This is an optimization exercise on Yosys and OpenROAD, whose aim is small area and few clock cycles, not a production implementation. RTL that was checked went through simulation tests only; none was proved equivalent to the original. Not every run is shown, and edits may drop behaviour that the tests do not exercise. No functional check of the RTL was part of runs 2 to 8. Power is estimated from default activity; no workload was simulated.

--- design.v ---
`default_nettype none
`timescale 1ns/1ps
module krnl_vadd_rtl_control_s_axi
#(parameter
    C_S_AXI_ADDR_WIDTH = 6,
    C_S_AXI_DATA_WIDTH = 32
)(
    input  wire                          ACLK,
    input  wire                          ARESET,
    input  wire [C_S_AXI_ADDR_WIDTH-1:0] AWADDR,
    input  wire                          AWVALID,
    output wire                          AWREADY,
    input  wire [C_S_AXI_DATA_WIDTH-1:0] WDATA,
    input  wire [C_S_AXI_DATA_WIDTH/8-1:0] WSTRB,
    input  wire                          WVALID,
    output wire                          WREADY,
    output wire [1:0]                    BRESP,
    output wire                          BVALID,
    input  wire                          BREADY,
    input  wire [C_S_AXI_ADDR_WIDTH-1:0] ARADDR,
    input  wire                          ARVALID,
    output wire                          ARREADY,
    output reg  [C_S_AXI_DATA_WIDTH-1:0] RDATA,
    output wire [1:0]                    RRESP,
    output wire                          RVALID,
    input  wire                          RREADY,
    output wire                          ap_start_pulse,
    input  wire                          ap_done,
    input  wire                          ap_idle,
    output wire [63:0]                   a,
    output wire [63:0]                   b,
    output wire [63:0]                   c,
    output wire [31:0]                   length_r
);
localparam
    ADDR_AP_CTRL         = 6'h00,
    ADDR_GIE             = 6'h04,
    ADDR_IER             = 6'h08,
    ADDR_ISR             = 6'h0c,
    ADDR_A_DATA_0        = 6'h10,
    ADDR_A_DATA_1        = 6'h14,
    ADDR_B_DATA_0        = 6'h1c,
    ADDR_B_DATA_1        = 6'h20,
    ADDR_C_DATA_0        = 6'h28,
    ADDR_C_DATA_1        = 6'h2c,
    ADDR_LENGTH_R_DATA_0 = 6'h34;
reg         bvalid;
reg         rvalid;
reg  [5:0]  raddr;
reg  [3:0]  st;             
reg         int_ap_start;
reg         int_ap_done;
reg         int_auto_restart;
reg         int_gie;
reg  [1:0]  int_ier;
reg  [1:0]  int_isr;
reg  [63:0] int_a;
reg  [63:0] int_b;
reg  [63:0] int_c;
reg  [31:0] int_length_r;
wire        wr    = AWVALID & WVALID & ~bvalid & ~ARESET;
wire        ar_hs = ARVALID & ~rvalid & ~ARESET;
wire [31:0] wdat  = WDATA & {32{~ARESET}};
wire        wr0   = wr & WSTRB[0];
assign AWREADY = wr;
assign WREADY  = wr;
assign BRESP   = 2'b00;
assign BVALID  = bvalid;
assign ARREADY = ~rvalid & ~ARESET;
assign RRESP   = 2'b00;
assign RVALID  = rvalid;
assign a        = int_a;
assign b        = int_b;
assign c        = int_c;
assign length_r = int_length_r;
assign ap_start_pulse = wr0 & (AWADDR == ADDR_AP_CTRL) & WDATA[0] & ~int_ap_start;
always @(posedge ACLK) begin
    if (ARESET)
        bvalid <= 1'b0;
    else if (wr)
        bvalid <= 1'b1;
    else if (BREADY)
        bvalid <= 1'b0;
end
always @(posedge ACLK) begin
    if (ARESET)
        rvalid <= 1'b0;
    else if (ar_hs)
        rvalid <= 1'b1;
    else if (RREADY)
        rvalid <= 1'b0;
end
always @(posedge ACLK) begin
    if (ar_hs) begin
        raddr <= ARADDR;
        st    <= {ap_done, ap_idle, int_ap_done, int_ap_start};
    end
end
always @(*) begin
    case (raddr)
        ADDR_AP_CTRL:         RDATA = {24'd0, int_auto_restart, 3'd0, st};
        ADDR_GIE:             RDATA = {31'd0, int_gie};
        ADDR_IER:             RDATA = {30'd0, int_ier};
        ADDR_ISR:             RDATA = {30'd0, int_isr};
        ADDR_A_DATA_0:        RDATA = int_a[31:0];
        ADDR_A_DATA_1:        RDATA = int_a[63:32];
        ADDR_B_DATA_0:        RDATA = int_b[31:0];
        ADDR_B_DATA_1:        RDATA = int_b[63:32];
        ADDR_C_DATA_0:        RDATA = int_c[31:0];
        ADDR_C_DATA_1:        RDATA = int_c[63:32];
        ADDR_LENGTH_R_DATA_0: RDATA = int_length_r;
        default:              RDATA = 32'd0;
    endcase
end
always @(posedge ACLK) begin
    if (ARESET)
        int_ap_start <= 1'b0;
    else if (ap_start_pulse)
        int_ap_start <= 1'b1;
    else if (ap_done)
        int_ap_start <= int_auto_restart;
end
always @(posedge ACLK) begin
    if (ARESET)
        int_ap_done <= 1'b0;
    else if (ap_done)
        int_ap_done <= 1'b1;
    else if (ar_hs && ARADDR == ADDR_AP_CTRL)
        int_ap_done <= 1'b0;
end
always @(posedge ACLK) begin
    if (ARESET)
        int_auto_restart <= 1'b0;
    else if (wr0 && AWADDR == ADDR_AP_CTRL)
        int_auto_restart <= WDATA[7];
end
always @(posedge ACLK) begin
    if (ARESET)
        int_gie <= 1'b0;
    else if (wr0 && AWADDR == ADDR_GIE)
        int_gie <= WDATA[0];
end
always @(posedge ACLK) begin
    if (ARESET)
        int_ier <= 2'b0;
    else if (wr0 && AWADDR == ADDR_IER)
        int_ier <= WDATA[1:0];
end
always @(posedge ACLK) begin
    if (ARESET)
        int_isr <= 2'b0;
    else if (ap_done)
        int_isr <= int_isr | int_ier;
    else if (wr0 && AWADDR == ADDR_ISR)
        int_isr <= int_isr ^ WDATA[1:0];
end
function automatic [3:0] be(input [5:0] addr);
    be = {4{ARESET}} | ({4{wr && AWADDR == addr}} & WSTRB);
endfunction
wire [3:0] be_a0 = be(ADDR_A_DATA_0);
wire [3:0] be_a1 = be(ADDR_A_DATA_1);
wire [3:0] be_b0 = be(ADDR_B_DATA_0);
wire [3:0] be_b1 = be(ADDR_B_DATA_1);
wire [3:0] be_c0 = be(ADDR_C_DATA_0);
wire [3:0] be_c1 = be(ADDR_C_DATA_1);
wire [3:0] be_l  = be(ADDR_LENGTH_R_DATA_0);
genvar k;
generate
for (k = 0; k < 4; k = k + 1) begin : g_byte
    always @(posedge ACLK) begin
        if (be_a0[k]) int_a[8*k +: 8]        <= wdat[8*k +: 8];
        if (be_a1[k]) int_a[32 + 8*k +: 8]   <= wdat[8*k +: 8];
        if (be_b0[k]) int_b[8*k +: 8]        <= wdat[8*k +: 8];
        if (be_b1[k]) int_b[32 + 8*k +: 8]   <= wdat[8*k +: 8];
        if (be_c0[k]) int_c[8*k +: 8]        <= wdat[8*k +: 8];
        if (be_c1[k]) int_c[32 + 8*k +: 8]   <= wdat[8*k +: 8];
        if (be_l[k])  int_length_r[8*k +: 8] <= wdat[8*k +: 8];
    end
end
endgenerate
endmodule
`default_nettype wire
`default_nettype none
`timescale 1 ns / 1 ps 
module krnl_vadd_rtl_int #( 
  parameter integer  C_S_AXI_CONTROL_DATA_WIDTH = 32,
  parameter integer  C_S_AXI_CONTROL_ADDR_WIDTH = 6,
  parameter integer  C_M_AXI_GMEM_ID_WIDTH = 1,
  parameter integer  C_M_AXI_GMEM_ADDR_WIDTH = 64,
  parameter integer  C_M_AXI_GMEM_DATA_WIDTH = 32
)
(
  input  wire  ap_clk,
  input  wire  ap_rst_n,
  output wire                                 m_axi_gmem_AWVALID,
  input  wire                                 m_axi_gmem_AWREADY,
  output wire [C_M_AXI_GMEM_ADDR_WIDTH-1:0]   m_axi_gmem_AWADDR,
  output wire [C_M_AXI_GMEM_ID_WIDTH - 1:0]   m_axi_gmem_AWID,
  output wire [7:0]                           m_axi_gmem_AWLEN,
  output wire [2:0]                           m_axi_gmem_AWSIZE,
  output wire [1:0]                           m_axi_gmem_AWBURST,
  output wire [1:0]                           m_axi_gmem_AWLOCK,
  output wire [3:0]                           m_axi_gmem_AWCACHE,
  output wire [2:0]                           m_axi_gmem_AWPROT,
  output wire [3:0]                           m_axi_gmem_AWQOS,
  output wire [3:0]                           m_axi_gmem_AWREGION,
  output wire                                 m_axi_gmem_WVALID,
  input  wire                                 m_axi_gmem_WREADY,
  output wire [C_M_AXI_GMEM_DATA_WIDTH-1:0]   m_axi_gmem_WDATA,
  output wire [C_M_AXI_GMEM_DATA_WIDTH/8-1:0] m_axi_gmem_WSTRB,
  output wire                                 m_axi_gmem_WLAST,
  output wire                                 m_axi_gmem_ARVALID,
  input  wire                                 m_axi_gmem_ARREADY,
  output wire [C_M_AXI_GMEM_ADDR_WIDTH-1:0]   m_axi_gmem_ARADDR,
  output wire [C_M_AXI_GMEM_ID_WIDTH-1:0]     m_axi_gmem_ARID,
  output wire [7:0]                           m_axi_gmem_ARLEN,
  output wire [2:0]                           m_axi_gmem_ARSIZE,
  output wire [1:0]                           m_axi_gmem_ARBURST,
  output wire [1:0]                           m_axi_gmem_ARLOCK,
  output wire [3:0]                           m_axi_gmem_ARCACHE,
  output wire [2:0]                           m_axi_gmem_ARPROT,
  output wire [3:0]                           m_axi_gmem_ARQOS,
  output wire [3:0]                           m_axi_gmem_ARREGION,
  input  wire                                 m_axi_gmem_RVALID,
  output wire                                 m_axi_gmem_RREADY,
  input  wire [C_M_AXI_GMEM_DATA_WIDTH - 1:0] m_axi_gmem_RDATA,
  input  wire                                 m_axi_gmem_RLAST,
  input  wire [C_M_AXI_GMEM_ID_WIDTH - 1:0]   m_axi_gmem_RID,
  input  wire [1:0]                           m_axi_gmem_RRESP,
  input  wire                                 m_axi_gmem_BVALID,
  output wire                                 m_axi_gmem_BREADY,
  input  wire [1:0]                           m_axi_gmem_BRESP,
  input  wire [C_M_AXI_GMEM_ID_WIDTH - 1:0]   m_axi_gmem_BID,
  input  wire                                    s_axi_control_AWVALID,
  output wire                                    s_axi_control_AWREADY,
  input  wire [C_S_AXI_CONTROL_ADDR_WIDTH-1:0]   s_axi_control_AWADDR,
  input  wire                                    s_axi_control_WVALID,
  output wire                                    s_axi_control_WREADY,
  input  wire [C_S_AXI_CONTROL_DATA_WIDTH-1:0]   s_axi_control_WDATA,
  input  wire [C_S_AXI_CONTROL_DATA_WIDTH/8-1:0] s_axi_control_WSTRB,
  input  wire                                    s_axi_control_ARVALID,
  output wire                                    s_axi_control_ARREADY,
  input  wire [C_S_AXI_CONTROL_ADDR_WIDTH-1:0]   s_axi_control_ARADDR,
  output wire                                    s_axi_control_RVALID,
  input  wire                                    s_axi_control_RREADY,
  output wire [C_S_AXI_CONTROL_DATA_WIDTH-1:0]   s_axi_control_RDATA,
  output wire [1:0]                              s_axi_control_RRESP,
  output wire                                    s_axi_control_BVALID,
  input  wire                                    s_axi_control_BREADY,
  output wire [1:0]                              s_axi_control_BRESP 
);
localparam integer LP_LOG_BURST = 1;
localparam integer LP_BURST     = 1 << LP_LOG_BURST;
localparam integer LP_BI_W      = (LP_LOG_BURST > 0) ? LP_LOG_BURST : 1;
logic        areset;
logic        ap_start_pulse;
logic        ap_done;
logic        running;
logic [63:0] a;
logic [63:0] b;
logic [63:0] c;
logic [31:0] length_r;
logic [15:0] lm1;
assign m_axi_gmem_AWID     = {C_M_AXI_GMEM_ID_WIDTH{1'b0}};
assign m_axi_gmem_AWSIZE   = 3'd2;
assign m_axi_gmem_AWBURST  = 2'b01;
assign m_axi_gmem_AWLOCK   = 2'b00;
assign m_axi_gmem_AWCACHE  = 4'b0011;
assign m_axi_gmem_AWPROT   = 3'b000;
assign m_axi_gmem_AWQOS    = 4'b0000;
assign m_axi_gmem_AWREGION = 4'b0000;
assign m_axi_gmem_ARID     = {C_M_AXI_GMEM_ID_WIDTH{1'b0}};
assign m_axi_gmem_ARSIZE   = 3'd2;
assign m_axi_gmem_ARBURST  = 2'b01;
assign m_axi_gmem_ARLOCK   = 2'b00;
assign m_axi_gmem_ARCACHE  = 4'b0011;
assign m_axi_gmem_ARPROT   = 3'b000;
assign m_axi_gmem_ARQOS    = 4'b0000;
assign m_axi_gmem_ARREGION = 4'b0000;
assign m_axi_gmem_WSTRB    = {C_M_AXI_GMEM_DATA_WIDTH/8{1'b1}};
assign m_axi_gmem_BREADY   = 1'b1;
always @(posedge ap_clk) begin
  areset <= ~ap_rst_n;
end
krnl_vadd_rtl_control_s_axi #(
  .C_S_AXI_ADDR_WIDTH( C_S_AXI_CONTROL_ADDR_WIDTH ),
  .C_S_AXI_DATA_WIDTH( C_S_AXI_CONTROL_DATA_WIDTH )
)
inst_krnl_vadd_control_s_axi (
  .ACLK           ( ap_clk                ),
  .ARESET         ( areset                ),
  .AWADDR         ( s_axi_control_AWADDR  ),
  .AWVALID        ( s_axi_control_AWVALID ),
  .AWREADY        ( s_axi_control_AWREADY ),
  .WDATA          ( s_axi_control_WDATA   ),
  .WSTRB          ( s_axi_control_WSTRB   ),
  .WVALID         ( s_axi_control_WVALID  ),
  .WREADY         ( s_axi_control_WREADY  ),
  .BRESP          ( s_axi_control_BRESP   ),
  .BVALID         ( s_axi_control_BVALID  ),
  .BREADY         ( s_axi_control_BREADY  ),
  .ARADDR         ( s_axi_control_ARADDR  ),
  .ARVALID        ( s_axi_control_ARVALID ),
  .ARREADY        ( s_axi_control_ARREADY ),
  .RDATA          ( s_axi_control_RDATA   ),
  .RRESP          ( s_axi_control_RRESP   ),
  .RVALID         ( s_axi_control_RVALID  ),
  .RREADY         ( s_axi_control_RREADY  ),
  .ap_start_pulse ( ap_start_pulse        ),
  .ap_done        ( ap_done               ),
  .ap_idle        ( ~running              ),
  .a              ( a                     ),
  .b              ( b                     ),
  .c              ( c                     ),
  .length_r       ( length_r              )
);
assign lm1 = length_r[15:0] - 1'b1;
always @(posedge ap_clk) begin
  if (areset)
    running <= 1'b0;
  else if (ap_start_pulse)
    running <= 1'b1;
  else if (ap_done)
    running <= 1'b0;
end
logic [15:0] ar_off;      
logic        ar_sel;      
logic        ar_done;
logic        ar_last;
logic        arxfer;
assign ar_last = (ar_off >> LP_LOG_BURST) == (lm1 >> LP_LOG_BURST);
assign m_axi_gmem_ARVALID = running & ~ar_done;
assign m_axi_gmem_ARADDR  = (ar_sel ? b : a) + {ar_off, 2'b00};
assign m_axi_gmem_ARLEN   = ar_last ? 8'(lm1 & (LP_BURST - 1)) : 8'(LP_BURST - 1);
assign arxfer = m_axi_gmem_ARVALID & m_axi_gmem_ARREADY;
always @(posedge ap_clk) begin
  if (ap_start_pulse) begin
    ar_off  <= 16'd0;
    ar_sel  <= 1'b0;
    ar_done <= 1'b0;
  end
  else if (arxfer) begin
    ar_sel <= ~ar_sel;
    if (ar_sel) begin
      ar_off  <= ar_off + LP_BURST;
      ar_done <= ar_last;
    end
  end
end
logic                               r_phase;    
logic [LP_BI_W-1:0]                 r_beat;
logic [C_M_AXI_GMEM_DATA_WIDTH-1:0] abuf [LP_BURST];
logic                               rxfer;
assign m_axi_gmem_RREADY = ~r_phase | m_axi_gmem_WREADY;
assign rxfer = m_axi_gmem_RVALID & m_axi_gmem_RREADY;
always @(posedge ap_clk) begin
  if (ap_start_pulse) begin
    r_phase <= 1'b0;
    r_beat  <= '0;
  end
  else if (rxfer) begin
    if (m_axi_gmem_RLAST) begin
      r_phase <= ~r_phase;
      r_beat  <= '0;
    end
    else begin
      r_beat  <= r_beat + 1'b1;
    end
  end
end
always @(posedge ap_clk) begin
  if (rxfer & ~r_phase) abuf[r_beat] <= m_axi_gmem_RDATA;
end
assign m_axi_gmem_WVALID = m_axi_gmem_RVALID & r_phase;
assign m_axi_gmem_WDATA  = abuf[r_beat] + m_axi_gmem_RDATA;
logic [15:0] w_cnt;
assign m_axi_gmem_WLAST = (&w_cnt[7:0]) | (w_cnt == lm1);
always @(posedge ap_clk) begin
  if (ap_start_pulse)
    w_cnt <= 16'd0;
  else if (m_axi_gmem_WVALID & m_axi_gmem_WREADY)
    w_cnt <= w_cnt + 1'b1;
end
logic [7:0] aw_idx;
logic       aw_done;
logic       aw_last;
assign aw_last = (aw_idx == lm1[15:8]);
assign m_axi_gmem_AWVALID = running & ~aw_done;
assign m_axi_gmem_AWADDR  = c + {aw_idx, 10'd0};
assign m_axi_gmem_AWLEN   = aw_last ? lm1[7:0] : 8'hff;
always @(posedge ap_clk) begin
  if (ap_start_pulse) begin
    aw_idx  <= 8'd0;
    aw_done <= 1'b0;
  end
  else if (m_axi_gmem_AWVALID & m_axi_gmem_AWREADY) begin
    aw_idx  <= aw_idx + 1'b1;
    aw_done <= aw_last;
  end
end
logic [7:0] b_cnt;
assign ap_done = running & m_axi_gmem_BVALID & (b_cnt == lm1[15:8]);
always @(posedge ap_clk) begin
  if (ap_start_pulse)
    b_cnt <= 8'd0;
  else if (m_axi_gmem_BVALID)
    b_cnt <= b_cnt + 1'b1;
end
endmodule
`default_nettype wire
`default_nettype none
`timescale 1 ns / 1 ps 
module krnl_vadd_rtl #( 
  parameter integer  C_S_AXI_CONTROL_DATA_WIDTH = 32,
  parameter integer  C_S_AXI_CONTROL_ADDR_WIDTH = 6,
  parameter integer  C_M_AXI_GMEM_ID_WIDTH = 1,
  parameter integer  C_M_AXI_GMEM_ADDR_WIDTH = 64,
  parameter integer  C_M_AXI_GMEM_DATA_WIDTH = 32
)
(
  input  wire  ap_clk,
  input  wire  ap_rst_n,
  output wire                                 m_axi_gmem_AWVALID,
  input  wire                                 m_axi_gmem_AWREADY,
  output wire [C_M_AXI_GMEM_ADDR_WIDTH-1:0]   m_axi_gmem_AWADDR,
  output wire [C_M_AXI_GMEM_ID_WIDTH - 1:0]   m_axi_gmem_AWID,
  output wire [7:0]                           m_axi_gmem_AWLEN,
  output wire [2:0]                           m_axi_gmem_AWSIZE,
  output wire [1:0]                           m_axi_gmem_AWBURST,
  output wire [1:0]                           m_axi_gmem_AWLOCK,
  output wire [3:0]                           m_axi_gmem_AWCACHE,
  output wire [2:0]                           m_axi_gmem_AWPROT,
  output wire [3:0]                           m_axi_gmem_AWQOS,
  output wire [3:0]                           m_axi_gmem_AWREGION,
  output wire                                 m_axi_gmem_WVALID,
  input  wire                                 m_axi_gmem_WREADY,
  output wire [C_M_AXI_GMEM_DATA_WIDTH-1:0]   m_axi_gmem_WDATA,
  output wire [C_M_AXI_GMEM_DATA_WIDTH/8-1:0] m_axi_gmem_WSTRB,
  output wire                                 m_axi_gmem_WLAST,
  output wire                                 m_axi_gmem_ARVALID,
  input  wire                                 m_axi_gmem_ARREADY,
  output wire [C_M_AXI_GMEM_ADDR_WIDTH-1:0]   m_axi_gmem_ARADDR,
  output wire [C_M_AXI_GMEM_ID_WIDTH-1:0]     m_axi_gmem_ARID,
  output wire [7:0]                           m_axi_gmem_ARLEN,
  output wire [2:0]                           m_axi_gmem_ARSIZE,
  output wire [1:0]                           m_axi_gmem_ARBURST,
  output wire [1:0]                           m_axi_gmem_ARLOCK,
  output wire [3:0]                           m_axi_gmem_ARCACHE,
  output wire [2:0]                           m_axi_gmem_ARPROT,
  output wire [3:0]                           m_axi_gmem_ARQOS,
  output wire [3:0]                           m_axi_gmem_ARREGION,
  input  wire                                 m_axi_gmem_RVALID,
  output wire                                 m_axi_gmem_RREADY,
  input  wire [C_M_AXI_GMEM_DATA_WIDTH - 1:0] m_axi_gmem_RDATA,
  input  wire                                 m_axi_gmem_RLAST,
  input  wire [C_M_AXI_GMEM_ID_WIDTH - 1:0]   m_axi_gmem_RID,
  input  wire [1:0]                           m_axi_gmem_RRESP,
  input  wire                                 m_axi_gmem_BVALID,
  output wire                                 m_axi_gmem_BREADY,
  input  wire [1:0]                           m_axi_gmem_BRESP,
  input  wire [C_M_AXI_GMEM_ID_WIDTH - 1:0]   m_axi_gmem_BID,
  input  wire                                    s_axi_control_AWVALID,
  output wire                                    s_axi_control_AWREADY,
  input  wire [C_S_AXI_CONTROL_ADDR_WIDTH-1:0]   s_axi_control_AWADDR,
  input  wire                                    s_axi_control_WVALID,
  output wire                                    s_axi_control_WREADY,
  input  wire [C_S_AXI_CONTROL_DATA_WIDTH-1:0]   s_axi_control_WDATA,
  input  wire [C_S_AXI_CONTROL_DATA_WIDTH/8-1:0] s_axi_control_WSTRB,
  input  wire                                    s_axi_control_ARVALID,
  output wire                                    s_axi_control_ARREADY,
  input  wire [C_S_AXI_CONTROL_ADDR_WIDTH-1:0]   s_axi_control_ARADDR,
  output wire                                    s_axi_control_RVALID,
  input  wire                                    s_axi_control_RREADY,
  output wire [C_S_AXI_CONTROL_DATA_WIDTH-1:0]   s_axi_control_RDATA,
  output wire [1:0]                              s_axi_control_RRESP,
  output wire                                    s_axi_control_BVALID,
  input  wire                                    s_axi_control_BREADY,
  output wire [1:0]                              s_axi_control_BRESP 
);
krnl_vadd_rtl_int #(
  .C_S_AXI_CONTROL_DATA_WIDTH  ( C_S_AXI_CONTROL_DATA_WIDTH ),
  .C_S_AXI_CONTROL_ADDR_WIDTH  ( C_S_AXI_CONTROL_ADDR_WIDTH ),
  .C_M_AXI_GMEM_ID_WIDTH       ( C_M_AXI_GMEM_ID_WIDTH ),
  .C_M_AXI_GMEM_ADDR_WIDTH     ( C_M_AXI_GMEM_ADDR_WIDTH ),
  .C_M_AXI_GMEM_DATA_WIDTH     ( C_M_AXI_GMEM_DATA_WIDTH )
)
inst_krnl_vadd_rtl_int (
  .ap_clk                 ( ap_clk ),
  .ap_rst_n               ( ap_rst_n ),
  .m_axi_gmem_AWVALID     ( m_axi_gmem_AWVALID ),
  .m_axi_gmem_AWREADY     ( m_axi_gmem_AWREADY ),
  .m_axi_gmem_AWADDR      ( m_axi_gmem_AWADDR ),
  .m_axi_gmem_AWID        ( m_axi_gmem_AWID ),
  .m_axi_gmem_AWLEN       ( m_axi_gmem_AWLEN ),
  .m_axi_gmem_AWSIZE      ( m_axi_gmem_AWSIZE ),
  .m_axi_gmem_AWBURST     ( m_axi_gmem_AWBURST ),
  .m_axi_gmem_AWLOCK      ( m_axi_gmem_AWLOCK ),
  .m_axi_gmem_AWCACHE     ( m_axi_gmem_AWCACHE ),
  .m_axi_gmem_AWPROT      ( m_axi_gmem_AWPROT ),
  .m_axi_gmem_AWQOS       ( m_axi_gmem_AWQOS ),
  .m_axi_gmem_AWREGION    ( m_axi_gmem_AWREGION ),
  .m_axi_gmem_WVALID      ( m_axi_gmem_WVALID ),
  .m_axi_gmem_WREADY      ( m_axi_gmem_WREADY ),
  .m_axi_gmem_WDATA       ( m_axi_gmem_WDATA ),
  .m_axi_gmem_WSTRB       ( m_axi_gmem_WSTRB ),
  .m_axi_gmem_WLAST       ( m_axi_gmem_WLAST ),
  .m_axi_gmem_ARVALID     ( m_axi_gmem_ARVALID ),
  .m_axi_gmem_ARREADY     ( m_axi_gmem_ARREADY ),
  .m_axi_gmem_ARADDR      ( m_axi_gmem_ARADDR ),
  .m_axi_gmem_ARID        ( m_axi_gmem_ARID ),
  .m_axi_gmem_ARLEN       ( m_axi_gmem_ARLEN ),
  .m_axi_gmem_ARSIZE      ( m_axi_gmem_ARSIZE ),
  .m_axi_gmem_ARBURST     ( m_axi_gmem_ARBURST ),
  .m_axi_gmem_ARLOCK      ( m_axi_gmem_ARLOCK ),
  .m_axi_gmem_ARCACHE     ( m_axi_gmem_ARCACHE ),
  .m_axi_gmem_ARPROT      ( m_axi_gmem_ARPROT ),
  .m_axi_gmem_ARQOS       ( m_axi_gmem_ARQOS ),
  .m_axi_gmem_ARREGION    ( m_axi_gmem_ARREGION ),
  .m_axi_gmem_RVALID      ( m_axi_gmem_RVALID ),
  .m_axi_gmem_RREADY      ( m_axi_gmem_RREADY ),
  .m_axi_gmem_RDATA       ( m_axi_gmem_RDATA ),
  .m_axi_gmem_RLAST       ( m_axi_gmem_RLAST ),
  .m_axi_gmem_RID         ( m_axi_gmem_RID ),
  .m_axi_gmem_RRESP       ( m_axi_gmem_RRESP ),
  .m_axi_gmem_BVALID      ( m_axi_gmem_BVALID ),
  .m_axi_gmem_BREADY      ( m_axi_gmem_BREADY ),
  .m_axi_gmem_BRESP       ( m_axi_gmem_BRESP ),
  .m_axi_gmem_BID         ( m_axi_gmem_BID ),
  .s_axi_control_AWVALID  ( s_axi_control_AWVALID ),
  .s_axi_control_AWREADY  ( s_axi_control_AWREADY ),
  .s_axi_control_AWADDR   ( s_axi_control_AWADDR ),
  .s_axi_control_WVALID   ( s_axi_control_WVALID ),
  .s_axi_control_WREADY   ( s_axi_control_WREADY ),
  .s_axi_control_WDATA    ( s_axi_control_WDATA ),
  .s_axi_control_WSTRB    ( s_axi_control_WSTRB ),
  .s_axi_control_ARVALID  ( s_axi_control_ARVALID ),
  .s_axi_control_ARREADY  ( s_axi_control_ARREADY ),
  .s_axi_control_ARADDR   ( s_axi_control_ARADDR ),
  .s_axi_control_RVALID   ( s_axi_control_RVALID ),
  .s_axi_control_RREADY   ( s_axi_control_RREADY ),
  .s_axi_control_RDATA    ( s_axi_control_RDATA ),
  .s_axi_control_RRESP    ( s_axi_control_RRESP ),
  .s_axi_control_BVALID   ( s_axi_control_BVALID ),
  .s_axi_control_BREADY   ( s_axi_control_BREADY ),
  .s_axi_control_BRESP    ( s_axi_control_BRESP )
);
endmodule
`default_nettype wire
--- run.sh ---
#!/bin/bash
# synth_recipe.tcl (not shown) runs the flow's synth.tcl, then flattens the netlist and writes it again
# the make line also repeats each setting of config.mk as NAME=value (left out here)
make -C /OpenROAD-flow-scripts/flow DESIGN_CONFIG=/design/flow/config.mk WORK_HOME=/design/flow/orfs CLKGATE_MAP_FILE= SYNTH_SCRIPT=/design/flow/synth_recipe.tcl finish
--- config.mk ---
export PLATFORM = sky130hd
export DESIGN_NAME = krnl_vadd_rtl
export DESIGN_NICKNAME = krnl_vadd_rtl
export VERILOG_FILES = /design/flow/design.v
export SDC_FILE = /design/flow/constraint.sdc
export NUM_CORES = 4
export LEC_CHECK = 0
export CAP_MARGIN = 20
export CORE_MARGIN = 2
export CORE_UTILIZATION = 40
export PLACE_DENSITY = 0.6
export SLEW_MARGIN = 20
--- constraint.sdc ---
create_clock -name core_clock -period 8.0 [get_ports {ap_clk}]
set_input_delay 1.6000 -clock core_clock [delete_from_list [all_inputs] [get_ports {ap_clk}]]
set_output_delay 1.6000 -clock core_clock [all_outputs]
set_load 0.01 [all_outputs]
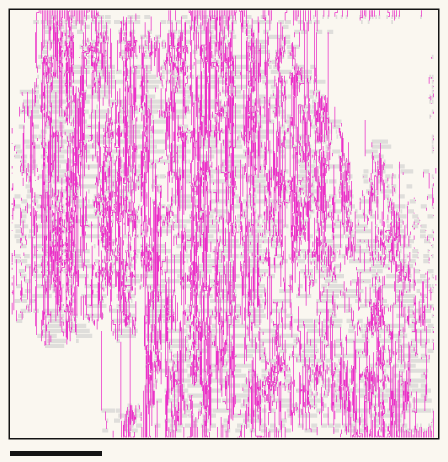
Fig. 1. The metal 2 layer (run 1).
The bar under the picture is 50 um long.
The wires run mostly vertical. The layer carries 32.2 mm of wire. 2,081 nets have wire on it. The longest straight run is 110 um.
Post-Route WL: 67,300 um
met2 Track Usage GR: 40.1%
Via Count: 16,356

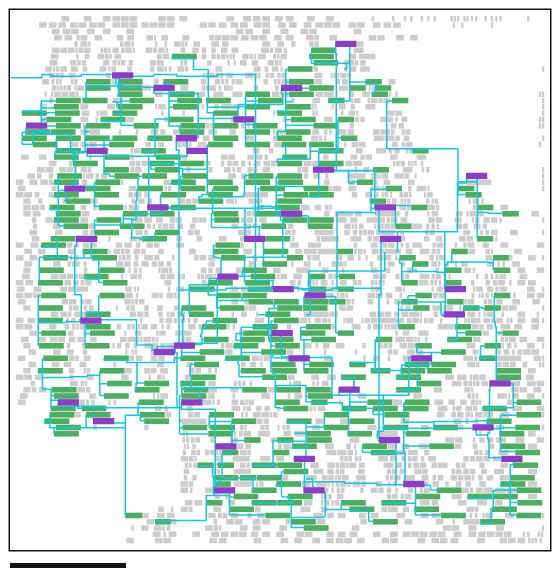
Fig. 2. Clock network drawn from the DEF (run 1).
The bar under the picture is 50 um long.
Key: clock wires = cyan [length 5,080 um]; flip-flops = green [count 363]; cells driving clock nets = purple [count 42]
There are 43 routed clock nets.
clk latency of the worst-skew pair: 0.57 ns
clock network power share: 38.3%

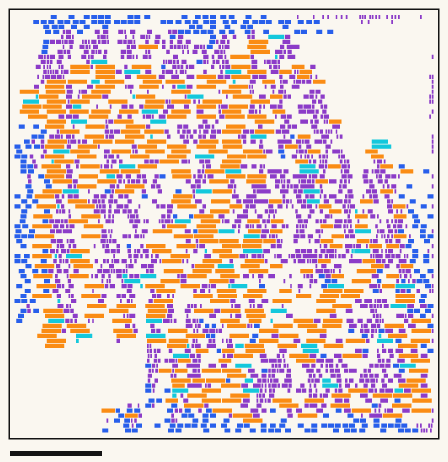
Fig. 3. Cells coloured by class (run 1).
The bar under the picture is 50 um long.
Key: clock drivers and dummy loads = cyan [cells 78, share of their area 5.9%]; flip-flops = orange [cells 363, share of their area 41%]; other buffers and delay cells = blue [cells 322, share of their area 13%]; all other logic = purple [cells 1,482, share of their area 41%]

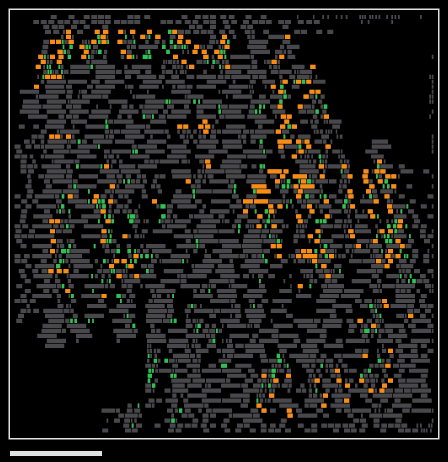
Fig. 4. Gate-type map (run 1).
The bar under the picture is 50 um long.
Key: XOR/XNOR gates = orange [cells 231, most used xnor2_1, where spread over the die]; NAND gates = green [cells 256, most used nand2_1, where spread over the die]

==> impl_metrics.csv, run 1 <==
group,metric,value,unit
outcome,status,"timing/DRC/antenna clean",
routing,drcViolationCount,0,
timing,min_period,7.49,ns
floorplanning,die_width,234,um
setup_path,crit_type,"flip-flop to output pin",
clocking,clk_pin_slew_worst_paths,0.06,ns
clocking,cts_resized,0,
yosys,synth_area_leaders,"edfxtp_1, dfxtp_1, xnor2_1, xor2_1, mux2i_1",
timing,slew_viol_final,0,
global_route,antenna_found_initial,3,
routing,drt-pass1-iter-count,5,
layout,drive_gt1_share,7.44,%
yosys,synthFlopType,"edfxtp_1",
power_and_ir_drop,leakagePower,0.00973,uW
layout,final_cells,2933,
timing,slew_headroom,24.9,%
place,post-place-ws,0.907,ns
yosys,synth_area,21100,sq um
floorplanning,fp.dieArea,54600,sq um
yosys,ys_types,78,
layout,antennaDiodeCount,0,
setup_path,rrSetupSlack,4.01,ns
yosys,yosysSeqAreaShare,48.6,%
setup_path,critical_path_required,6.40,ns
power_and_ir_drop,cellPowerDensity,207,nW/um^2
layout,n_fill_cell,4715,
clocking,h-tree-depth,2,
Testbench counts for the RTL of run 1, summed over its fixed seeds: cycles 60,838.
## run 1: report_power, final
group	switching, uW	internal [uW]
registers	116	2180
logic	522	499
clock network	804	1260
## run 1: cell type report
type,count,area (sq um),share of cell area [%]
Sequential cell,363,10300,39.4
Multi-Input combinational cell,1437,10100,38.7
Tap cell,688,861,3.31
Timing Repair Buffer,322,3180,12.2
Inverter,45,169,0.650
Clock inverter,22,278,1.07
Clock buffer,56,1200,4.63
## run 1: worst max-delay path, cell delays in order, from the launching register on
cell	delay, ns
dfxtp_4	0.67
buf_4	0.42
mux2_2	0.43
ha_1	0.35
inv_1	0.07
o21ai_0	0.35
a21oi_1	0.19
o31ai_2	0.66
nand2_1	0.56
or4b_2	0.77
nand3_1	0.20
clkdlybuf4s50_1	0.58
## run 1: worst paths after layout
| check | from | end | cells after the start |
|---|---|---|---|
| hold reg to reg | flip-flop | flip-flop | 0 |
| setup / recovery | inst_krnl_vadd_rtl_int.ar_sel | m_axi_gmem_ARADDR[36] | 11 |
| hold / removal | flip-flop | flip-flop | 0 |
| setup reg to reg | flip-flop | flip-flop | 9 |
## run 1: synthesized netlist by cell type, types with 37 or more instances
master,count
edfxtp_1,298
nor2_1,167
nand2_1,122
xnor2_1,117
xor2_1,105
mux2i_1,77
buf_4,74
a21oi_1,72
nand3_1,72
dfxtp_1,65
clkbuf_1,59
ha_1,59
a21o_1,58
nor3_1,58
nor2b_1,56
mux2_2,51
inv_1,45
nand4_1,37
## run 1: kinds of logic after synthesis
logic type,after synthesis,share of synthesized area [%]
compound gates,298,10.0
xor+xnor,231,10.2
fa+ha+maj,63,3.83
buf+inv,197,4.98
flops,363,48.6
mux,129,6.48
other cells,2,0.0356
simple gates,654,15.9
## run 1: sequential cells by signal, summed over array words and instances (netlist names), named ones only
signal / flops
inst_krnl_vadd_rtl_int.r_beat: 1
inst_krnl_vadd_rtl_int.ar_sel: 1
inst_krnl_vadd_rtl_int.inst_krnl_vadd_control_s_axi.int_isr: 2
inst_krnl_vadd_rtl_int.running: 1
inst_krnl_vadd_rtl_int.inst_krnl_vadd_control_s_axi.raddr: 6
inst_krnl_vadd_rtl_int.b_cnt: 8
inst_krnl_vadd_rtl_int.inst_krnl_vadd_control_s_axi.st: 4
inst_krnl_vadd_rtl_int.w_cnt: 16
inst_krnl_vadd_rtl_int.abuf: 64
inst_krnl_vadd_rtl_int.areset: 1
inst_krnl_vadd_rtl_int.ar_off: 15
inst_krnl_vadd_rtl_int.ar_done: 1
inst_krnl_vadd_rtl_int.inst_krnl_vadd_control_s_axi.bvalid: 1
inst_krnl_vadd_rtl_int.aw_idx: 8
inst_krnl_vadd_rtl_int.inst_krnl_vadd_control_s_axi.int_gie: 1
inst_krnl_vadd_rtl_int.inst_krnl_vadd_control_s_axi.int_c: 64
inst_krnl_vadd_rtl_int.aw_done: 1
inst_krnl_vadd_rtl_int.inst_krnl_vadd_control_s_axi.int_b: 64
inst_krnl_vadd_rtl_int.inst_krnl_vadd_control_s_axi.int_ier: 2
inst_krnl_vadd_rtl_int.inst_krnl_vadd_control_s_axi.int_a: 64
inst_krnl_vadd_rtl_int.r_phase: 1
inst_krnl_vadd_rtl_int.inst_krnl_vadd_control_s_axi.rvalid: 1
## run 1: cell usage in the layout, fill, tap and decap left out, types with 7 or more instances in the layout
cell type / n
and4_1: 9
xnor3_1: 7
a31oi_1: 10
nor4_1: 16
clkbuf_16: 43
clkinv_2: 10
o21ai_0: 27
a22oi_1: 27
xnor2_1: 117
conb_1: 62
nor3_1: 56
a21oi_1: 72
nand3b_1: 8
nand2_1: 122
clkdlybuf4s50_1: 303
edfxtp_1: 298
a221oi_1: 35
o21bai_1: 10
inv_1: 45
nor2b_1: 56
a21o_1: 58
dfxtp_1: 63
a32oi_1: 11
nand4_1: 37
buf_4: 19
ha_1: 59
mux2_2: 51
nor4b_1: 13
and3_1: 32
xor2_1: 105
clkbuf_8: 8
mux2i_1: 77
nand3_1: 72
nand2b_1: 11
nor2_1: 165
or3_1: 17
o21a_1: 8
## run 1: per-layer routing
layer / track usage (%) / share of wire (%) / vias to the layer above
met5: 0 / 0.037 / -
met4: 9.08 / 3.6 / 4
met3: 3.65 / 6.9 / 121
met2: 40.1 / 48 / 646
met1: 31.0 / 41 / 8028
li1: - / - / 7557
Fig. 5: run 1, clock tree branches
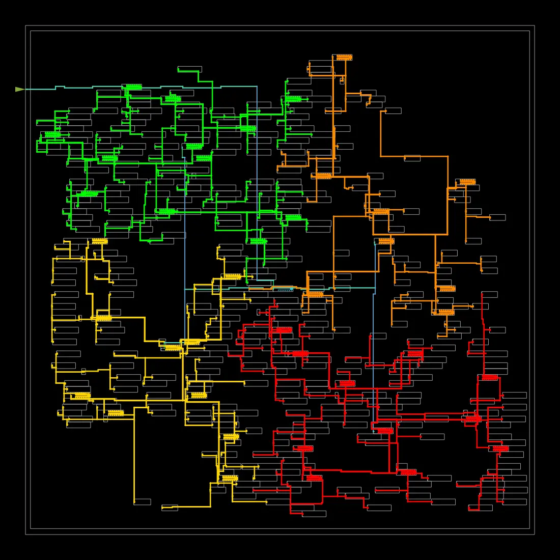

==> run 2: changes to the inputs <==
--- a/design.v
+++ b/design.v
@@ -332,3 +332,7 @@
 assign m_axi_gmem_ARVALID = running & ~ar_done;
-assign m_axi_gmem_ARADDR  = (ar_sel ? b : a) + {ar_off, 2'b00};
+logic [63:0] ar_base;
+logic [18:0] ar_lo;
+assign ar_base = ar_sel ? b : a;
+assign ar_lo = {1'b0, ar_base[17:0]} + {1'b0, ar_off, 2'b00};
+assign m_axi_gmem_ARADDR  = {ar_base[63:18] + ar_lo[18], ar_lo[17:0]};
 assign m_axi_gmem_ARLEN   = ar_last ? 8'(lm1 & (LP_BURST - 1)) : 8'(LP_BURST - 1);
@@ -353,3 +357,5 @@
 logic                               rxfer;
-assign m_axi_gmem_RREADY = ~r_phase | m_axi_gmem_WREADY;
+logic                               w_valid;
+logic [C_M_AXI_GMEM_DATA_WIDTH-1:0] w_data;
+assign m_axi_gmem_RREADY = ~r_phase | ~w_valid | m_axi_gmem_WREADY;
 assign rxfer = m_axi_gmem_RVALID & m_axi_gmem_RREADY;
@@ -373,4 +379,15 @@
 end
-assign m_axi_gmem_WVALID = m_axi_gmem_RVALID & r_phase;
-assign m_axi_gmem_WDATA  = abuf[r_beat] + m_axi_gmem_RDATA;
+always @(posedge ap_clk) begin
+  if (areset)
+    w_valid <= 1'b0;
+  else if (rxfer & r_phase)
+    w_valid <= 1'b1;
+  else if (m_axi_gmem_WREADY)
+    w_valid <= 1'b0;
+end
+always @(posedge ap_clk) begin
+  if (rxfer & r_phase) w_data <= abuf[r_beat] + m_axi_gmem_RDATA;
+end
+assign m_axi_gmem_WVALID = w_valid;
+assign m_axi_gmem_WDATA  = w_data;
 logic [15:0] w_cnt;
@@ -388,3 +405,5 @@
 assign m_axi_gmem_AWVALID = running & ~aw_done;
-assign m_axi_gmem_AWADDR  = c + {aw_idx, 10'd0};
+logic [8:0] aw_mid;
+assign aw_mid = {1'b0, c[17:10]} + {1'b0, aw_idx};
+assign m_axi_gmem_AWADDR  = {c[63:18] + aw_mid[8], aw_mid[7:0], c[9:0]};
 assign m_axi_gmem_AWLEN   = aw_last ? lm1[7:0] : 8'hff;
==> flow/run.sh (new file) <==
#!/bin/bash
# Standard layout, with the smallest buffer on every input and output port
# instead of the default port buffer cell.
set -euo pipefail
export BUFFER_PORTS_ARGS="-buffer_cell sky130_fd_sc_hd__buf_1"
bash standard.sh BUFFER_PORTS_ARGS="$BUFFER_PORTS_ARGS" finish > standard_flow.log 2>&1
==> standard.sh (new file) <==
#!/bin/bash
# synth_recipe.tcl (not shown) runs the flow's synth.tcl, then flattens the netlist and writes it again
# the make line also repeats each setting of config.mk as NAME=value (left out here)
make -C /OpenROAD-flow-scripts/flow DESIGN_CONFIG=/design/flow/config.mk WORK_HOME=/design/flow/orfs CLKGATE_MAP_FILE= SYNTH_SCRIPT=/design/flow/synth_recipe.tcl "${@:-finish}"
removed: run.sh
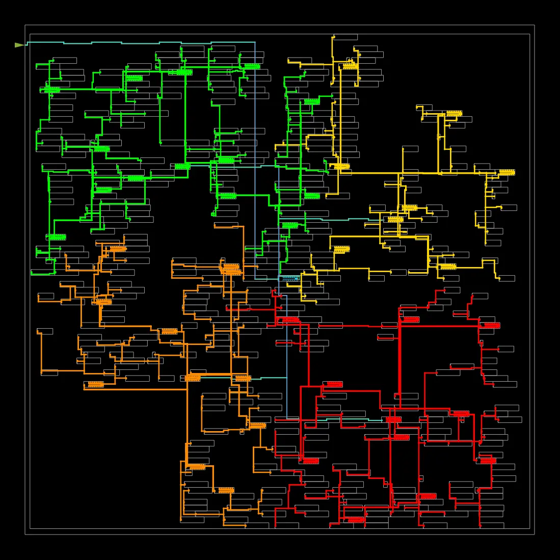
Fig. 6. Clock tree branches (run 2).
clk root buf: clkbuf_16
FFs & Latches: 396
H-tree depth: 2

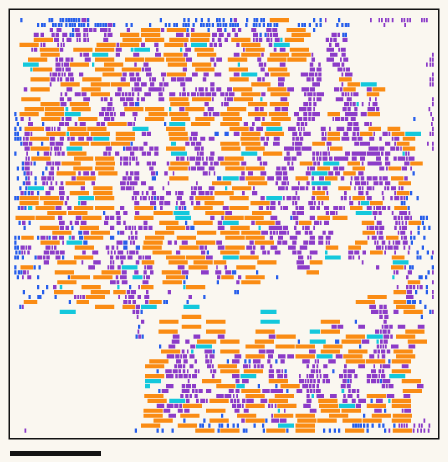
Fig. 7. Cells coloured by class (run 2).
The bar under the picture is 50 um long.
Key: other buffers and delay cells = blue [cells 322, share of their area 5.4%]; all other logic = purple [cells 1,371, share of their area 41%]; clock drivers and dummy loads = cyan [cells 82, share of their area 5.9%]; flip-flops = orange [cells 396, share of their area 48%]

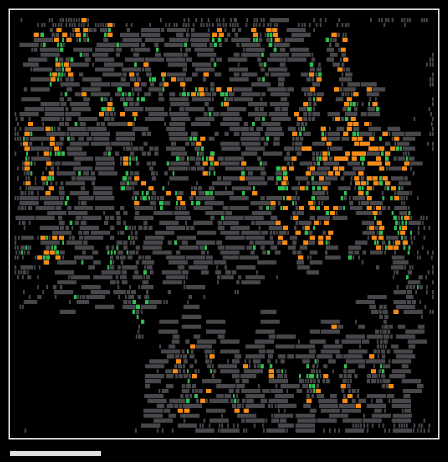
Fig. 8. Gate-type map (run 2).
The bar under the picture is 50 um long.
Key: NAND gates = green [cells 266, most used nand2_1]; XOR/XNOR gates = orange [cells 239, most used xnor2_1, where spread over the die]

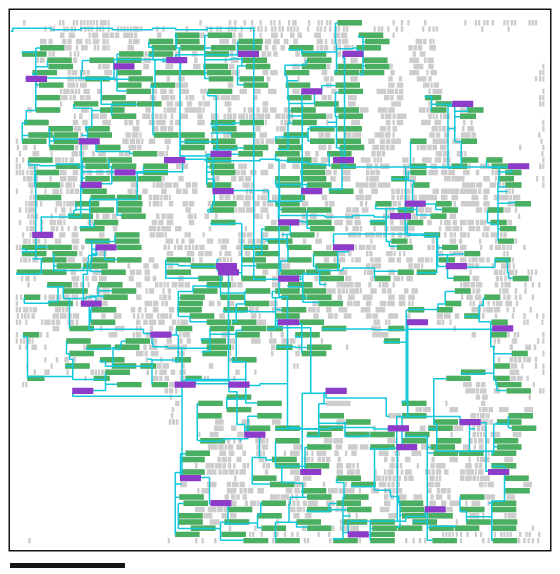
Fig. 9. Clock network drawn from the DEF (run 2).
The bar under the picture is 50 um long.
Key: clock wires = cyan [length 5,530 um]; cells driving clock nets = purple [count 45]; flip-flops = green [count 396]
There are 46 routed clock nets. Position of the flops: spread over the die.
Power Clock: 1970 uW
clock network power share: 37.5%
Final Skew: 0.0320 ns
clk latency of the worst-skew pair: 0.60 ns

==> impl_metrics.csv, run 2 <==
group,metric,value,unit
yosys,yosysMostFrequentCell,"edfxtp_1",
layout,final_common_cell,"edfxtp_1",
timing,min_period,7.70,ns
setup_path,critical_path_depth,21,
floorplanning,die_width,235,um
setup_path,rrSetupSlack,3.37,ns
setup_path,r2r_cells,13,
setup_path,path_buf_inv,2,
yosys,synthFlopType,"edfxtp_1",
setup_path,r2r-end,"inst_krnl_vadd_rtl_int.w_data[30]",
clocking,cts_resized,1,
layout,final_cell_mix,"edfxtp_1, buf_1, nor2_1",
yosys,yosysSeqAreaShare,52.4,%
yosys,synth_area_leaders,"edfxtp_1, dfxtp_1, xnor2_1, xor2_1, ha_1",
setup_path,cp_common_cell,"ha_1",
setup_path,max_stage_delay,0.57,ns
setup_path,critical_path_required,6.40,ns
clocking,clk_pin_slew_worst_paths,0.06,ns
setup_path,crit_chain,"mux2_2 -> ha_1 -> a21o_1 -> a21o_1 -> a21oi_1 -> o21ai_1 -> a211oi_1 -> o41ai_1 -> a21oi_1 -> o21bai_1 -> ha_1 -> ha_1 -> inv_1 -> a211oi_2 -> and2_1 -> nand3_1 -> nor4_2 -> nand2_1 -> xor2_1 -> mux2i_1 -> buf_1",
setup_path,crit_type,"flip-flop to output pin",
layout,multi_input_area,9550,sq um
timing,slew_headroom,28.0,%
layout,ff_latch_area,11200,sq um
routing,drt-pass1-iter-count,6,
global_route,antenna_found_initial,8,
routing,drcViolationCount,0,
outcome,status,"timing/DRC/antenna clean",
[run 2: changes by cell type in the layout (fill, tap and decap cells not counted), moves of 17 or more]
cell,delta
nor2_1,-43
nand3_1,+17
nor3_1,-31
a222oi_1,+32
mux2i_1,-28
clkdlybuf4s50_1,-303
buf_1,+303
a221oi_1,-32
edfxtp_1,+32
a22oi_1,+39
[run 2: report_power, final]
| part | internal [uW] | switching, uW | leakage, uW | total, uW |
|---|---|---|---|---|
| Combinational | 288 | 442 | 0.00425 | 730 |
| Clock | 1100 | 871 | 0.000676 | 1970 |
| Sequential | 2420 | 126 | 0.00383 | 2550 |
[run 2: kinds of logic (layout without fill, tap and decap cells)]
logic type      count (synthesis)  count (layout)  share of synthesized area (%)
simple gates                  567             567                           13.8
flops                         396             396                           52.4
compound gates                305             305                           10.3
xor+xnor                      239             239                           10.1
buf+inv                       169             433                           4.34
mux                           103             103                           5.13
fa+ha+maj                      66              66                           3.96
other cells                     2              64                         0.0351
[run 2: worst register-to-register path, stage by stage (launching register included)]
cell,delay (ns)
dfxtp_1,0.75
buf_4,0.43
mux2_2,0.22
ha_1,0.16
inv_1,0.06
fa_1,0.41
nor2b_1,0.18
o31ai_1,0.14
a21o_1,0.21
o21ai_1,0.38
a211oi_1,0.22
a2111oi_1,0.72
a211oi_1,0.15
a311o_1,0.35
[run 2: final cells by class]
| cell class | instances | area share [%] |
|---|---|---|
| Antenna cell | 2 | 0.0205 |
| Clock buffer | 62 | 4.95 |
| Clock inverter | 20 | 0.727 |
| Sequential cell | 396 | 46.0 |
| Tap cell | 688 | 3.52 |
| Multi-Input combinational cell | 1342 | 39.1 |
| Timing Repair Buffer | 322 | 5.24 |
| Inverter | 29 | 0.446 |
[run 2: how the worst max path moves through the flow]
stage,startpoint,endpoint
after floorplan,inst_krnl_vadd_rtl_int.ar_sel,m_axi_gmem_ARADDR[40]
after global placement,inst_krnl_vadd_rtl_int.ar_sel,m_axi_gmem_ARADDR[40]
after detailed placement,inst_krnl_vadd_rtl_int.ar_sel,m_axi_gmem_ARADDR[40]
after CTS,inst_krnl_vadd_rtl_int.ar_sel,m_axi_gmem_ARADDR[40]
after global routing,inst_krnl_vadd_rtl_int.ar_sel,m_axi_gmem_ARADDR[40]
final,inst_krnl_vadd_rtl_int.ar_sel,m_axi_gmem_ARADDR[40]
[run 2: through the flow]
stage / std cells / hold slack [ns] / power [uW] / setup slack [ns]
5_1_grt: 2861 / 0.452 / 5450 / 0.0248
6_report: 2861 / 0.432 / 5250 / 0.305
2_1_floorplan: 1907 / 0.409 / 3080 / 0.907
3_5_place_dp: 2777 / 0.426 / 3320 / 0.566
3_3_place_gp: 2777 / 0.416 / 3300 / 0.667
4_1_cts: 2859 / 0.435 / 5280 / 0.0878
[run 2: layer usage]
| metal | GRT usage [%] | part of all wire [%] |
|---|---|---|
| met1 | 30.5 | 42 |
| met2 | 36.5 | 46 |
| met3 | 4.94 | 8.7 |
| met4 | 7.18 | 2.8 |
| met5 | 0 | 0.11 |
Fig. 10: run 2, the metal 2 layer
The bar under the picture is 50 um long.
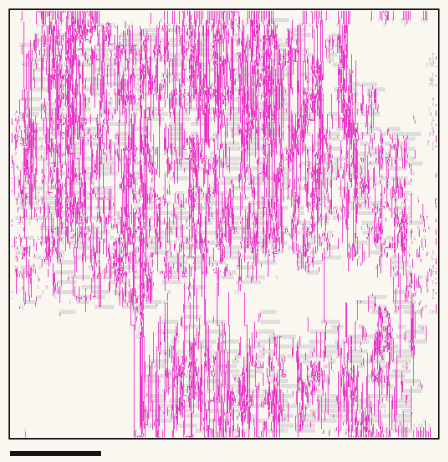

==> run 3: changes to the inputs <==
--- a/config.mk
+++ b/config.mk
@@ -10,2 +10,4 @@
 export CORE_UTILIZATION = 40
+export CTS_BUF_LIST = sky130_fd_sc_hd__clkbuf_4 sky130_fd_sc_hd__clkbuf_8
+export CTS_CLUSTER_SIZE = 20
 export PLACE_DENSITY = 0.6
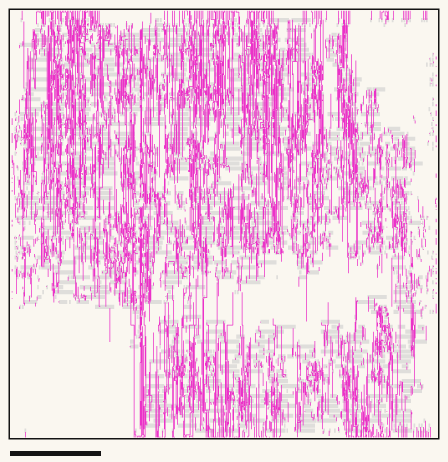
Fig. 11. The metal 2 layer (run 3).
The bar under the picture is 50 um long.
The layer carries 30.0 mm of wire. The wires run mostly vertical. The longest straight run is 62.9 um. The layer holds 46% of the routed length. 2,077 nets have wire on it.

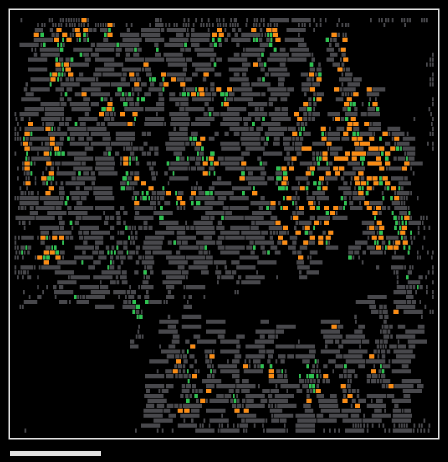
Fig. 12. Gate-type map (run 3).
The bar under the picture is 50 um long.
Key: NAND gates = green [cells 266, most used nand2_1]; XOR/XNOR gates = orange [cells 239, most used xnor2_1, where spread over the die]

==> impl_metrics.csv, run 3 <==
group,metric,value,unit
outcome,status,"timing/DRC/antenna clean",
setup_path,path_buf_inv,2,
setup_path,crit_chain,"mux2_2 -> ha_1 -> a21o_1 -> a21o_1 -> a21oi_1 -> o21ai_1 -> a211oi_1 -> o41ai_2 -> a21oi_1 -> o21bai_1 -> ha_1 -> ha_1 -> inv_1 -> a211oi_2 -> and2_1 -> nand3_1 -> nor4_2 -> nand2_1 -> xor2_1 -> mux2i_1 -> buf_1",
setup_path,critical_path_required,6.40,ns
layout,final_common_cell,"edfxtp_1",
setup_path,setup.worst_path.end,"m_axi_gmem_ARADDR[40]",
setup_path,crit_type,"flip-flop to output pin",
setup_path,cp_common_cell,"ha_1",
routing,drtIter0Drc,1438,
setup_path,r2r_cells,13,
global_route,antenna_found_initial,9,
setup_path,crit_path_max_fanout,16,
routing,drcViolationCount,0,
power_and_ir_drop,ir_worst_vdd,126,uV
setup_path,r2r-end,"inst_krnl_vadd_rtl_int.w_data[30]",
floorplanning,die_width,235,um
routing,drt-pass1-iter-count,7,
layout,synthToLayoutAreaGrowth,13.9,%
clocking,clk_pin_slew_worst_paths,0.06,ns
power_and_ir_drop,power,5140,uW
setup_path,critical_path_depth,21,
yosys,yosysMostFrequentCell,"edfxtp_1",
setup_path,max_stage_delay,0.51,ns
timing,slew_headroom,29.0,%
yosys,synth_area_leaders,"edfxtp_1, dfxtp_1, xnor2_1, xor2_1, ha_1",
clocking,clk_path_buf_depth,3,
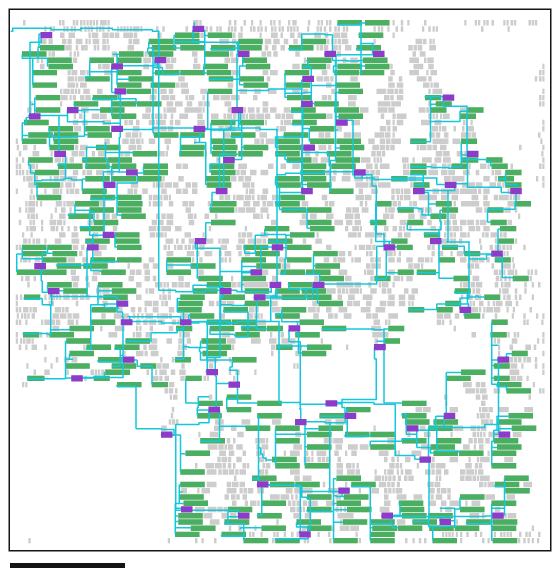
Fig. 13. Clock network drawn from the DEF (run 3).
The bar under the picture is 50 um long.
Key: clock wires = cyan [length 5,770 um]; cells driving clock nets = purple [count 71]; flip-flops = green [count 396]
There are 72 routed clock nets. Position of the flops: spread over the die.
clock network power share: 36.2%
Final Skew: 0.0258 ns
clk latency of the worst-skew pair: 0.66 ns
Power Clock: 1860 uW

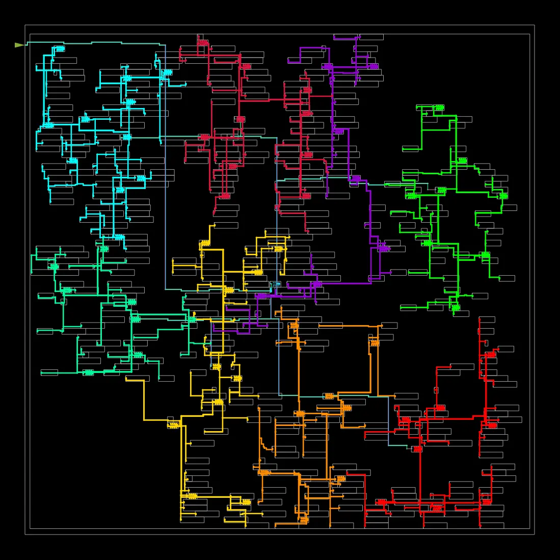
Fig. 14. Clock tree branches (run 3).
cts bufs inserted: 71
H-tree depth: 3
clk root buf: clkbuf_8

run 3: changes by cell type in the layout (fill, tap and decap cells not counted), sizes merged:
cell / previous run / this run
clkbuf: 62 / 95
clkinv: 18 / 20
inv: 29 / 34
diode: 2 / 3
run 3: cells by family (layout without fill, tap and decap cells):
group,Yosys count,in the layout,synth area share (%)
other,2,65,0.0351
adder cells (fa/ha/maj),66,66,3.96
flip-flops,396,396,52.4
AND/OR/NAND/NOR,567,567,13.8
AO/OA/AOI/OAI,305,305,10.3
buffers and inverters,169,473,4.34
multiplexers,103,103,5.13
XOR/XNOR,239,239,10.1
run 3: worst min-delay path by stage:
stage,cells past startpoint,to,startpoint
floorplan,0,flip-flop,flip-flop
global placement,0,flip-flop,flip-flop
detailed placement,0,flip-flop,flip-flop
CTS,0,flip-flop,flip-flop
global route,0,flip-flop,flip-flop
finish,0,flip-flop,flip-flop
run 3: area by class of cell:
cell class | instances | area (sq um)
inverters | 29 | 109
fillers | 4935 | 28400
well taps | 688 | 861
diodes | 3 | 7.51
clock inverters | 27 | 173
flip-flops and latches | 396 | 11200
repair buffers | 322 | 1280
clock buffers | 95 | 1180
multi-input cells | 1342 | 9550
run 3: where the power goes:
part,internal (uW),switching [uW]
combinational,288,443
sequential,2420,126
clock,993,868
total,3710,1440
run 3: metrics by stage:
step	util [%]	setup slack, ns	std cells	hold WS, ns
after detailed placement	43.6	0.566	2777	0.426
after global routing	46.2	0.0828	2902	0.466
after floorplan	-	0.907	1907	0.409
final	46.2	0.376	2902	0.439
after CTS	46.2	0.102	2899	0.442
after global placement	43.6	0.667	2777	0.416
run 3: timing repair:
| item | in CTS | in global routing |
|---|---|---|
| endpoints found under the hold margin | 0 | 0 |
| gates resized for setup | 4 | 2 |
| buffers inserted | 0 | 0 |
| endpoints found under the setup margin | 6 | 7 |
run 3: routing by layer:
layer / vias up / track usage (%) / wire length (um)
met5: - / 0 / 72
met4: 10 / 8.61 / 1960
met3: 128 / 5.79 / 5310
met2: 675 / 36.3 / 30000
met1: 7914 / 30.2 / 27800
li1: 7391 / - / -
Fig. 15: run 3, cells coloured by class
The bar under the picture is 50 um long.
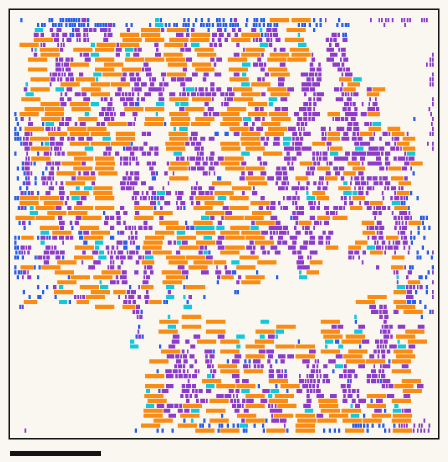

==> run 4: changes to the inputs <==
--- a/config.mk
+++ b/config.mk
@@ -9,6 +9,6 @@
 export CORE_MARGIN = 2
-export CORE_UTILIZATION = 40
-export CTS_BUF_LIST = sky130_fd_sc_hd__clkbuf_4 sky130_fd_sc_hd__clkbuf_8
-export CTS_CLUSTER_SIZE = 20
-export PLACE_DENSITY = 0.6
+export CORE_UTILIZATION = 60
+export CTS_BUF_LIST = sky130_fd_sc_hd__clkbuf_2 sky130_fd_sc_hd__clkbuf_4
+export CTS_CLUSTER_SIZE = 30
+export PLACE_DENSITY = 0.75
 export SLEW_MARGIN = 20
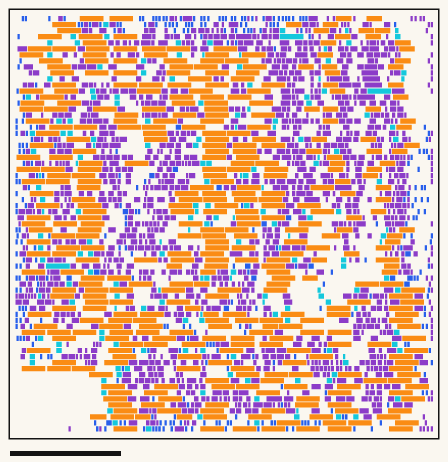
Fig. 16. Cells coloured by class (run 4).
The bar under the picture is 50 um long.
Key: all other logic = purple [cells 1,371, share of their area 41%]; flip-flops = orange [cells 396, share of their area 48%]; other buffers and delay cells = blue [cells 321, share of their area 5.4%]; clock drivers and dummy loads = cyan [cells 179, share of their area 5.5%]

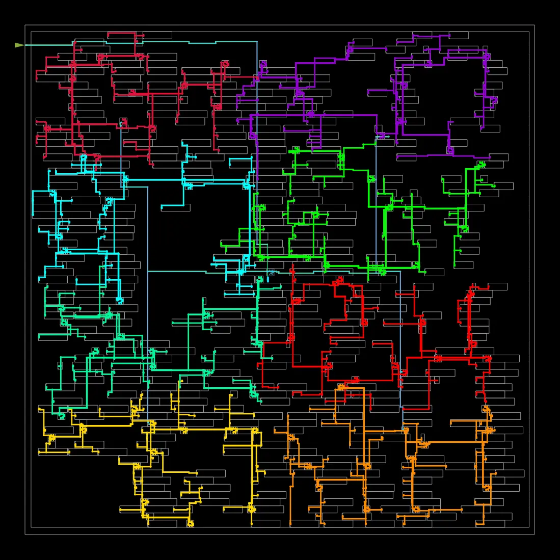
Fig. 17. Clock tree branches (run 4).
cts bufs inserted: 100
clk root buf: clkbuf_4
Sink Count: 396

==> impl_metrics.csv, run 4 <==
group,metric,value,unit
setup_path,max_stage_delay,0.49,ns
yosys,yosysMostFrequentCell,"edfxtp_1",
setup_path,crit_type,"flip-flop to output pin",
outcome,status,"timing/DRC/antenna clean",
routing,drt-pass1-iter-count,9,
setup_path,cp_common_cell,"ha_1",
routing,drcViolationCount,0,
setup_path,crit_chain,"mux2_2 -> ha_1 -> a21o_1 -> a21o_1 -> a21oi_1 -> o21ai_1 -> a211oi_1 -> o41ai_2 -> a21oi_1 -> o21bai_2 -> ha_1 -> ha_1 -> inv_1 -> a211oi_2 -> and2_1 -> nand3_1 -> nor4_2 -> nand2_1 -> xor2_1 -> mux2i_1 -> buf_1",
power_and_ir_drop,seq_power_share,50.6,%
layout,final_common_cell,"edfxtp_1",
power_and_ir_drop,power_frac_comb,14.5,%
place,post-place-ws,0.741,ns
layout,n_fill_cell,2690,
setup_path,critical_path_required,6.40,ns
clocking,h-tree-depth,3,
layout,postLayoutCoreUtil,68.0,%
layout,synthToLayoutAreaGrowth,12.3,%
global_route,antenna_found_initial,5,
clocking,clk_pin_slew_worst_paths,0.07,ns
routing,drtIter0Drc,1755,
clocking,post-cts-setup-buffers,0,
clocking,clk_path_buf_depth,3,
timing,layout_setup_ws,0.386,ns
timing,slew_headroom,26.9,%
power_and_ir_drop,p_sw_share,28.0,%
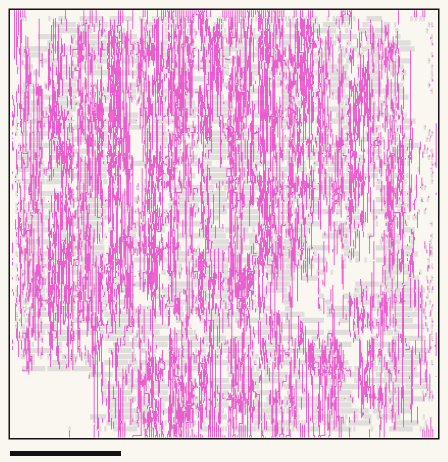
Fig. 18. The metal 2 layer (run 4).
The bar under the picture is 50 um long.
The layer holds 46% of the routed length. The longest straight run is 62.4 um. The wires run mostly vertical. The layer carries 27.5 mm of wire. 2,068 nets have wire on it.

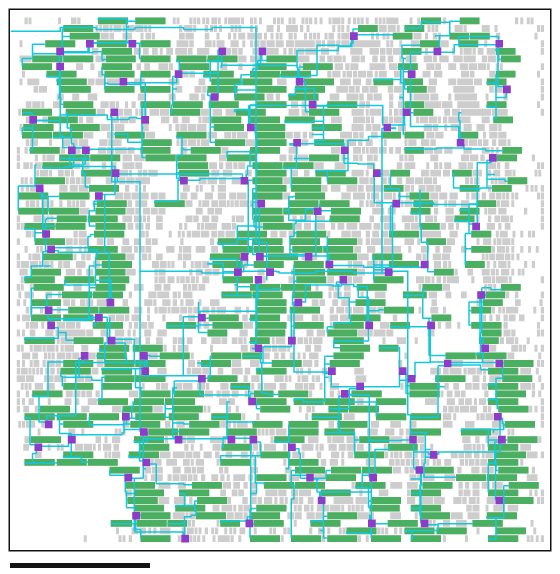
Fig. 19. Clock network drawn from the DEF (run 4).
The bar under the picture is 50 um long.
Key: flip-flops = green [count 396]; clock wires = cyan [length 5,410 um]; cells driving clock nets = purple [count 100]
There are 101 routed clock nets.
Final Skew: 0.0693 ns
clock network power share: 34.9%

-- run 4: changes by cell type in the layout (fill, tap and decap cells not counted), moves of 2 or more --
cell,delta
nand2_1,-2
inv_6,-4
clkinv_1,+15
clkbuf_8,-74
nand2_2,+2
bufinv_16,+2
clkbuf_4,+118
-- run 4: cell type report --
class                           count  area (sq um)  share of cell area [%]
Antenna cell                        4          10.0                  0.0416
Multi-Input combinational cell   1342          9570                    39.8
Clock inverter                     40           244                    1.01
Timing Repair Buffer              321          1270                    5.29
Sequential cell                   396         11200                    46.7
Tap cell                          461           577                    2.40
Inverter                           29           109                   0.452
Clock buffer                      139          1040                    4.34
-- run 4: final timing paths --
path                                  startpoint                                end  slack (ns)  depth (start not counted)
setup / recovery   inst_krnl_vadd_rtl_int.ar_sel              m_axi_gmem_ARADDR[40]        0.39                         21
hold / removal    inst_krnl_vadd_rtl_int.ar_done     inst_krnl_vadd_rtl_int.ar_done        0.45                          2
setup reg to reg                       flip-flop  inst_krnl_vadd_rtl_int.w_data[30]        3.82                         13
hold reg to reg   inst_krnl_vadd_rtl_int.ar_done     inst_krnl_vadd_rtl_int.ar_done        0.45                          2
-- run 4: cells by family after synthesis --
family / share of synthesized area (%)
flip-flops: 52.4
XOR/XNOR: 10.1
AND/OR/NAND/NOR: 13.8
multiplexers: 5.13
AO/OA/AOI/OAI: 10.3
other: 0.0351
buffers and inverters: 4.34
adder cells (fa/ha/maj): 3.96
-- run 4: routing by layer --
layer	wire length, um	track usage, %	vias up
met5	0	0	-
met4	2450	15.0	0
met3	6450	7.04	142
met2	27500	50.2	955
met1	23700	42.4	7919
li1	-	-	7531
-- run 4: worst min-delay path: stages, from the launching register on --
cell     delay [ns]
dfxtp_1        0.31
inv_1          0.05
a21oi_1        0.05
-- run 4: repair_timing --
item	CTS	global route
setup endpoints to repair	3	17
gates resized for setup	4	5
hold buffers	0	0
endpoints found under the hold margin	0	0
-- run 4: stage by stage --
stage	instance area, sq um	std cells	hold WS [ns]
floorplan	21600	1907	0.409
global placement	22700	2549	0.420
detailed placement	22700	2549	0.433
CTS	24000	2728	0.442
global route	24000	2729	0.464
finish	24100	2732	0.446
-- run 4: power groups by stage --
| stage | Clock [uW] | Sequential, uW | Combinational [uW] |
|---|---|---|---|
| after floorplan | 0 | 2560 | 524 |
| after global placement | 0 | 2580 | 696 |
| after detailed placement | 0 | 2580 | 716 |
| after CTS | 1780 | 2540 | 722 |
| after global routing | 1880 | 2560 | 800 |
| final | 1750 | 2540 | 726 |
Fig. 20: run 4, gate-type map
The bar under the picture is 50 um long.
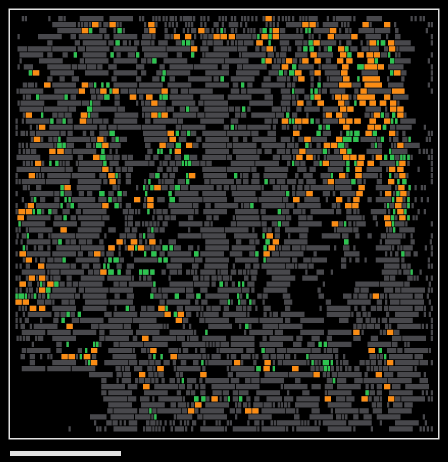

==> run 5: changes to the inputs <==
--- a/config.mk
+++ b/config.mk
@@ -10,3 +10,4 @@
 export CORE_UTILIZATION = 60
-export CTS_BUF_LIST = sky130_fd_sc_hd__clkbuf_2 sky130_fd_sc_hd__clkbuf_4
+export CTS_BUF_LIST = sky130_fd_sc_hd__clkbuf_16
+export CTS_CLUSTER_DIAMETER = 60
 export CTS_CLUSTER_SIZE = 30
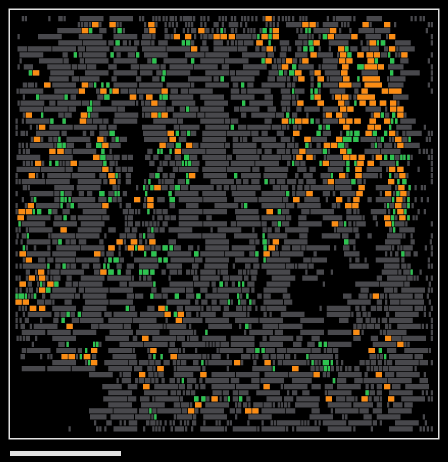
Fig. 21. Gate-type map (run 5).
The bar under the picture is 50 um long.
Key: NAND gates = green [cells 266, most used nand2_1, where spread over the die]; XOR/XNOR gates = orange [cells 239, most used xnor2_1, where spread over the die]
Finished Layout Cells: 2,615
fraction of area in multi-input gates: 40.0%
most common cell after layout, fill and taps aside: edfxtp_1

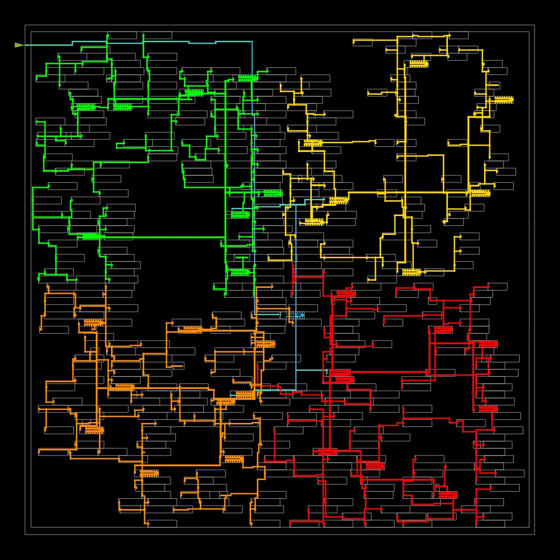
Fig. 22. Clock tree branches (run 5).
clk root buf: clkbuf_16
cts bufs inserted: 34
H-tree depth: 2

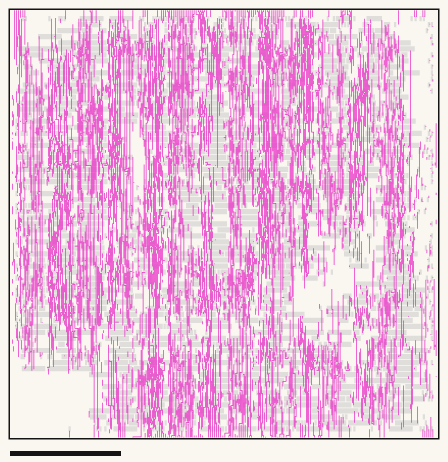
Fig. 23. The metal 2 layer (run 5).
The bar under the picture is 50 um long.
The layer holds 46% of the routed length. The wires run mostly vertical. The layer carries 27.2 mm of wire. The longest straight run is 71.6 um.

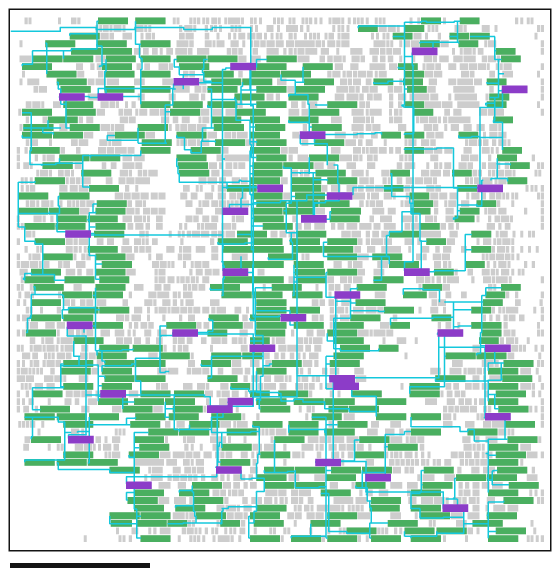
Fig. 24. Clock network drawn from the DEF (run 5).
The bar under the picture is 50 um long.
Key: clock wires = cyan [length 4,470 um]; cells driving clock nets = purple [count 34]; flip-flops = green [count 396]
Position of the flops: spread over the die. There are 35 routed clock nets.

==> impl_metrics.csv, run 5 <==
group,metric,value,unit
setup_path,crit_type,"flip-flop to output pin",
clocking,clock_sinks,396,
layout,postLayoutCoreUtil,67.4,%
yosys,synth_top_family_by_area,"simple AND/OR/NAND/NOR gates",
yosys,synth-compound-area-share,10.3,%
setup_path,rrSetupSlack,3.83,ns
yosys,synth-simple-area-share,13.8,%
routing,drtIter0Drc,1802,
setup_path,setup.worst_path.end,"m_axi_gmem_ARADDR[52]",
timing,layout_setup_ws,0.506,ns
clocking,clk_path_buf_depth,3,
clocking,post-cts-setup-buffers,0,
clocking,cts_hold_buf,0,
setup_path,r2r-end,"inst_krnl_vadd_rtl_int.w_data[30]",
routing,drcViolationCount,0,
clocking,clk_pin_slew_worst_paths,0.07,ns
layout,synthToLayoutAreaGrowth,11.4,%
routing,drt-pass1-iter-count,6,
yosys,synth_mux_area_share,5.13,%
global_route,antenna_found_initial,4,
outcome,status,"timing/DRC/antenna clean",
yosys,yosys.area_share.adder,3.96,%
setup_path,critical_path_required,6.40,ns
clocking,cts_resized,0,
setup_path,r2r_cells,13,
setup_path,critPathLaunch,"inst_krnl_vadd_rtl_int.ar_sel",
timing,fin_worst_skew,0.0210,ns
run 5: how the worst min path moves through the flow:
stage / startpoint / endpoint / slack (ns)
after floorplan: flip-flop / flip-flop / 0.41
after global placement: flip-flop / flip-flop / 0.42
after detailed placement: flip-flop / flip-flop / 0.43
after CTS: flip-flop / flip-flop / 0.44
after global routing: flip-flop / flip-flop / 0.46
final: flip-flop / flip-flop / 0.45
run 5: routing by layer:
metal,vias to the layer above,wire length [um],GRT usage [%]
li1,7334,-,-
met2,840,27200,49.9
met3,118,5350,5.59
met5,-,16,0
met4,2,2250,11.7
met1,7739,24300,42.6
run 5: cell families after synthesis:
kind of cell               count (synthesis)
buffers and inverters                    169
DFF                                      396
adders and majority gates                 66
xor gates and xnor gates                 239
and+or+nand+nor                          567
AOI/OAI and AO/OA                        305
other                                      2
muxes                                    103
run 5: through the flow:
stage	hold slack, ns	total power (uW)	cell area (sq um)	instances
finish	0.447	4930	23900	2615
global route	0.458	5110	23900	2610
CTS	0.443	4940	23800	2610
detailed placement	0.433	3300	22700	2549
global placement	0.420	3270	22700	2549
floorplan	0.409	3080	21600	1907
run 5: power by group:
| part | switching, uW | internal, uW | leakage (uW) |
|---|---|---|---|
| Clock | 806 | 862 | 0.000534 |
| Sequential | 119 | 2420 | 0.00383 |
| Combinational | 439 | 288 | 0.00424 |
| Total | 1360 | 3570 | 0.00860 |
run 5: worst max-delay path: stages, from the launching register on:
cell and delay (ns):
dfxtp_4 0.49, mux2_2 0.41, ha_1 0.28, a21o_1 0.10, a21o_1 0.14, a21oi_1 0.10
o21ai_1 0.27, a211oi_1 0.18, o41ai_2 0.45, a21oi_1 0.12, o21bai_1 0.36, ha_1 0.27
ha_1 0.20, inv_1 0.07, a211oi_1 0.36, nand2_1 0.31, or4_1 0.54, nor2_1 0.22
nand2_1 0.10, xor2_1 0.21, buf_1 0.18
run 5: area by class of cell:
type / instances / area, sq um / area share (%)
antenna: 5 / 12.5 / 0.0524
tap: 461 / 577 / 2.42
clock inverter: 26 / 230 / 0.965
multi-input combinational: 1342 / 9550 / 40.0
clock buffer: 35 / 876 / 3.67
sequential: 396 / 11200 / 47.1
inverter: 29 / 109 / 0.456
timing repair buffer: 321 / 1270 / 5.33
Fig. 25: run 5, cells coloured by class
The bar under the picture is 50 um long.
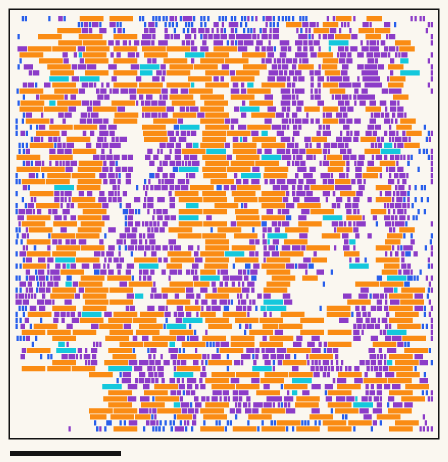

==> run 6: changes to the inputs <==
--- a/config.mk
+++ b/config.mk
@@ -11,3 +11,3 @@
 export CTS_BUF_LIST = sky130_fd_sc_hd__clkbuf_16
-export CTS_CLUSTER_DIAMETER = 60
+export CTS_CLUSTER_DIAMETER = 100
 export CTS_CLUSTER_SIZE = 30
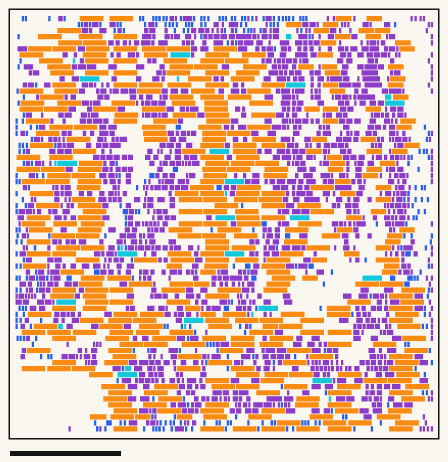
Fig. 26. Cells coloured by class (run 6).
The bar under the picture is 50 um long.
Key: other buffers and delay cells = blue [cells 321, share of their area 5.6%]; flip-flops = orange [cells 396, share of their area 50%]; clock drivers and dummy loads = cyan [cells 29, share of their area 2.1%]; all other logic = purple [cells 1,371, share of their area 43%]
Final Instance Area: 23,200 sq um
Final Util: 65.7%

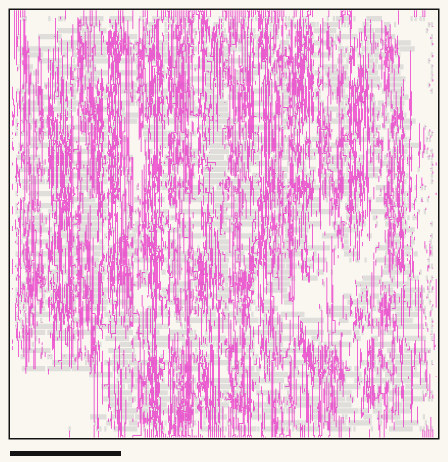
Fig. 27. The metal 2 layer (run 6).
The bar under the picture is 50 um long.
The layer holds 46% of the routed length. The longest straight run is 65.6 um.
Post-Route WL: 58,500 um
Via Count: 15,910
met2 Track Usage GR: 49.7%

==> impl_metrics.csv, run 6 <==
group,metric,value,unit
timing,max_freq,133,MHz
setup_path,r2r_cells,13,
layout,ff_latch_area,11200,sq um
clocking,clk_path_buf_depth,3,
yosys,synth_area_leaders,"edfxtp_1, dfxtp_1, xnor2_1, xor2_1, ha_1",
power_and_ir_drop,power.share.clock,24.0,%
setup_path,critPathTopFamily,"compound AO/OA/AOI/OAI gates",
layout,fin_nets,2272,
timing,worst_pin_slew,1.08,ns
clocking,cts_root_buf,"clkbuf_16",
layout,n_fill_cell,2731,
clocking,clk_pin_slew_worst_paths,0.11,ns
routing,drtIter0Drc,1565,
setup_path,critical_path_required,6.40,ns
power_and_ir_drop,internal-power,3110,uW
routing,routedWlPerCell,22.7,um
clocking,cts_resized,0,
setup_path,crit_chain,"mux2_2 -> ha_1 -> a21o_1 -> a21o_1 -> a21oi_1 -> o21ai_1 -> a211oi_1 -> o41ai_2 -> a21oi_1 -> o21bai_1 -> ha_1 -> ha_1 -> inv_1 -> a211oi_1 -> nand2_1 -> or4_1 -> nor2_1 -> nand2_1 -> xor2_1 -> buf_1",
floorplanning,core,35400,sq um
power_and_ir_drop,seq_power_share,59.1,%
timing,fin_worst_skew,0.0144,ns
power_and_ir_drop,power_frac_comb,16.9,%
floorplanning,io_pins,372,
global_route,antenna_found_initial,4,
global_route,grt_overflow,0,
timing,setup_viol,0,
clocking,post-cts-setup-buffers,0,
setup_path,max_stage_delay,0.54,ns
setup_path,critical_path_depth,20,
clocking,cts_hold_buf,0,
layout,synthToLayoutAreaGrowth,8.51,%
routing,ant_nets,0,
power_and_ir_drop,power_switching,1190,uW
setup_path,critPathSlowestCell,"or4_1",
yosys,ys_types,73,
routing,drt-pass1-iter-count,8,
setup_path,cp_common_cell,"ha_1",
hold_path,hp-class,"flip-flop to flip-flop",
yosys,synth_seq_cells,396,
power_and_ir_drop,power,4290,uW
routing,drcViolationCount,0,
global_route,grt_max_degree,76,
setup_path,crit_type,"flip-flop to output pin",
outcome,status,"timing/DRC/antenna clean",
setup_path,path_buf_inv,2,
global_route,grt_use_met3,5.14,%
global_route,busiest_layer,"met2",
layout,multi_input_area,9550,sq um
power_and_ir_drop,p_sw_share,27.6,%
timing,rsz0062_at_grt,"no",
layout,final_common_cell,"edfxtp_1",
yosys,synth_area,21400,sq um
clocking,clock_sinks,396,
timing,slew_headroom,27.5,%
setup_path,startpoint_type,"flip-flop",
global_route,grt_use_met1,42.1,%
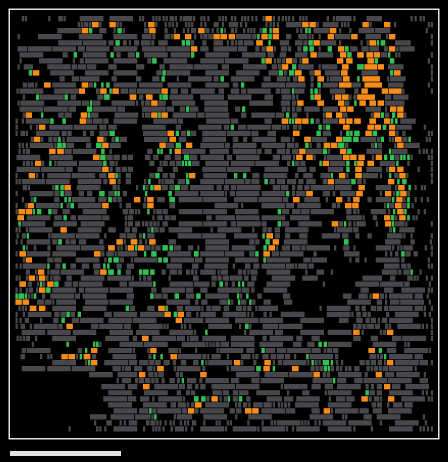
Fig. 28. Gate-type map (run 6).
The bar under the picture is 50 um long.
Key: XOR/XNOR gates = orange [cells 239, most used xnor2_1, where spread over the die]; NAND gates = green [cells 266, most used nand2_1, where spread over the die]

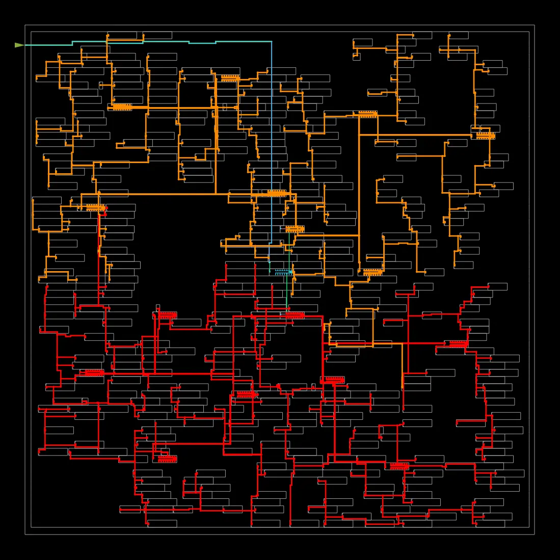
Fig. 29. Clock tree branches (run 6).
cts bufs inserted: 17
H-tree depth: 1

run 6: worst reg2reg max path, stage by stage, from the launching register on:
cell and delay [ns]:
dfxtp_1 0.33, buf_4 0.42, mux2_2 0.29, ha_1 0.16, inv_1 0.05, fa_1 0.40, nor2b_1 0.17, o31ai_1 0.15
a21o_1 0.21, o21ai_1 0.39, a211oi_1 0.24, a2111oi_1 0.63, a211oi_1 0.15, a311o_1 0.36
run 6: metal layers:
metal	up-vias	wire length [um]
li1	7284	-
met3	101	5560
met4	2	2030
met2	791	27200
met1	7732	23800
met5	-	16
run 6: worst paths after layout:
check / startpoint / end / slack [ns]
max: inst_krnl_vadd_rtl_int.ar_sel / m_axi_gmem_ARADDR[52] / 0.46
min: inst_krnl_vadd_rtl_int.ar_done / inst_krnl_vadd_rtl_int.ar_done / 0.45
max reg2reg: flip-flop / inst_krnl_vadd_rtl_int.w_data[30] / 3.81
min reg2reg: inst_krnl_vadd_rtl_int.ar_done / inst_krnl_vadd_rtl_int.ar_done / 0.45
run 6: power groups by stage:
stage / clock, uW / sequential (uW) / combinational [uW]
CTS: 1040 / 2540 / 720
global route: 1100 / 2550 / 799
floorplan: 0 / 2560 / 524
finish: 1030 / 2540 / 725
detailed placement: 0 / 2580 / 716
global placement: 0 / 2580 / 696
run 6: cell families (layout without fill, tap and decap cells):
family                     count (synthesis)  after routing  share of synthesized area [%]
muxes                                    103            103                           5.13
buffers and inverters                    169            379                           4.34
AOI/OAI and AO/OA                        305            305                           10.3
DFF                                      396            396                           52.4
adders and majority gates                 66             66                           3.96
and+or+nand+nor                          567            567                           13.8
xor gates and xnor gates                 239            239                           10.1
other                                      2             65                         0.0351
run 6: through the flow:
stage                     cell area [sq um]  setup WS (ns)  instances  hold slack (ns)
after floorplan                       21600          0.907       1907            0.409
after global placement                22700          0.906       2549            0.420
after detailed placement              22700          0.741       2549            0.433
after CTS                             23200          0.145       2578            0.454
after global routing                  23200          0.102       2578            0.477
final                                 23200          0.464       2581            0.455
run 6: final cells by class:
class	instances	area share (%)
antenna	3	0.0323
sequential	396	48.3
inverter	29	0.468
clock inverter	12	0.264
clock buffer	17	1.83
tap	461	2.48
multi-input combinational	1342	41.1
timing repair buffer	321	5.48
Fig. 30: run 6, clock network drawn from the DEF
The bar under the picture is 50 um long.
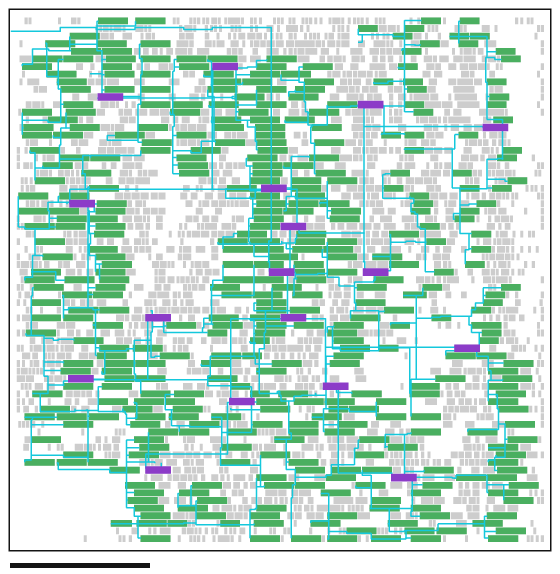

==> run 7: changes to the inputs <==
--- a/design.v
+++ b/design.v
@@ -1,2 +1,45 @@
 `default_nettype none
+module krnl_vadd_rtl_adder #(
+  parameter integer W = 32
+)
+(
+  input  wire [W-1:0] a,
+  input  wire [W-1:0] b,
+  input  wire         cin,
+  output wire [W-1:0] s,
+  output wire         cout
+);
+logic [W-1:0] p;     
+logic [W-1:0] gp;    
+logic [W-1:0] pp;    
+always_comb begin
+  p  = a ^ b;
+  gp = a & b;
+  pp = p;
+  gp[0] = gp[0] | (p[0] & cin);
+  for (int d = 1; d < W; d = d * 2) begin
+    for (int i = 2 * d - 1; i < W; i = i + 2 * d) begin
+      gp[i] = gp[i] | (pp[i] & gp[i - d]);
+      pp[i] = pp[i] & pp[i - d];
+    end
+  end
+  for (int d = 1 << $clog2(W); d >= 1; d = d / 2) begin
+    for (int i = 3 * d - 1; i < W; i = i + 2 * d) begin
+      gp[i] = gp[i] | (pp[i] & gp[i - d]);
+      pp[i] = pp[i] & pp[i - d];
+    end
+  end
+end
+generate
+  if (W > 1) begin : g_wide
+    assign s = p ^ {gp[W-2:0], cin};
+  end
+  else begin : g_bit
+    assign s = p ^ cin;
+  end
+endgenerate
+assign cout = gp[W-1];
+endmodule
+`default_nettype wire
+`default_nettype none
 `timescale 1ns/1ps
@@ -27,4 +70,4 @@
     output wire                          ap_start_pulse,
+    output wire                          ap_start,
     input  wire                          ap_done,
-    input  wire                          ap_idle,
     output wire [63:0]                   a,
@@ -48,4 +91,4 @@
 reg         rvalid;
-reg  [5:0]  raddr;
-reg  [3:0]  st;             
+reg  [3:0]  raddr;          
+reg  [1:0]  st;             
 reg         int_ap_start;
@@ -71,2 +114,3 @@
 assign RVALID  = rvalid;
+assign ap_start = int_ap_start;
 assign a        = int_a;
@@ -94,4 +138,4 @@
     if (ar_hs) begin
-        raddr <= ARADDR;
-        st    <= {ap_done, ap_idle, int_ap_done, int_ap_start};
+        raddr <= (ARADDR[1:0] == 2'b00) ? ARADDR[5:2] : 4'h6;
+        st    <= {int_ap_done | ap_done, ap_done ? int_auto_restart : int_ap_start};
     end
@@ -100,14 +144,14 @@
     case (raddr)
-        ADDR_AP_CTRL:         RDATA = {24'd0, int_auto_restart, 3'd0, st};
-        ADDR_GIE:             RDATA = {31'd0, int_gie};
-        ADDR_IER:             RDATA = {30'd0, int_ier};
-        ADDR_ISR:             RDATA = {30'd0, int_isr};
-        ADDR_A_DATA_0:        RDATA = int_a[31:0];
-        ADDR_A_DATA_1:        RDATA = int_a[63:32];
-        ADDR_B_DATA_0:        RDATA = int_b[31:0];
-        ADDR_B_DATA_1:        RDATA = int_b[63:32];
-        ADDR_C_DATA_0:        RDATA = int_c[31:0];
-        ADDR_C_DATA_1:        RDATA = int_c[63:32];
-        ADDR_LENGTH_R_DATA_0: RDATA = int_length_r;
-        default:              RDATA = 32'd0;
+        ADDR_AP_CTRL[5:2]:         RDATA = {24'd0, int_auto_restart, 4'd0, ~st[0], st};
+        ADDR_GIE[5:2]:             RDATA = {31'd0, int_gie};
+        ADDR_IER[5:2]:             RDATA = {30'd0, int_ier};
+        ADDR_ISR[5:2]:             RDATA = {30'd0, int_isr};
+        ADDR_A_DATA_0[5:2]:        RDATA = int_a[31:0];
+        ADDR_A_DATA_1[5:2]:        RDATA = int_a[63:32];
+        ADDR_B_DATA_0[5:2]:        RDATA = int_b[31:0];
+        ADDR_B_DATA_1[5:2]:        RDATA = int_b[63:32];
+        ADDR_C_DATA_0[5:2]:        RDATA = int_c[31:0];
+        ADDR_C_DATA_1[5:2]:        RDATA = int_c[63:32];
+        ADDR_LENGTH_R_DATA_0[5:2]: RDATA = int_length_r;
+        default:                   RDATA = 32'd0;
     endcase
@@ -125,6 +169,6 @@
         int_ap_done <= 1'b0;
-    else if (ap_done)
-        int_ap_done <= 1'b1;
     else if (ar_hs && ARADDR == ADDR_AP_CTRL)
         int_ap_done <= 1'b0;
+    else if (ap_done)
+        int_ap_done <= 1'b1;
 end
@@ -256,2 +300,3 @@
 logic        ap_start_pulse;
+logic        ap_start;
 logic        ap_done;
@@ -281,5 +326,3 @@
 assign m_axi_gmem_BREADY   = 1'b1;
-always @(posedge ap_clk) begin
-  areset <= ~ap_rst_n;
-end
+assign areset = ~ap_rst_n;
 krnl_vadd_rtl_control_s_axi #(
@@ -309,4 +352,4 @@
   .ap_start_pulse ( ap_start_pulse        ),
+  .ap_start       ( ap_start              ),
   .ap_done        ( ap_done               ),
-  .ap_idle        ( ~running              ),
   .a              ( a                     ),
@@ -317,11 +360,4 @@
 assign lm1 = length_r[15:0] - 1'b1;
-always @(posedge ap_clk) begin
-  if (areset)
-    running <= 1'b0;
-  else if (ap_start_pulse)
-    running <= 1'b1;
-  else if (ap_done)
-    running <= 1'b0;
-end
-logic [15:0] ar_off;      
+assign running = ap_start;
+logic [15:1] ar_off;      
 logic        ar_sel;      
@@ -330,10 +366,17 @@
 logic        arxfer;
-assign ar_last = (ar_off >> LP_LOG_BURST) == (lm1 >> LP_LOG_BURST);
+assign ar_last = (ar_off[15:1] == lm1[15:1]);
 assign m_axi_gmem_ARVALID = running & ~ar_done;
 logic [63:0] ar_base;
-logic [18:0] ar_lo;
+logic [17:3] ar_lo;
+logic        ar_lo_c;
+logic [63:18] ar_hi;
 assign ar_base = ar_sel ? b : a;
-assign ar_lo = {1'b0, ar_base[17:0]} + {1'b0, ar_off, 2'b00};
-assign m_axi_gmem_ARADDR  = {ar_base[63:18] + ar_lo[18], ar_lo[17:0]};
-assign m_axi_gmem_ARLEN   = ar_last ? 8'(lm1 & (LP_BURST - 1)) : 8'(LP_BURST - 1);
+krnl_vadd_rtl_adder #(.W(15)) inst_ar_lo_add (
+  .a(ar_base[17:3]), .b(ar_off), .cin(1'b0), .s(ar_lo), .cout(ar_lo_c)
+);
+krnl_vadd_rtl_adder #(.W(46)) inst_ar_hi_inc (
+  .a(ar_base[63:18]), .b(46'd0), .cin(ar_lo_c), .s(ar_hi), .cout()
+);
+assign m_axi_gmem_ARADDR  = {ar_hi, ar_lo, ar_base[2:0]};
+assign m_axi_gmem_ARLEN   = {7'd0, ~ar_last | lm1[0]};
 assign arxfer = m_axi_gmem_ARVALID & m_axi_gmem_ARREADY;
@@ -341,3 +384,3 @@
   if (ap_start_pulse) begin
-    ar_off  <= 16'd0;
+    ar_off  <= 15'd0;
     ar_sel  <= 1'b0;
@@ -348,3 +391,3 @@
     if (ar_sel) begin
-      ar_off  <= ar_off + LP_BURST;
+      ar_off  <= ar_off + 1'b1;
       ar_done <= ar_last;
@@ -387,4 +430,8 @@
 end
+logic [C_M_AXI_GMEM_DATA_WIDTH-1:0] sum;
+krnl_vadd_rtl_adder #(.W(C_M_AXI_GMEM_DATA_WIDTH)) inst_adder (
+  .a(abuf[r_beat]), .b(m_axi_gmem_RDATA), .cin(1'b0), .s(sum), .cout()
+);
 always @(posedge ap_clk) begin
-  if (rxfer & r_phase) w_data <= abuf[r_beat] + m_axi_gmem_RDATA;
+  if (rxfer & r_phase) w_data <= sum;
 end
@@ -405,5 +452,12 @@
 assign m_axi_gmem_AWVALID = running & ~aw_done;
-logic [8:0] aw_mid;
-assign aw_mid = {1'b0, c[17:10]} + {1'b0, aw_idx};
-assign m_axi_gmem_AWADDR  = {c[63:18] + aw_mid[8], aw_mid[7:0], c[9:0]};
+logic [17:10] aw_mid;
+logic         aw_mid_c;
+logic [63:18] aw_hi;
+krnl_vadd_rtl_adder #(.W(8)) inst_aw_mid_add (
+  .a(c[17:10]), .b(aw_idx), .cin(1'b0), .s(aw_mid), .cout(aw_mid_c)
+);
+krnl_vadd_rtl_adder #(.W(46)) inst_aw_hi_inc (
+  .a(c[63:18]), .b(46'd0), .cin(aw_mid_c), .s(aw_hi), .cout()
+);
+assign m_axi_gmem_AWADDR  = {aw_hi, aw_mid, c[9:0]};
 assign m_axi_gmem_AWLEN   = aw_last ? lm1[7:0] : 8'hff;
==> flow/run.sh (replaced) <==
#!/bin/bash
# Standard layout, with the smallest buffer on every input and output port
# instead of the default port buffer cell, and one tie cell per constant
# value instead of one per constant output.
set -euo pipefail
export BUFFER_PORTS_ARGS="-buffer_cell sky130_fd_sc_hd__buf_1"
export SKIP_REPAIR_TIE_FANOUT=1
bash standard.sh BUFFER_PORTS_ARGS="$BUFFER_PORTS_ARGS" SKIP_REPAIR_TIE_FANOUT=1 finish > standard_flow.log 2>&1
--- a/config.mk
+++ b/config.mk
@@ -12,3 +12,3 @@
 export CTS_CLUSTER_DIAMETER = 100
-export CTS_CLUSTER_SIZE = 30
+export CTS_CLUSTER_SIZE = 28
 export PLACE_DENSITY = 0.75
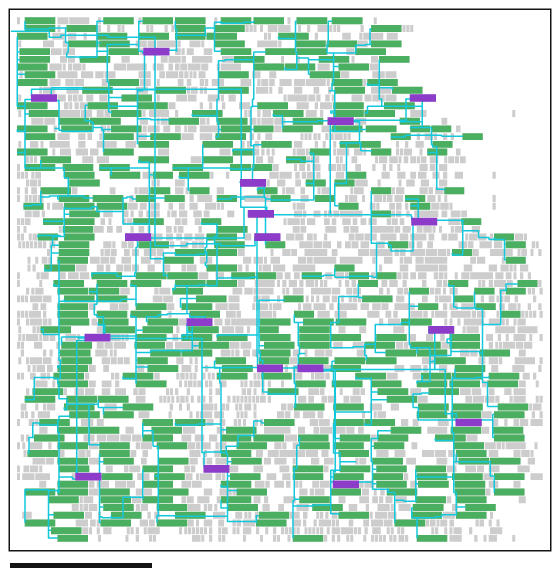
Fig. 31. Clock network drawn from the DEF (run 7).
The bar under the picture is 50 um long.
Key: clock wires = cyan [length 4,010 um]; cells driving clock nets = purple [count 18]; flip-flops = green [count 390]
Position of the flops: spread over the die. There are 19 routed clock nets.

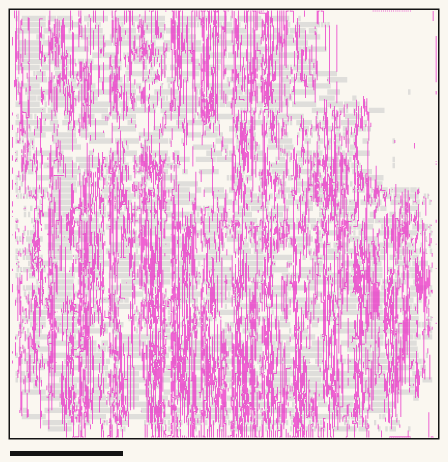
Fig. 32. The metal 2 layer (run 7).
The bar under the picture is 50 um long.
The wires run mostly vertical. 1,887 nets have wire on it.
Via Count: 14,498
Post-Route WL: 52,800 um

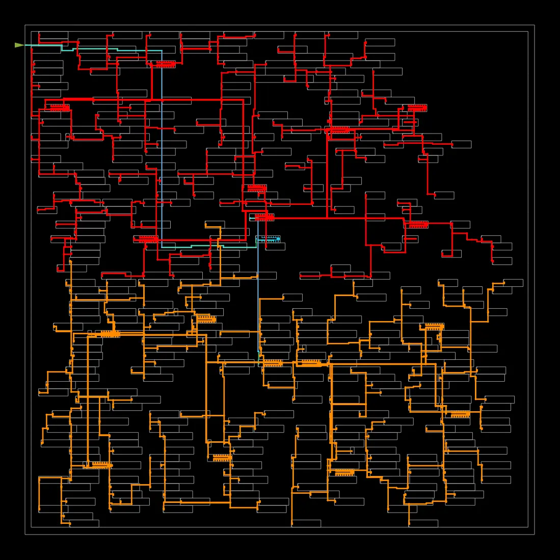
Fig. 33. Clock tree branches (run 7).
FFs & Latches: 390
Sink Count: 390

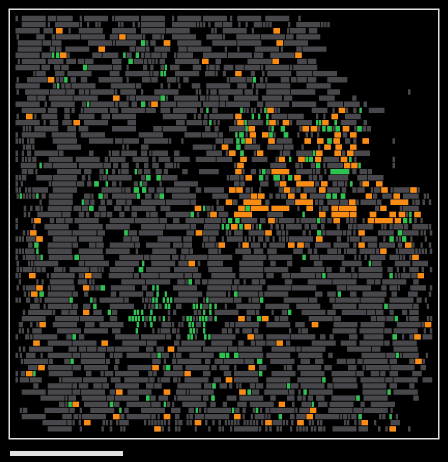
Fig. 34. Gate-type map (run 7).
The bar under the picture is 50 um long.
Key: NAND gates = green [cells 204, most used nand2_1]; XOR/XNOR gates = orange [cells 163, most used xor2_1, where spread over the die]
Finished Layout Cells: 2,360
fraction of area in multi-input gates: 38.9%

==> impl_metrics.csv, run 7 <==
group,metric,value,unit
timing,worst_pin_slew,1.11,ns
clocking,h-tree-depth,1,
setup_path,crit_type,"flip-flop to output pin",
power_and_ir_drop,power,4400,uW
clocking,cts_root_buf,"clkbuf_16",
timing,fin_worst_skew,0.0198,ns
global_route,antenna_found_initial,3,
routing,drt-pass1-iter-count,6,
setup_path,rrSetupSlack,2.82,ns
layout,fin_nets,2121,
timing,slew_headroom,25.1,%
layout,postLayoutCoreUtil,65.7,%
timing,max_freq,128,MHz
clocking,clk_path_buf_depth,3,
place,dp.cells,2325,
yosys,synth_seq_cells,390,
place,post-place-ws,0.589,ns
hold_path,hp-class,"flip-flop to flip-flop",
routing,routedWlPerCell,22.4,um
routing,ant_nets,0,
yosys,ys_types,77,
outcome,status,"timing/DRC/antenna clean",
timing,rsz0062_at_grt,"yes",
layout,final_common_cell,"edfxtp_1",
clocking,numCtsBuffers,18,
layout,synthToLayoutAreaGrowth,8.48,%
yosys,synth_area_leaders,"edfxtp_1, dfxtp_1, ha_1, xor2_1, mux2_2",
setup_path,r2r_cells,13,
timing,layout_setup_ws,0.162,ns
setup_path,r2r-end,"inst_krnl_vadd_rtl_int.w_data[30]",
clocking,clk_pin_slew_worst_paths,0.11,ns
floorplanning,core,34300,sq um
[run 7: worst max path at each step]
stage                                        startpoint                     to  slack [ns]  cells past startpoint
after floorplan           inst_krnl_vadd_rtl_int.ar_sel  m_axi_gmem_ARADDR[63]        0.31                     29
after global placement    inst_krnl_vadd_rtl_int.ar_sel  m_axi_gmem_ARADDR[63]        0.64                     24
after detailed placement  inst_krnl_vadd_rtl_int.ar_sel  m_axi_gmem_ARADDR[63]        0.59                     24
after CTS                 inst_krnl_vadd_rtl_int.ar_sel  m_axi_gmem_ARADDR[63]        0.06                     24
after global routing      inst_krnl_vadd_rtl_int.ar_sel  m_axi_gmem_ARADDR[63]       -0.06                     25
final                     inst_krnl_vadd_rtl_int.ar_sel  m_axi_gmem_ARADDR[43]        0.16                     24
[run 7: routing by layer]
metal / track usage (%) / routed length [um] / share of wire (%) / vias up
met2: 44.9 / 24300 / 46 / 765
met3: 4.48 / 5090 / 9.7 / 98
met4: 9.51 / 1620 / 3.1 / 4
met1: 40.7 / 21800 / 41 / 7074
met5: 0 / 23 / 0.044 / -
li1: - / - / - / 6557
[run 7: what timing repair did]
action                                  in CTS  in global routing
hold endpoints to repair                     0                  0
setup buffers                                0                  1
endpoints found under the setup margin       2                 12
cloned                                       0                  1
resized for setup                            5                  5
pin swaps                                    1                  1
[run 7: cell families after synthesis]
kind of cell             synth area share (%)
AND/OR/NAND/NOR                          12.1
flip-flops                               53.3
AO/OA/AOI/OAI                            7.92
buffers and inverters                    4.95
XOR/XNOR                                 7.60
adder cells (fa/ha/maj)                  8.84
multiplexers                             5.29
other                                  0.0361
[run 7: through the flow]
step / hold slack [ns] / instance area (sq um)
final: 0.483 / 22500
after global routing: 0.498 / 22500
after CTS: 0.478 / 22500
after detailed placement: 0.463 / 21900
after global placement: 0.455 / 21900
after floorplan: 0.441 / 20800
[run 7: critical path, cell delays in order (launching register included)]
cell and delay, ns:
dfxtp_4 0.51, buf_16 0.24, mux2_2 0.39, fa_1 0.45
a21o_1 0.18, a21oi_2 0.21, o21bai_1 0.11, a31oi_1 0.31
o21ai_2 0.14, nor4_2 0.25, o41ai_1 0.15, buf_4 0.16
fa_1 0.39, ha_1 0.20, ha_1 0.22, inv_1 0.14
a221oi_4 0.06, and4b_2 0.27, nand4_1 0.19, or2_2 0.26
nor2b_1 0.08, and2_1 0.16, ha_1 0.19, xor2_1 0.25
buf_1 0.18
[run 7: area by class of cell]
type                            instances  area, sq um
Antenna cell                            1         2.50
Clock buffer                           19          475
Clock inverter                         13         73.8
Fill cell                            2650        11700
Inverter                               57          214
Multi-Input combinational cell       1096         8760
Sequential cell                       390        11100
Tap cell                              455          569
Timing Repair Buffer                  329         1370
[run 7: power breakdown]
group | switching [uW] | internal, uW | total, uW
combinational | 453 | 306 | 759
clock | 636 | 447 | 1080
sequential | 145 | 2420 | 2560
total | 1230 | 3170 | 4400
Fig. 35: run 7, cells coloured by class
The bar under the picture is 50 um long.
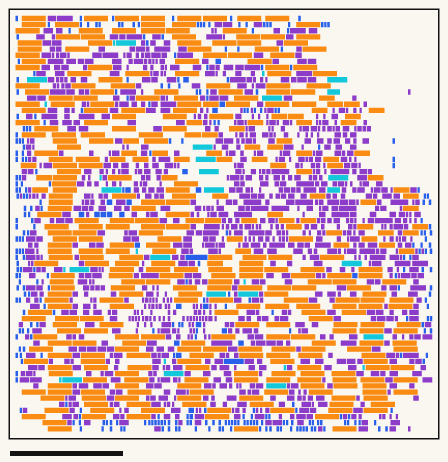

==> run 8: changes to the inputs <==
==> flow/run.sh (replaced) <==
#!/bin/bash
# Standard layout, with the smallest buffer on every input and output port
# instead of the default port buffer cell.
set -euo pipefail
export BUFFER_PORTS_ARGS="-buffer_cell sky130_fd_sc_hd__buf_1"
bash standard.sh BUFFER_PORTS_ARGS="$BUFFER_PORTS_ARGS" finish > standard_flow.log 2>&1
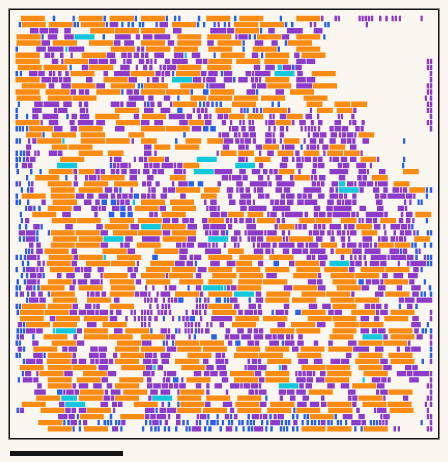
Fig. 36. Cells coloured by class (run 8).
The bar under the picture is 50 um long.
Key: flip-flops = orange [cells 390, share of their area 50%]; other buffers and delay cells = blue [cells 328, share of their area 6.0%]; all other logic = purple [cells 1,213, share of their area 42%]; clock drivers and dummy loads = cyan [cells 32, share of their area 2.5%]

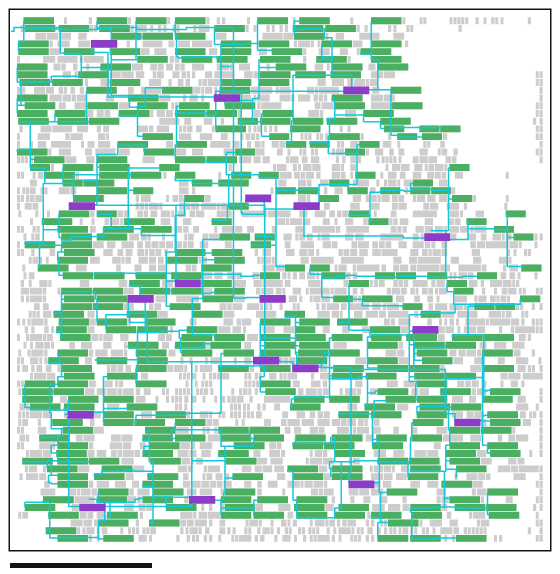
Fig. 37. Clock network drawn from the DEF (run 8).
The bar under the picture is 50 um long.
Key: flip-flops = green [count 390]; clock wires = cyan [length 4,110 um]; cells driving clock nets = purple [count 18]
Position of the flops: spread over the die.
clock network power share: 24.6%
Power Clock: 1090 uW
Final Skew: 0.0197 ns

==> impl_metrics.csv, run 8 <==
group,metric,value,unit
setup_path,setup.worst_path.end,"m_axi_gmem_ARADDR[43]",
layout,final_common_cell,"edfxtp_1",
clocking,h-tree-depth,1,
yosys,synth-simple-area-share,12.1,%
layout,final_cells,2418,
layout,n_fill_cell,2654,
yosys,synth_seq_cells,390,
layout,antennaDiodeCount,0,
clocking,clk_path_buf_depth,3,
timing,post-route-period-util,96.7,%
layout,postLayoutCoreUtil,66.3,%
layout,fin_nets,2180,
timing,rsz0062_at_grt,"yes",
setup_path,crit_type,"flip-flop to output pin",
yosys,synth-compound-area-share,7.92,%
setup_path,r2r-end,"inst_krnl_vadd_rtl_int.w_data[31]",
yosys,synth_mux_area_share,5.29,%
routing,routedWlPerCell,21.6,um
clocking,clock_sinks,390,
yosys,yosys.area_share.adder,8.84,%
place,place_area,22100,sq um
layout,ff_latch_area,11100,sq um
timing,slew_headroom,17.1,%
yosys,synth_area_leaders,"edfxtp_1, dfxtp_1, ha_1, xor2_1, mux2_2",
layout,final_area,22700,sq um
layout,synthToLayoutAreaGrowth,9.33,%
timing,max_freq,129,MHz
layout,multi_input_area,8980,sq um
hold_path,hp-class,"flip-flop to flip-flop",
yosys,synth_top_family_by_area,"simple AND/OR/NAND/NOR gates",
setup_path,critPathLaunch,"inst_krnl_vadd_rtl_int.ar_sel",
global_route,grt_overflow,0,
routing,ant_nets,0,
routing,drt-pass1-iter-count,6,
routing,num_vias,14551,
clocking,clk_pin_slew_worst_paths,0.12,ns
setup_path,rrSetupSlack,2.61,ns
yosys,ys_types,77,
place,dp.cells,2385,
setup_path,r2r_cells,13,
clocking,cts_root_buf,"clkbuf_16",
floorplanning,fp.dieArea,36100,sq um
timing,worst_pin_slew,1.23,ns
outcome,status,"timing/DRC/antenna clean",
global_route,antenna_found_initial,1,
yosys,ys_warn_count,6,
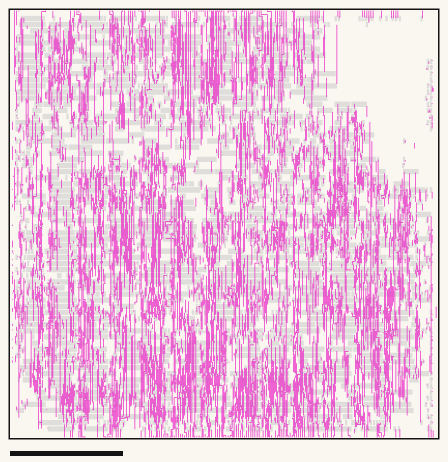
Fig. 38. The metal 2 layer (run 8).
The bar under the picture is 50 um long.
The longest straight run is 70.0 um. The layer carries 23.9 mm of wire.
Post-Route WL: 52,200 um
met2 Track Usage GR: 44.4%

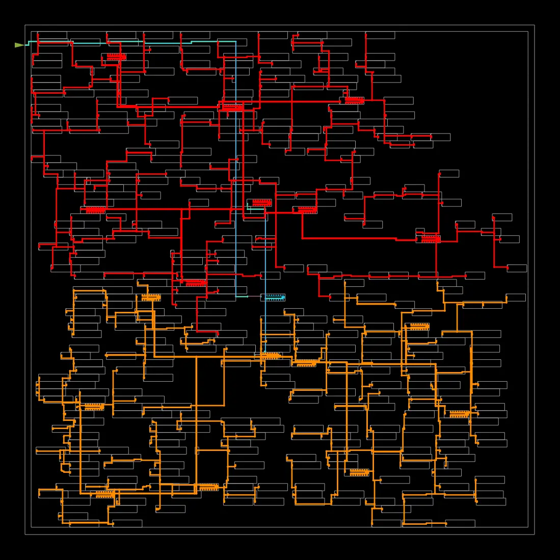
Fig. 39. Clock tree branches (run 8).
cts bufs inserted: 18

run 8: metrics by stage:
| step | setup WS, ns | total power [uW] | hold slack (ns) |
|---|---|---|---|
| 4_1_cts | 0.0488 | 4420 | 0.493 |
| 6_report | 0.266 | 4400 | 0.495 |
| 3_3_place_gp | 0.641 | 3320 | 0.456 |
| 2_1_floorplan | 0.311 | 3110 | 0.441 |
| 3_5_place_dp | 0.506 | 3350 | 0.473 |
| 5_1_grt | -0.0973 | 4580 | 0.532 |
run 8: layout make-up:
cell class	count	share of cell area, %
Clock inverter	13	0.319
Multi-Input combinational cell	1156	39.6
Sequential cell	390	48.7
Timing Repair Buffer	328	5.84
Inverter	57	0.942
Clock buffer	19	2.09
Tap cell	455	2.51
run 8: worst min-delay path by stage:
stage,cells after the start,slack [ns],end
floorplan,2,0.44,inst_krnl_vadd_rtl_int.ar_done
global placement,2,0.46,inst_krnl_vadd_rtl_int.ar_done
detailed placement,2,0.47,inst_krnl_vadd_rtl_int.aw_done
CTS,2,0.49,flip-flop
global route,2,0.53,flip-flop
finish,2,0.49,flip-flop
run 8: routing by layer:
layer / vias up / share of wire, % / GRT usage, %
met2: 775 / 46 / 44.4
li1: 6605 / - / -
met5: - / 0.025 / 0
met3: 100 / 9.7 / 4.28
met4: 2 / 3.6 / 10.5
met1: 7069 / 41 / 40.7
run 8: cells by family (layout without fill, tap and decap cells):
group	Yosys count	after routing
buf+inv	194	417
simple gates	480	480
flops	390	390
compound gates	220	220
other cells	2	62
xor+xnor	163	163
mux	101	101
fa+ha+maj	130	130
run 8: timing repair:
action	4_1_cts	5_1_grt
resized for setup	2	7
endpoints found under the hold margin	0	0
buffers inserted	0	1
pin swaps	0	5
setup endpoints to repair	2	6
run 8: worst max-delay path: stages, from the launching register on:
cell and delay [ns]:
dfxtp_4 0.48, mux2_2 0.38, ha_1 0.22, fa_1 0.42, a21o_1 0.17, a21oi_1 0.28
o21bai_1 0.14, a31oi_2 0.27, o21ai_2 0.10, nor4_1 0.27, o41ai_1 0.15, buf_4 0.16
fa_1 0.40, ha_1 0.21, ha_1 0.22, inv_1 0.15, a221oi_4 0.07, and4b_2 0.28
nand4_1 0.18, or2_2 0.24, nor2b_1 0.08, and2_1 0.16, ha_1 0.18, xor2_1 0.21
buf_1 0.19
run 8: where the power goes:
part / switching, uW / internal [uW]
clock: 639 / 446
combinational: 456 / 305
sequential: 141 / 2420
total: 1240 / 3170
Fig. 40: run 8, gate-type map
The bar under the picture is 50 um long.
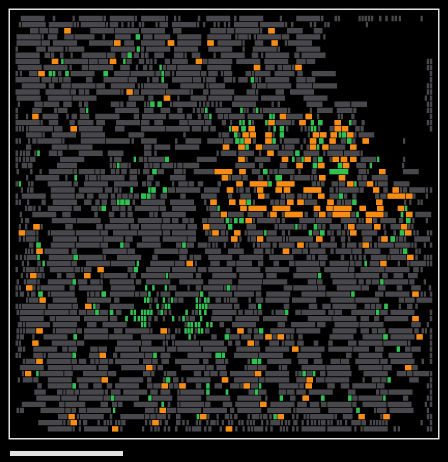

==> run 9: changes to the inputs <==
--- a/design.v
+++ b/design.v
@@ -1,2 +1,50 @@
 `default_nettype none
+module krnl_vadd_rtl_incr #(
+  parameter integer W   = 16,
+  parameter bit     DEC = 1'b0
+)
+(
+  input  wire [W-1:0] a,
+  output wire [W-1:0] y
+);
+logic [W-1:0] c;     
+always_comb begin
+  c[0] = 1'b1;
+  for (int i = 1; i < W; i++) c[i] = c[i-1] & (a[i-1] ^ DEC);
+end
+assign y = a ^ c;
+endmodule
+`default_nettype wire
+`default_nettype none
+module krnl_vadd_rtl_incr_blk #(
+  parameter integer W = 46,
+  parameter integer B = 8
+)
+(
+  input  wire [W-1:0] a,
+  input  wire         cin,
+  output logic [W-1:0] y
+);
+localparam integer NB = (W + B - 1) / B;
+logic [NB:0]   bc;       
+logic [NB-1:0] ones;     
+logic          c;
+always_comb begin
+  for (int k = 0; k < NB; k++) begin
+    ones[k] = 1'b1;
+    for (int i = k * B; i < (k + 1) * B && i < W; i++) ones[k] = ones[k] & a[i];
+  end
+  bc[0] = cin;
+  for (int k = 0; k < NB; k++) bc[k+1] = bc[k] & ones[k];
+  for (int k = 0; k < NB; k++) begin
+    c = bc[k];
+    for (int i = k * B; i < (k + 1) * B && i < W; i++) begin
+      y[i] = a[i] ^ c;
+      c    = c & a[i];
+    end
+  end
+end
+endmodule
+`default_nettype wire
+`default_nettype none
 module krnl_vadd_rtl_adder #(
@@ -359,5 +407,6 @@
 );
-assign lm1 = length_r[15:0] - 1'b1;
+krnl_vadd_rtl_incr #(.W(16), .DEC(1'b1)) inst_lm1 (.a(length_r[15:0]), .y(lm1));
 assign running = ap_start;
 logic [15:1] ar_off;      
+logic [15:1] ar_off_inc;
 logic        ar_sel;      
@@ -368,2 +417,3 @@
 assign m_axi_gmem_ARVALID = running & ~ar_done;
+logic        ar_sel_n;
 logic [63:0] ar_base;
@@ -372,3 +422,3 @@
 logic [63:18] ar_hi;
-assign ar_base = ar_sel ? b : a;
+assign ar_base = {ar_sel_n ? a[63:18] : b[63:18], ar_sel ? b[17:0] : a[17:0]};
 krnl_vadd_rtl_adder #(.W(15)) inst_ar_lo_add (
@@ -376,4 +426,4 @@
 );
-krnl_vadd_rtl_adder #(.W(46)) inst_ar_hi_inc (
-  .a(ar_base[63:18]), .b(46'd0), .cin(ar_lo_c), .s(ar_hi), .cout()
+krnl_vadd_rtl_incr_blk #(.W(46), .B(8)) inst_ar_hi_inc (
+  .a(ar_base[63:18]), .cin(ar_lo_c), .y(ar_hi)
 );
@@ -382,2 +432,3 @@
 assign arxfer = m_axi_gmem_ARVALID & m_axi_gmem_ARREADY;
+krnl_vadd_rtl_incr #(.W(15)) inst_ar_off_inc (.a(ar_off), .y(ar_off_inc));
 always @(posedge ap_clk) begin
@@ -385,9 +436,11 @@
     ar_off  <= 15'd0;
-    ar_sel  <= 1'b0;
-    ar_done <= 1'b0;
+    ar_sel   <= 1'b0;
+    ar_sel_n <= 1'b1;
+    ar_done  <= 1'b0;
   end
   else if (arxfer) begin
-    ar_sel <= ~ar_sel;
+    ar_sel   <= ~ar_sel;
+    ar_sel_n <= ar_sel;
     if (ar_sel) begin
-      ar_off  <= ar_off + 1'b1;
+      ar_off  <= ar_off_inc;
       ar_done <= ar_last;
@@ -440,2 +493,4 @@
 logic [15:0] w_cnt;
+logic [15:0] w_cnt_inc;
+krnl_vadd_rtl_incr #(.W(16)) inst_w_cnt_inc (.a(w_cnt), .y(w_cnt_inc));
 assign m_axi_gmem_WLAST = (&w_cnt[7:0]) | (w_cnt == lm1);
@@ -445,5 +500,7 @@
   else if (m_axi_gmem_WVALID & m_axi_gmem_WREADY)
-    w_cnt <= w_cnt + 1'b1;
+    w_cnt <= w_cnt_inc;
 end
 logic [7:0] aw_idx;
+logic [7:0] aw_idx_inc;
+krnl_vadd_rtl_incr #(.W(8)) inst_aw_idx_inc (.a(aw_idx), .y(aw_idx_inc));
 logic       aw_done;
@@ -458,4 +515,4 @@
 );
-krnl_vadd_rtl_adder #(.W(46)) inst_aw_hi_inc (
-  .a(c[63:18]), .b(46'd0), .cin(aw_mid_c), .s(aw_hi), .cout()
+krnl_vadd_rtl_incr_blk #(.W(46), .B(8)) inst_aw_hi_inc (
+  .a(c[63:18]), .cin(aw_mid_c), .y(aw_hi)
 );
@@ -469,3 +526,3 @@
   else if (m_axi_gmem_AWVALID & m_axi_gmem_AWREADY) begin
-    aw_idx  <= aw_idx + 1'b1;
+    aw_idx  <= aw_idx_inc;
     aw_done <= aw_last;
@@ -474,2 +531,4 @@
 logic [7:0] b_cnt;
+logic [7:0] b_cnt_inc;
+krnl_vadd_rtl_incr #(.W(8)) inst_b_cnt_inc (.a(b_cnt), .y(b_cnt_inc));
 assign ap_done = running & m_axi_gmem_BVALID & (b_cnt == lm1[15:8]);
@@ -479,3 +538,3 @@
   else if (m_axi_gmem_BVALID)
-    b_cnt <= b_cnt + 1'b1;
+    b_cnt <= b_cnt_inc;
 end
==> flow/run.sh (replaced) <==
#!/bin/bash
# Standard layout, with the smallest buffer on every input and output port
# instead of the default port buffer cell, and one tie cell per constant
# value instead of one per constant output.
set -euo pipefail
export BUFFER_PORTS_ARGS="-buffer_cell sky130_fd_sc_hd__buf_1"
export SKIP_REPAIR_TIE_FANOUT=1
bash standard.sh BUFFER_PORTS_ARGS="$BUFFER_PORTS_ARGS" SKIP_REPAIR_TIE_FANOUT=1 finish > standard_flow.log 2>&1
--- a/config.mk
+++ b/config.mk
@@ -7,5 +7,5 @@
 export LEC_CHECK = 0
-export CAP_MARGIN = 20
+export CAP_MARGIN = 0
 export CORE_MARGIN = 2
-export CORE_UTILIZATION = 60
+export CORE_UTILIZATION = 70
 export CTS_BUF_LIST = sky130_fd_sc_hd__clkbuf_16
@@ -13,3 +13,3 @@
 export CTS_CLUSTER_SIZE = 28
-export PLACE_DENSITY = 0.75
-export SLEW_MARGIN = 20
+export PLACE_DENSITY = 0.85
+export SLEW_MARGIN = 0
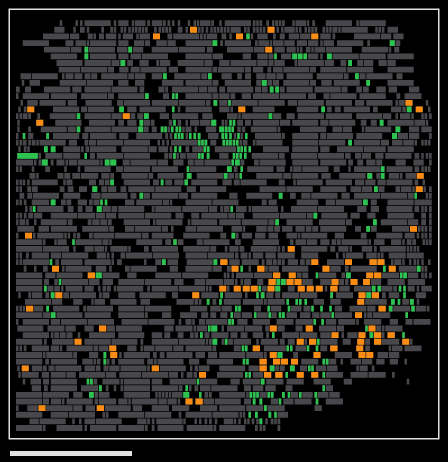
Fig. 41. Gate-type map (run 9).
The bar under the picture is 50 um long.
Key: NAND gates = green [cells 248, most used nand2_1, where spread over the die]; XOR/XNOR gates = orange [cells 94, most used xor2_1]

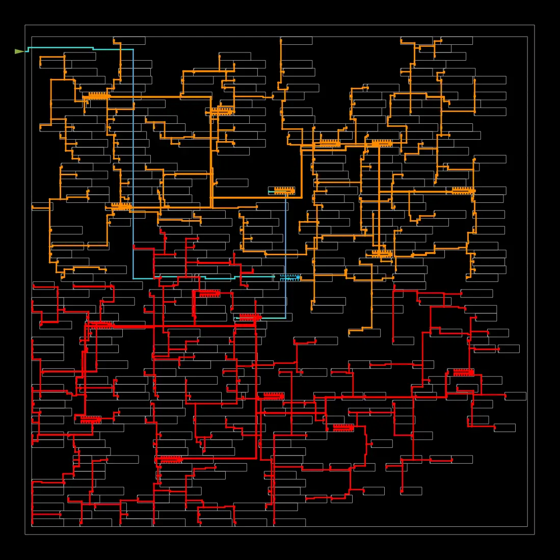
Fig. 42. Clock tree branches (run 9).
Sink Count: 391
FFs & Latches: 391
cts bufs inserted: 17

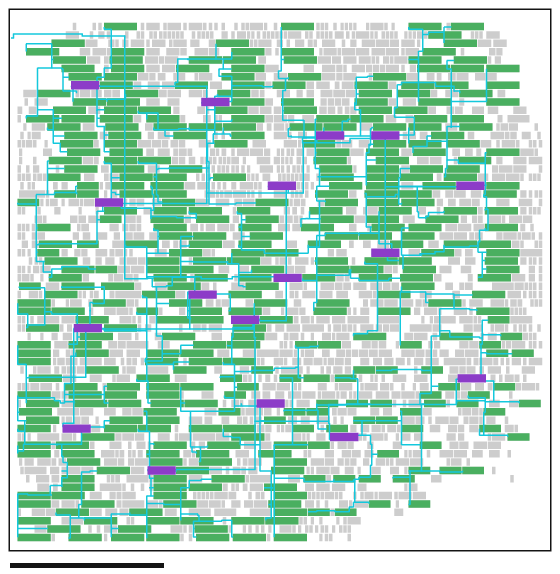
Fig. 43. Clock network drawn from the DEF (run 9).
The bar under the picture is 50 um long.
Key: clock wires = cyan [length 3,820 um]; cells driving clock nets = purple [count 17]; flip-flops = green [count 391]
There are 18 routed clock nets. Position of the flops: spread over the die.
Power Clock: 1010 uW
Final Skew: 0.0120 ns
clock network power share: 23.6%
clk latency of the worst-skew pair: 0.53 ns

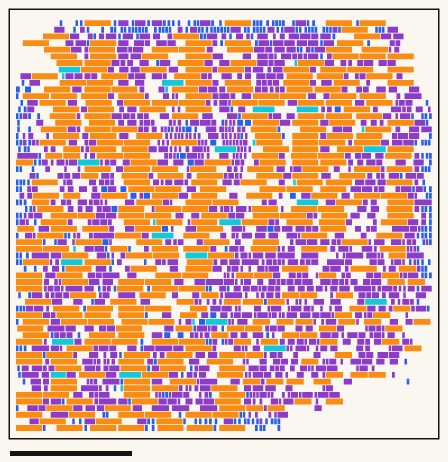
Fig. 44. Cells coloured by class (run 9).
The bar under the picture is 50 um long.
Key: all other logic = purple [cells 1,086, share of their area 40%]; other buffers and delay cells = blue [cells 324, share of their area 6.0%]; clock drivers and dummy loads = cyan [cells 28, share of their area 2.2%]; flip-flops = orange [cells 391, share of their area 51%]
Final Instance Area: 22,000 sq um
Final Util: 76.6%
fraction of area in registers: 50.3%

==> impl_metrics.csv, run 9 <==
group,metric,value,unit
timing,worst_pin_slew,1.07,ns
layout,final_common_cell,"edfxtp_1",
yosys,synth-edff-count,326,
setup_path,crit_chain,"mux2_2 -> ha_1 -> fa_1 -> a21oi_1 -> a2bb2oi_1 -> a21oi_1 -> and3_1 -> a31oi_1 -> a21oi_1 -> fa_1 -> nand3_1 -> a211oi_2 -> nand4_1 -> a211oi_1 -> buf_4 -> ha_1 -> ha_1 -> ha_1 -> ha_1 -> ha_1 -> ha_1 -> ha_1 -> xnor2_1 -> buf_1",
floorplanning,die_h,175,um
floorplanning,io_pins,372,
run,maxCapViolCount,0,
yosys,synth_area_leaders,"edfxtp_1, ha_1, dfxtp_1, mux2_2, nand2_1",
yosys,synth_seq_cells,391,
yosys,ys_types,61,
layout,fin_nets,2129,
timing,slew_headroom,28.3,%
clocking,h-tree-depth,1,
setup_path,cp_common_cell,"ha_1",
place,place_area,21600,sq um
layout,synthToLayoutAreaGrowth,7.22,%
yosys,synth_area,20600,sq um
floorplanning,start_util,71.4,%
hold_path,hp-class,"flip-flop to flip-flop",
setup_path,max_stage_delay,0.51,ns
yosys,ys_async_sr_fraction,0,%
routing,wl,52700,um
routing,ant_nets,0,
yosys,yosysMostFrequentCell,"edfxtp_1",
timing,post-route-period-util,95.7,%
routing,avgViaCountPerCell,6.50,
global_route,grt_overflow,0,
global_route,antenna_found_initial,2,
timing,rsz0062_at_grt,"no",
yosys,ys_warn_count,10,
routing,routedWlPerCell,23.8,um
layout,n_fill_cell,1823,
setup_path,crit_type,"flip-flop to output pin",
setup_path,critPathSlowestCell,"fa_1",
setup_path,rrSetupSlack,2.53,ns
yosys,synth_top_cell_by_area,"edfxtp_1",
floorplanning,fp.dieArea,30800,sq um
routing,num_vias,14387,
clocking,cts_root_buf,"clkbuf_16",
clocking,clk_pin_slew_worst_paths,0.11,ns
power_and_ir_drop,cellPowerDensity,194,nW/um^2
clocking,clk_path_buf_depth,3,
outcome,status,"timing/DRC/antenna clean",
Testbench counts for the RTL of run 9, summed over its fixed seeds: cycles 57,720.
==> run 9: cell count changes after synthesis, moves of 27 or more <==
cell	change
xor2_1	-31
nor2_1	-53
ha_1	+80
a21oi_2	+30
nand2_1	+49
xnor2_1	-27
==> run 9: metal layers <==
metal	global-route usage, %	share of wire, %	up-vias
met4	12.6	3.9	2
li1	-	-	6321
met3	6.17	11	146
met5	0	0.025	-
met1	45.9	37	6988
met2	55.6	48	930
==> run 9: logic make-up after synthesis <==
logic type	count (synthesis)	synth area share, %
flip-flops	391	53.9
XOR/XNOR	94	4.00
AO/OA/AOI/OAI	224	8.16
adder cells (fa/ha/maj)	210	13.8
multiplexers	100	5.36
AND/OR/NAND/NOR	401	9.67
buffers and inverters	188	5.03
other	2	0.0365
==> run 9: area by class of cell <==
type	instances	area, sq um	area share (%)
Sequential cell	391	11100	50.3
Multi-Input combinational cell	1031	8480	38.5
Timing Repair Buffer	324	1300	5.88
Tap cell	384	480	2.18
Clock buffer	17	425	1.93
Inverter	55	206	0.936
Clock inverter	11	55.1	0.250
Antenna cell	2	5.00	0.0227
==> run 9: path summary, 6_finish.rpt <==
path / cells after the start / startpoint / end
worst max-delay path: 24 / inst_krnl_vadd_rtl_int.ar_sel / m_axi_gmem_ARADDR[57]
worst min-delay path: 1 / flip-flop / flip-flop
worst max register to register: 21 / flip-flop / flip-flop
worst min register to register: 1 / flip-flop / flip-flop
==> run 9: what timing repair did <==
| action | in CTS | in global routing |
|---|---|---|
| gates resized for setup | 1 | 2 |
| hold buffers | 0 | 0 |
| endpoints found under the setup margin | 4 | 5 |
| setup buffers | 0 | 0 |
==> run 9: critical path, delay by kind of cell, from the launching register on <==
kind            cells  cell delay, ns
compound gates      7            1.20
xor+xnor            1            0.15
fa+ha+maj          10            2.44
buf+inv             2            0.33
flops               1            0.46
mux                 1            0.36
simple gates        3            0.58
==> run 9: where the power goes <==
part / total (uW) / internal [uW] / switching, uW
Combinational: 731 / 279 / 451
Sequential: 2540 / 2420 / 123
Clock: 1010 / 410 / 603
Total: 4290 / 3110 / 1180
==> run 9: stage by stage <==
step           setup slack (ns)  hold WS, ns  instances  total power, uW
4_1_cts                   0.167        0.475       2213             4270
2_1_floorplan              1.21        0.433       1610             3050
5_1_grt                  0.0442        0.509       2214             4440
3_3_place_gp              0.771        0.447       2185             3260
6_report                  0.347        0.477       2215             4290
3_5_place_dp              0.597        0.457       2185             3300
Fig. 45: run 9, the metal 2 layer
The bar under the picture is 50 um long.
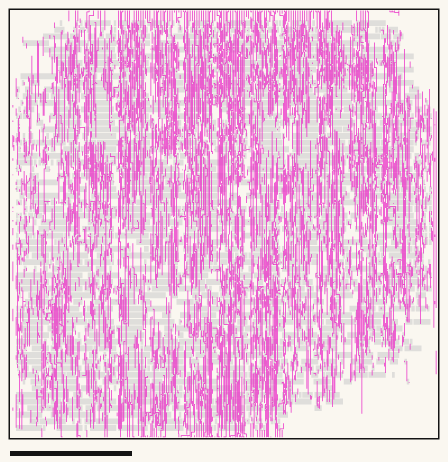

==> run 10: changes to the inputs <==
--- a/config.mk
+++ b/config.mk
@@ -7,5 +7,5 @@
 export LEC_CHECK = 0
-export CAP_MARGIN = 0
+export CAP_MARGIN = 20
 export CORE_MARGIN = 2
-export CORE_UTILIZATION = 70
+export CORE_UTILIZATION = 60
 export CTS_BUF_LIST = sky130_fd_sc_hd__clkbuf_16
@@ -13,3 +13,3 @@
 export CTS_CLUSTER_SIZE = 28
-export PLACE_DENSITY = 0.85
-export SLEW_MARGIN = 0
+export PLACE_DENSITY = 0.75
+export SLEW_MARGIN = 20
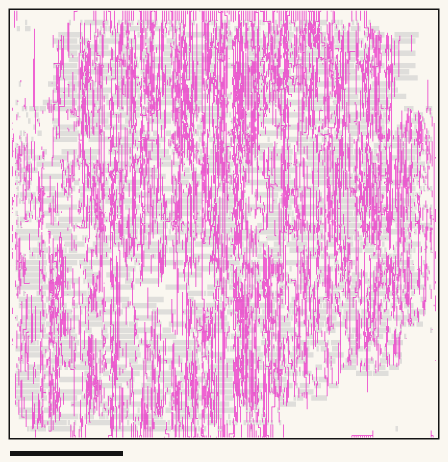
Fig. 46. The metal 2 layer (run 10).
The bar under the picture is 50 um long.
The layer holds 47% of the routed length. The wires run mostly vertical. 1,860 nets have wire on it.

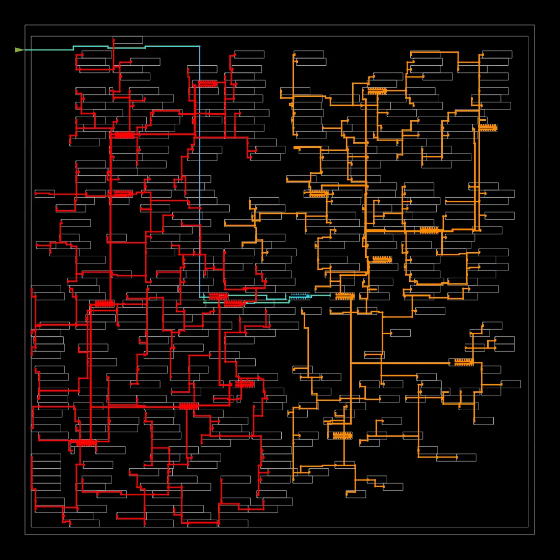
Fig. 47. Clock tree branches (run 10).
cts bufs inserted: 18

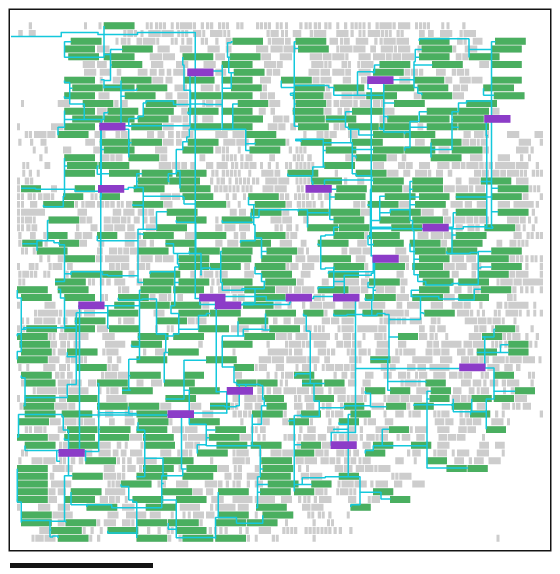
Fig. 48. Clock network drawn from the DEF (run 10).
The bar under the picture is 50 um long.
Key: clock wires = cyan [length 3,940 um]; cells driving clock nets = purple [count 18]; flip-flops = green [count 391]
Position of the flops: spread over the die. There are 19 routed clock nets.

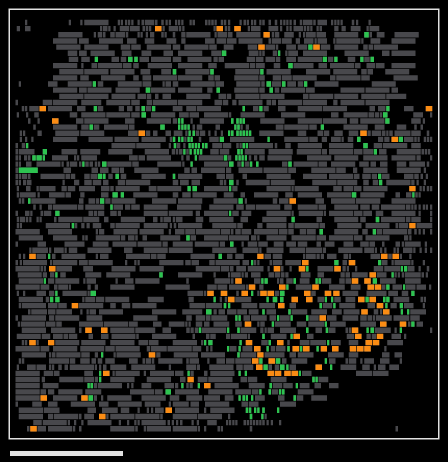
Fig. 49. Gate-type map (run 10).
The bar under the picture is 50 um long.
Key: NAND gates = green [cells 248, most used nand2_1, where spread over the die]; XOR/XNOR gates = orange [cells 94, most used xor2_1]

==> impl_metrics.csv, run 10 <==
group,metric,value,unit
routing,wl,52900,um
clocking,clk_path_buf_depth,3,
clocking,clk_pin_slew_worst_paths,0.11,ns
yosys,ys_async_sr_fraction,0,%
yosys,synth-simple-area-share,9.67,%
layout,synthToLayoutAreaGrowth,7.82,%
yosys,synth_area,20600,sq um
setup_path,rrSetupSlack,2.56,ns
layout,multi_input_area,8480,sq um
place,dp.cells,2247,
run,maxCapViolCount,0,
layout,final_common_cell,"edfxtp_1",
timing,post-route-period-util,95.8,%
yosys,synth_mux_area_share,5.36,%
yosys,synth-edff-count,326,
power_and_ir_drop,cellPowerDensity,195,nW/um^2
timing,worst_pin_slew,1.04,ns
timing,slew_headroom,30.3,%
yosys,yosysMostFrequentCell,"edfxtp_1",
yosys,synth-compound-area-share,8.16,%
clocking,h-tree-depth,1,
yosys,yosys.area_share.adder,13.8,%
power_and_ir_drop,power,4330,uW
layout,fin_nets,2128,
outcome,status,"timing/DRC/antenna clean",
routing,avgViaCountPerCell,6.14,
floorplanning,start_util,61.2,%
timing,fin_worst_skew,0.0109,ns
routing,routedWlPerCell,23.2,um
setup_path,max_stage_delay,0.50,ns
global_route,grt_overflow,0,
clocking,clock_sinks,391,
yosys,synth_seq_cells,391,
layout,final_area,22200,sq um
timing,layout_setup_ws,0.338,ns
clocking,cts_hold_buf,0,
layout,postLayoutCoreUtil,65.9,%
yosys,synth_area_leaders,"edfxtp_1, ha_1, dfxtp_1, mux2_2, nand2_1",
==> run 10: report_power, final <==
group	internal [uW]	switching [uW]	total (uW)
Clock	443	628	1070
Combinational	277	446	723
Sequential	2420	119	2540
==> run 10: kinds of logic (layout without fill, tap and decap cells) <==
| logic type | count (synthesis) | count (layout) |
|---|---|---|
| compound gates | 224 | 224 |
| xor+xnor | 94 | 94 |
| fa+ha+maj | 210 | 210 |
| buf+inv | 188 | 407 |
| flops | 391 | 391 |
| mux | 100 | 100 |
| other cells | 2 | 6 |
| simple gates | 401 | 401 |
==> run 10: final timing paths <==
check	start	endpoint	cells after the start
hold reg to reg	flip-flop	flip-flop	1
setup / recovery	inst_krnl_vadd_rtl_int.ar_sel	m_axi_gmem_ARADDR[57]	24
setup reg to reg	flip-flop	flip-flop	21
hold / removal	flip-flop	flip-flop	1
==> run 10: critical path, delay by kind of cell (launching register included) <==
family,cells,cell delay (ns)
compound gates,7,1.19
flops,1,0.36
mux,1,0.38
simple gates,3,0.57
xor+xnor,1,0.15
fa+ha+maj,10,2.50
buf+inv,2,0.37
==> run 10: metal layers <==
| metal | global-route usage, % | share of wire (%) | vias to the layer above |
|---|---|---|---|
| met1 | 40.6 | 40 | 6831 |
| met2 | 46.7 | 47 | 744 |
| met4 | 10.3 | 3.7 | 0 |
| li1 | - | - | 6320 |
| met5 | 0 | 0 | - |
| met3 | 4.84 | 9.5 | 103 |
==> run 10: what timing repair did <==
| item | CTS | global route |
|---|---|---|
| endpoints found under the setup margin | 0 | 3 |
| buffers inserted | 0 | 0 |
| resized for setup | 0 | 1 |
==> run 10: area by class of cell <==
cell class / count / share of cell area (%)
diodes: 4 / 0.0452
clock buffers: 19 / 2.14
clock inverters: 11 / 0.277
inverters: 55 / 0.931
multi-input cells: 1031 / 38.3
flip-flops and latches: 391 / 50.0
well taps: 448 / 2.53
repair buffers: 322 / 5.78

==> what the ideal ports hide <==
In the flow no input, the clock included, has a driving cell. The finished layouts below were timed again as built, in two steps.
Step 1 sets driving cells, clkbuf_16 on the clock port and buf_2 on the other inputs (assumed; they add their load-dependent delay and slew).
Step 2 times the ports against the registers' clock, not the clock port: input delays grow and output delays shrink by t, the midpoint of the rising clock arrivals with the driver on.
a / b / c = no drivers / after step 1 / after step 2; a / b = the first two.
run	t, ns	slack for setup (ns)
run 1	0.626	0.506 / 0.446 / 0.926
run 2	0.651	0.305 / 0.242 / 0.892
run 3	0.709	0.376 / 0.312 / 1.021
run 4	0.829	0.386 / 0.335 / 1.163
run 5	0.583	0.506 / 0.447 / 1.030
run 6	0.573	0.464 / 0.411 / 0.984
run 7	0.576	0.162 / 0.110 / 0.686
run 8	0.590	0.266 / 0.211 / 0.801
run 9	0.572	0.347 / 0.295 / 0.867
run 10	0.577	0.338 / 0.281 / 0.858
After both steps every run listed still meets setup and hold.
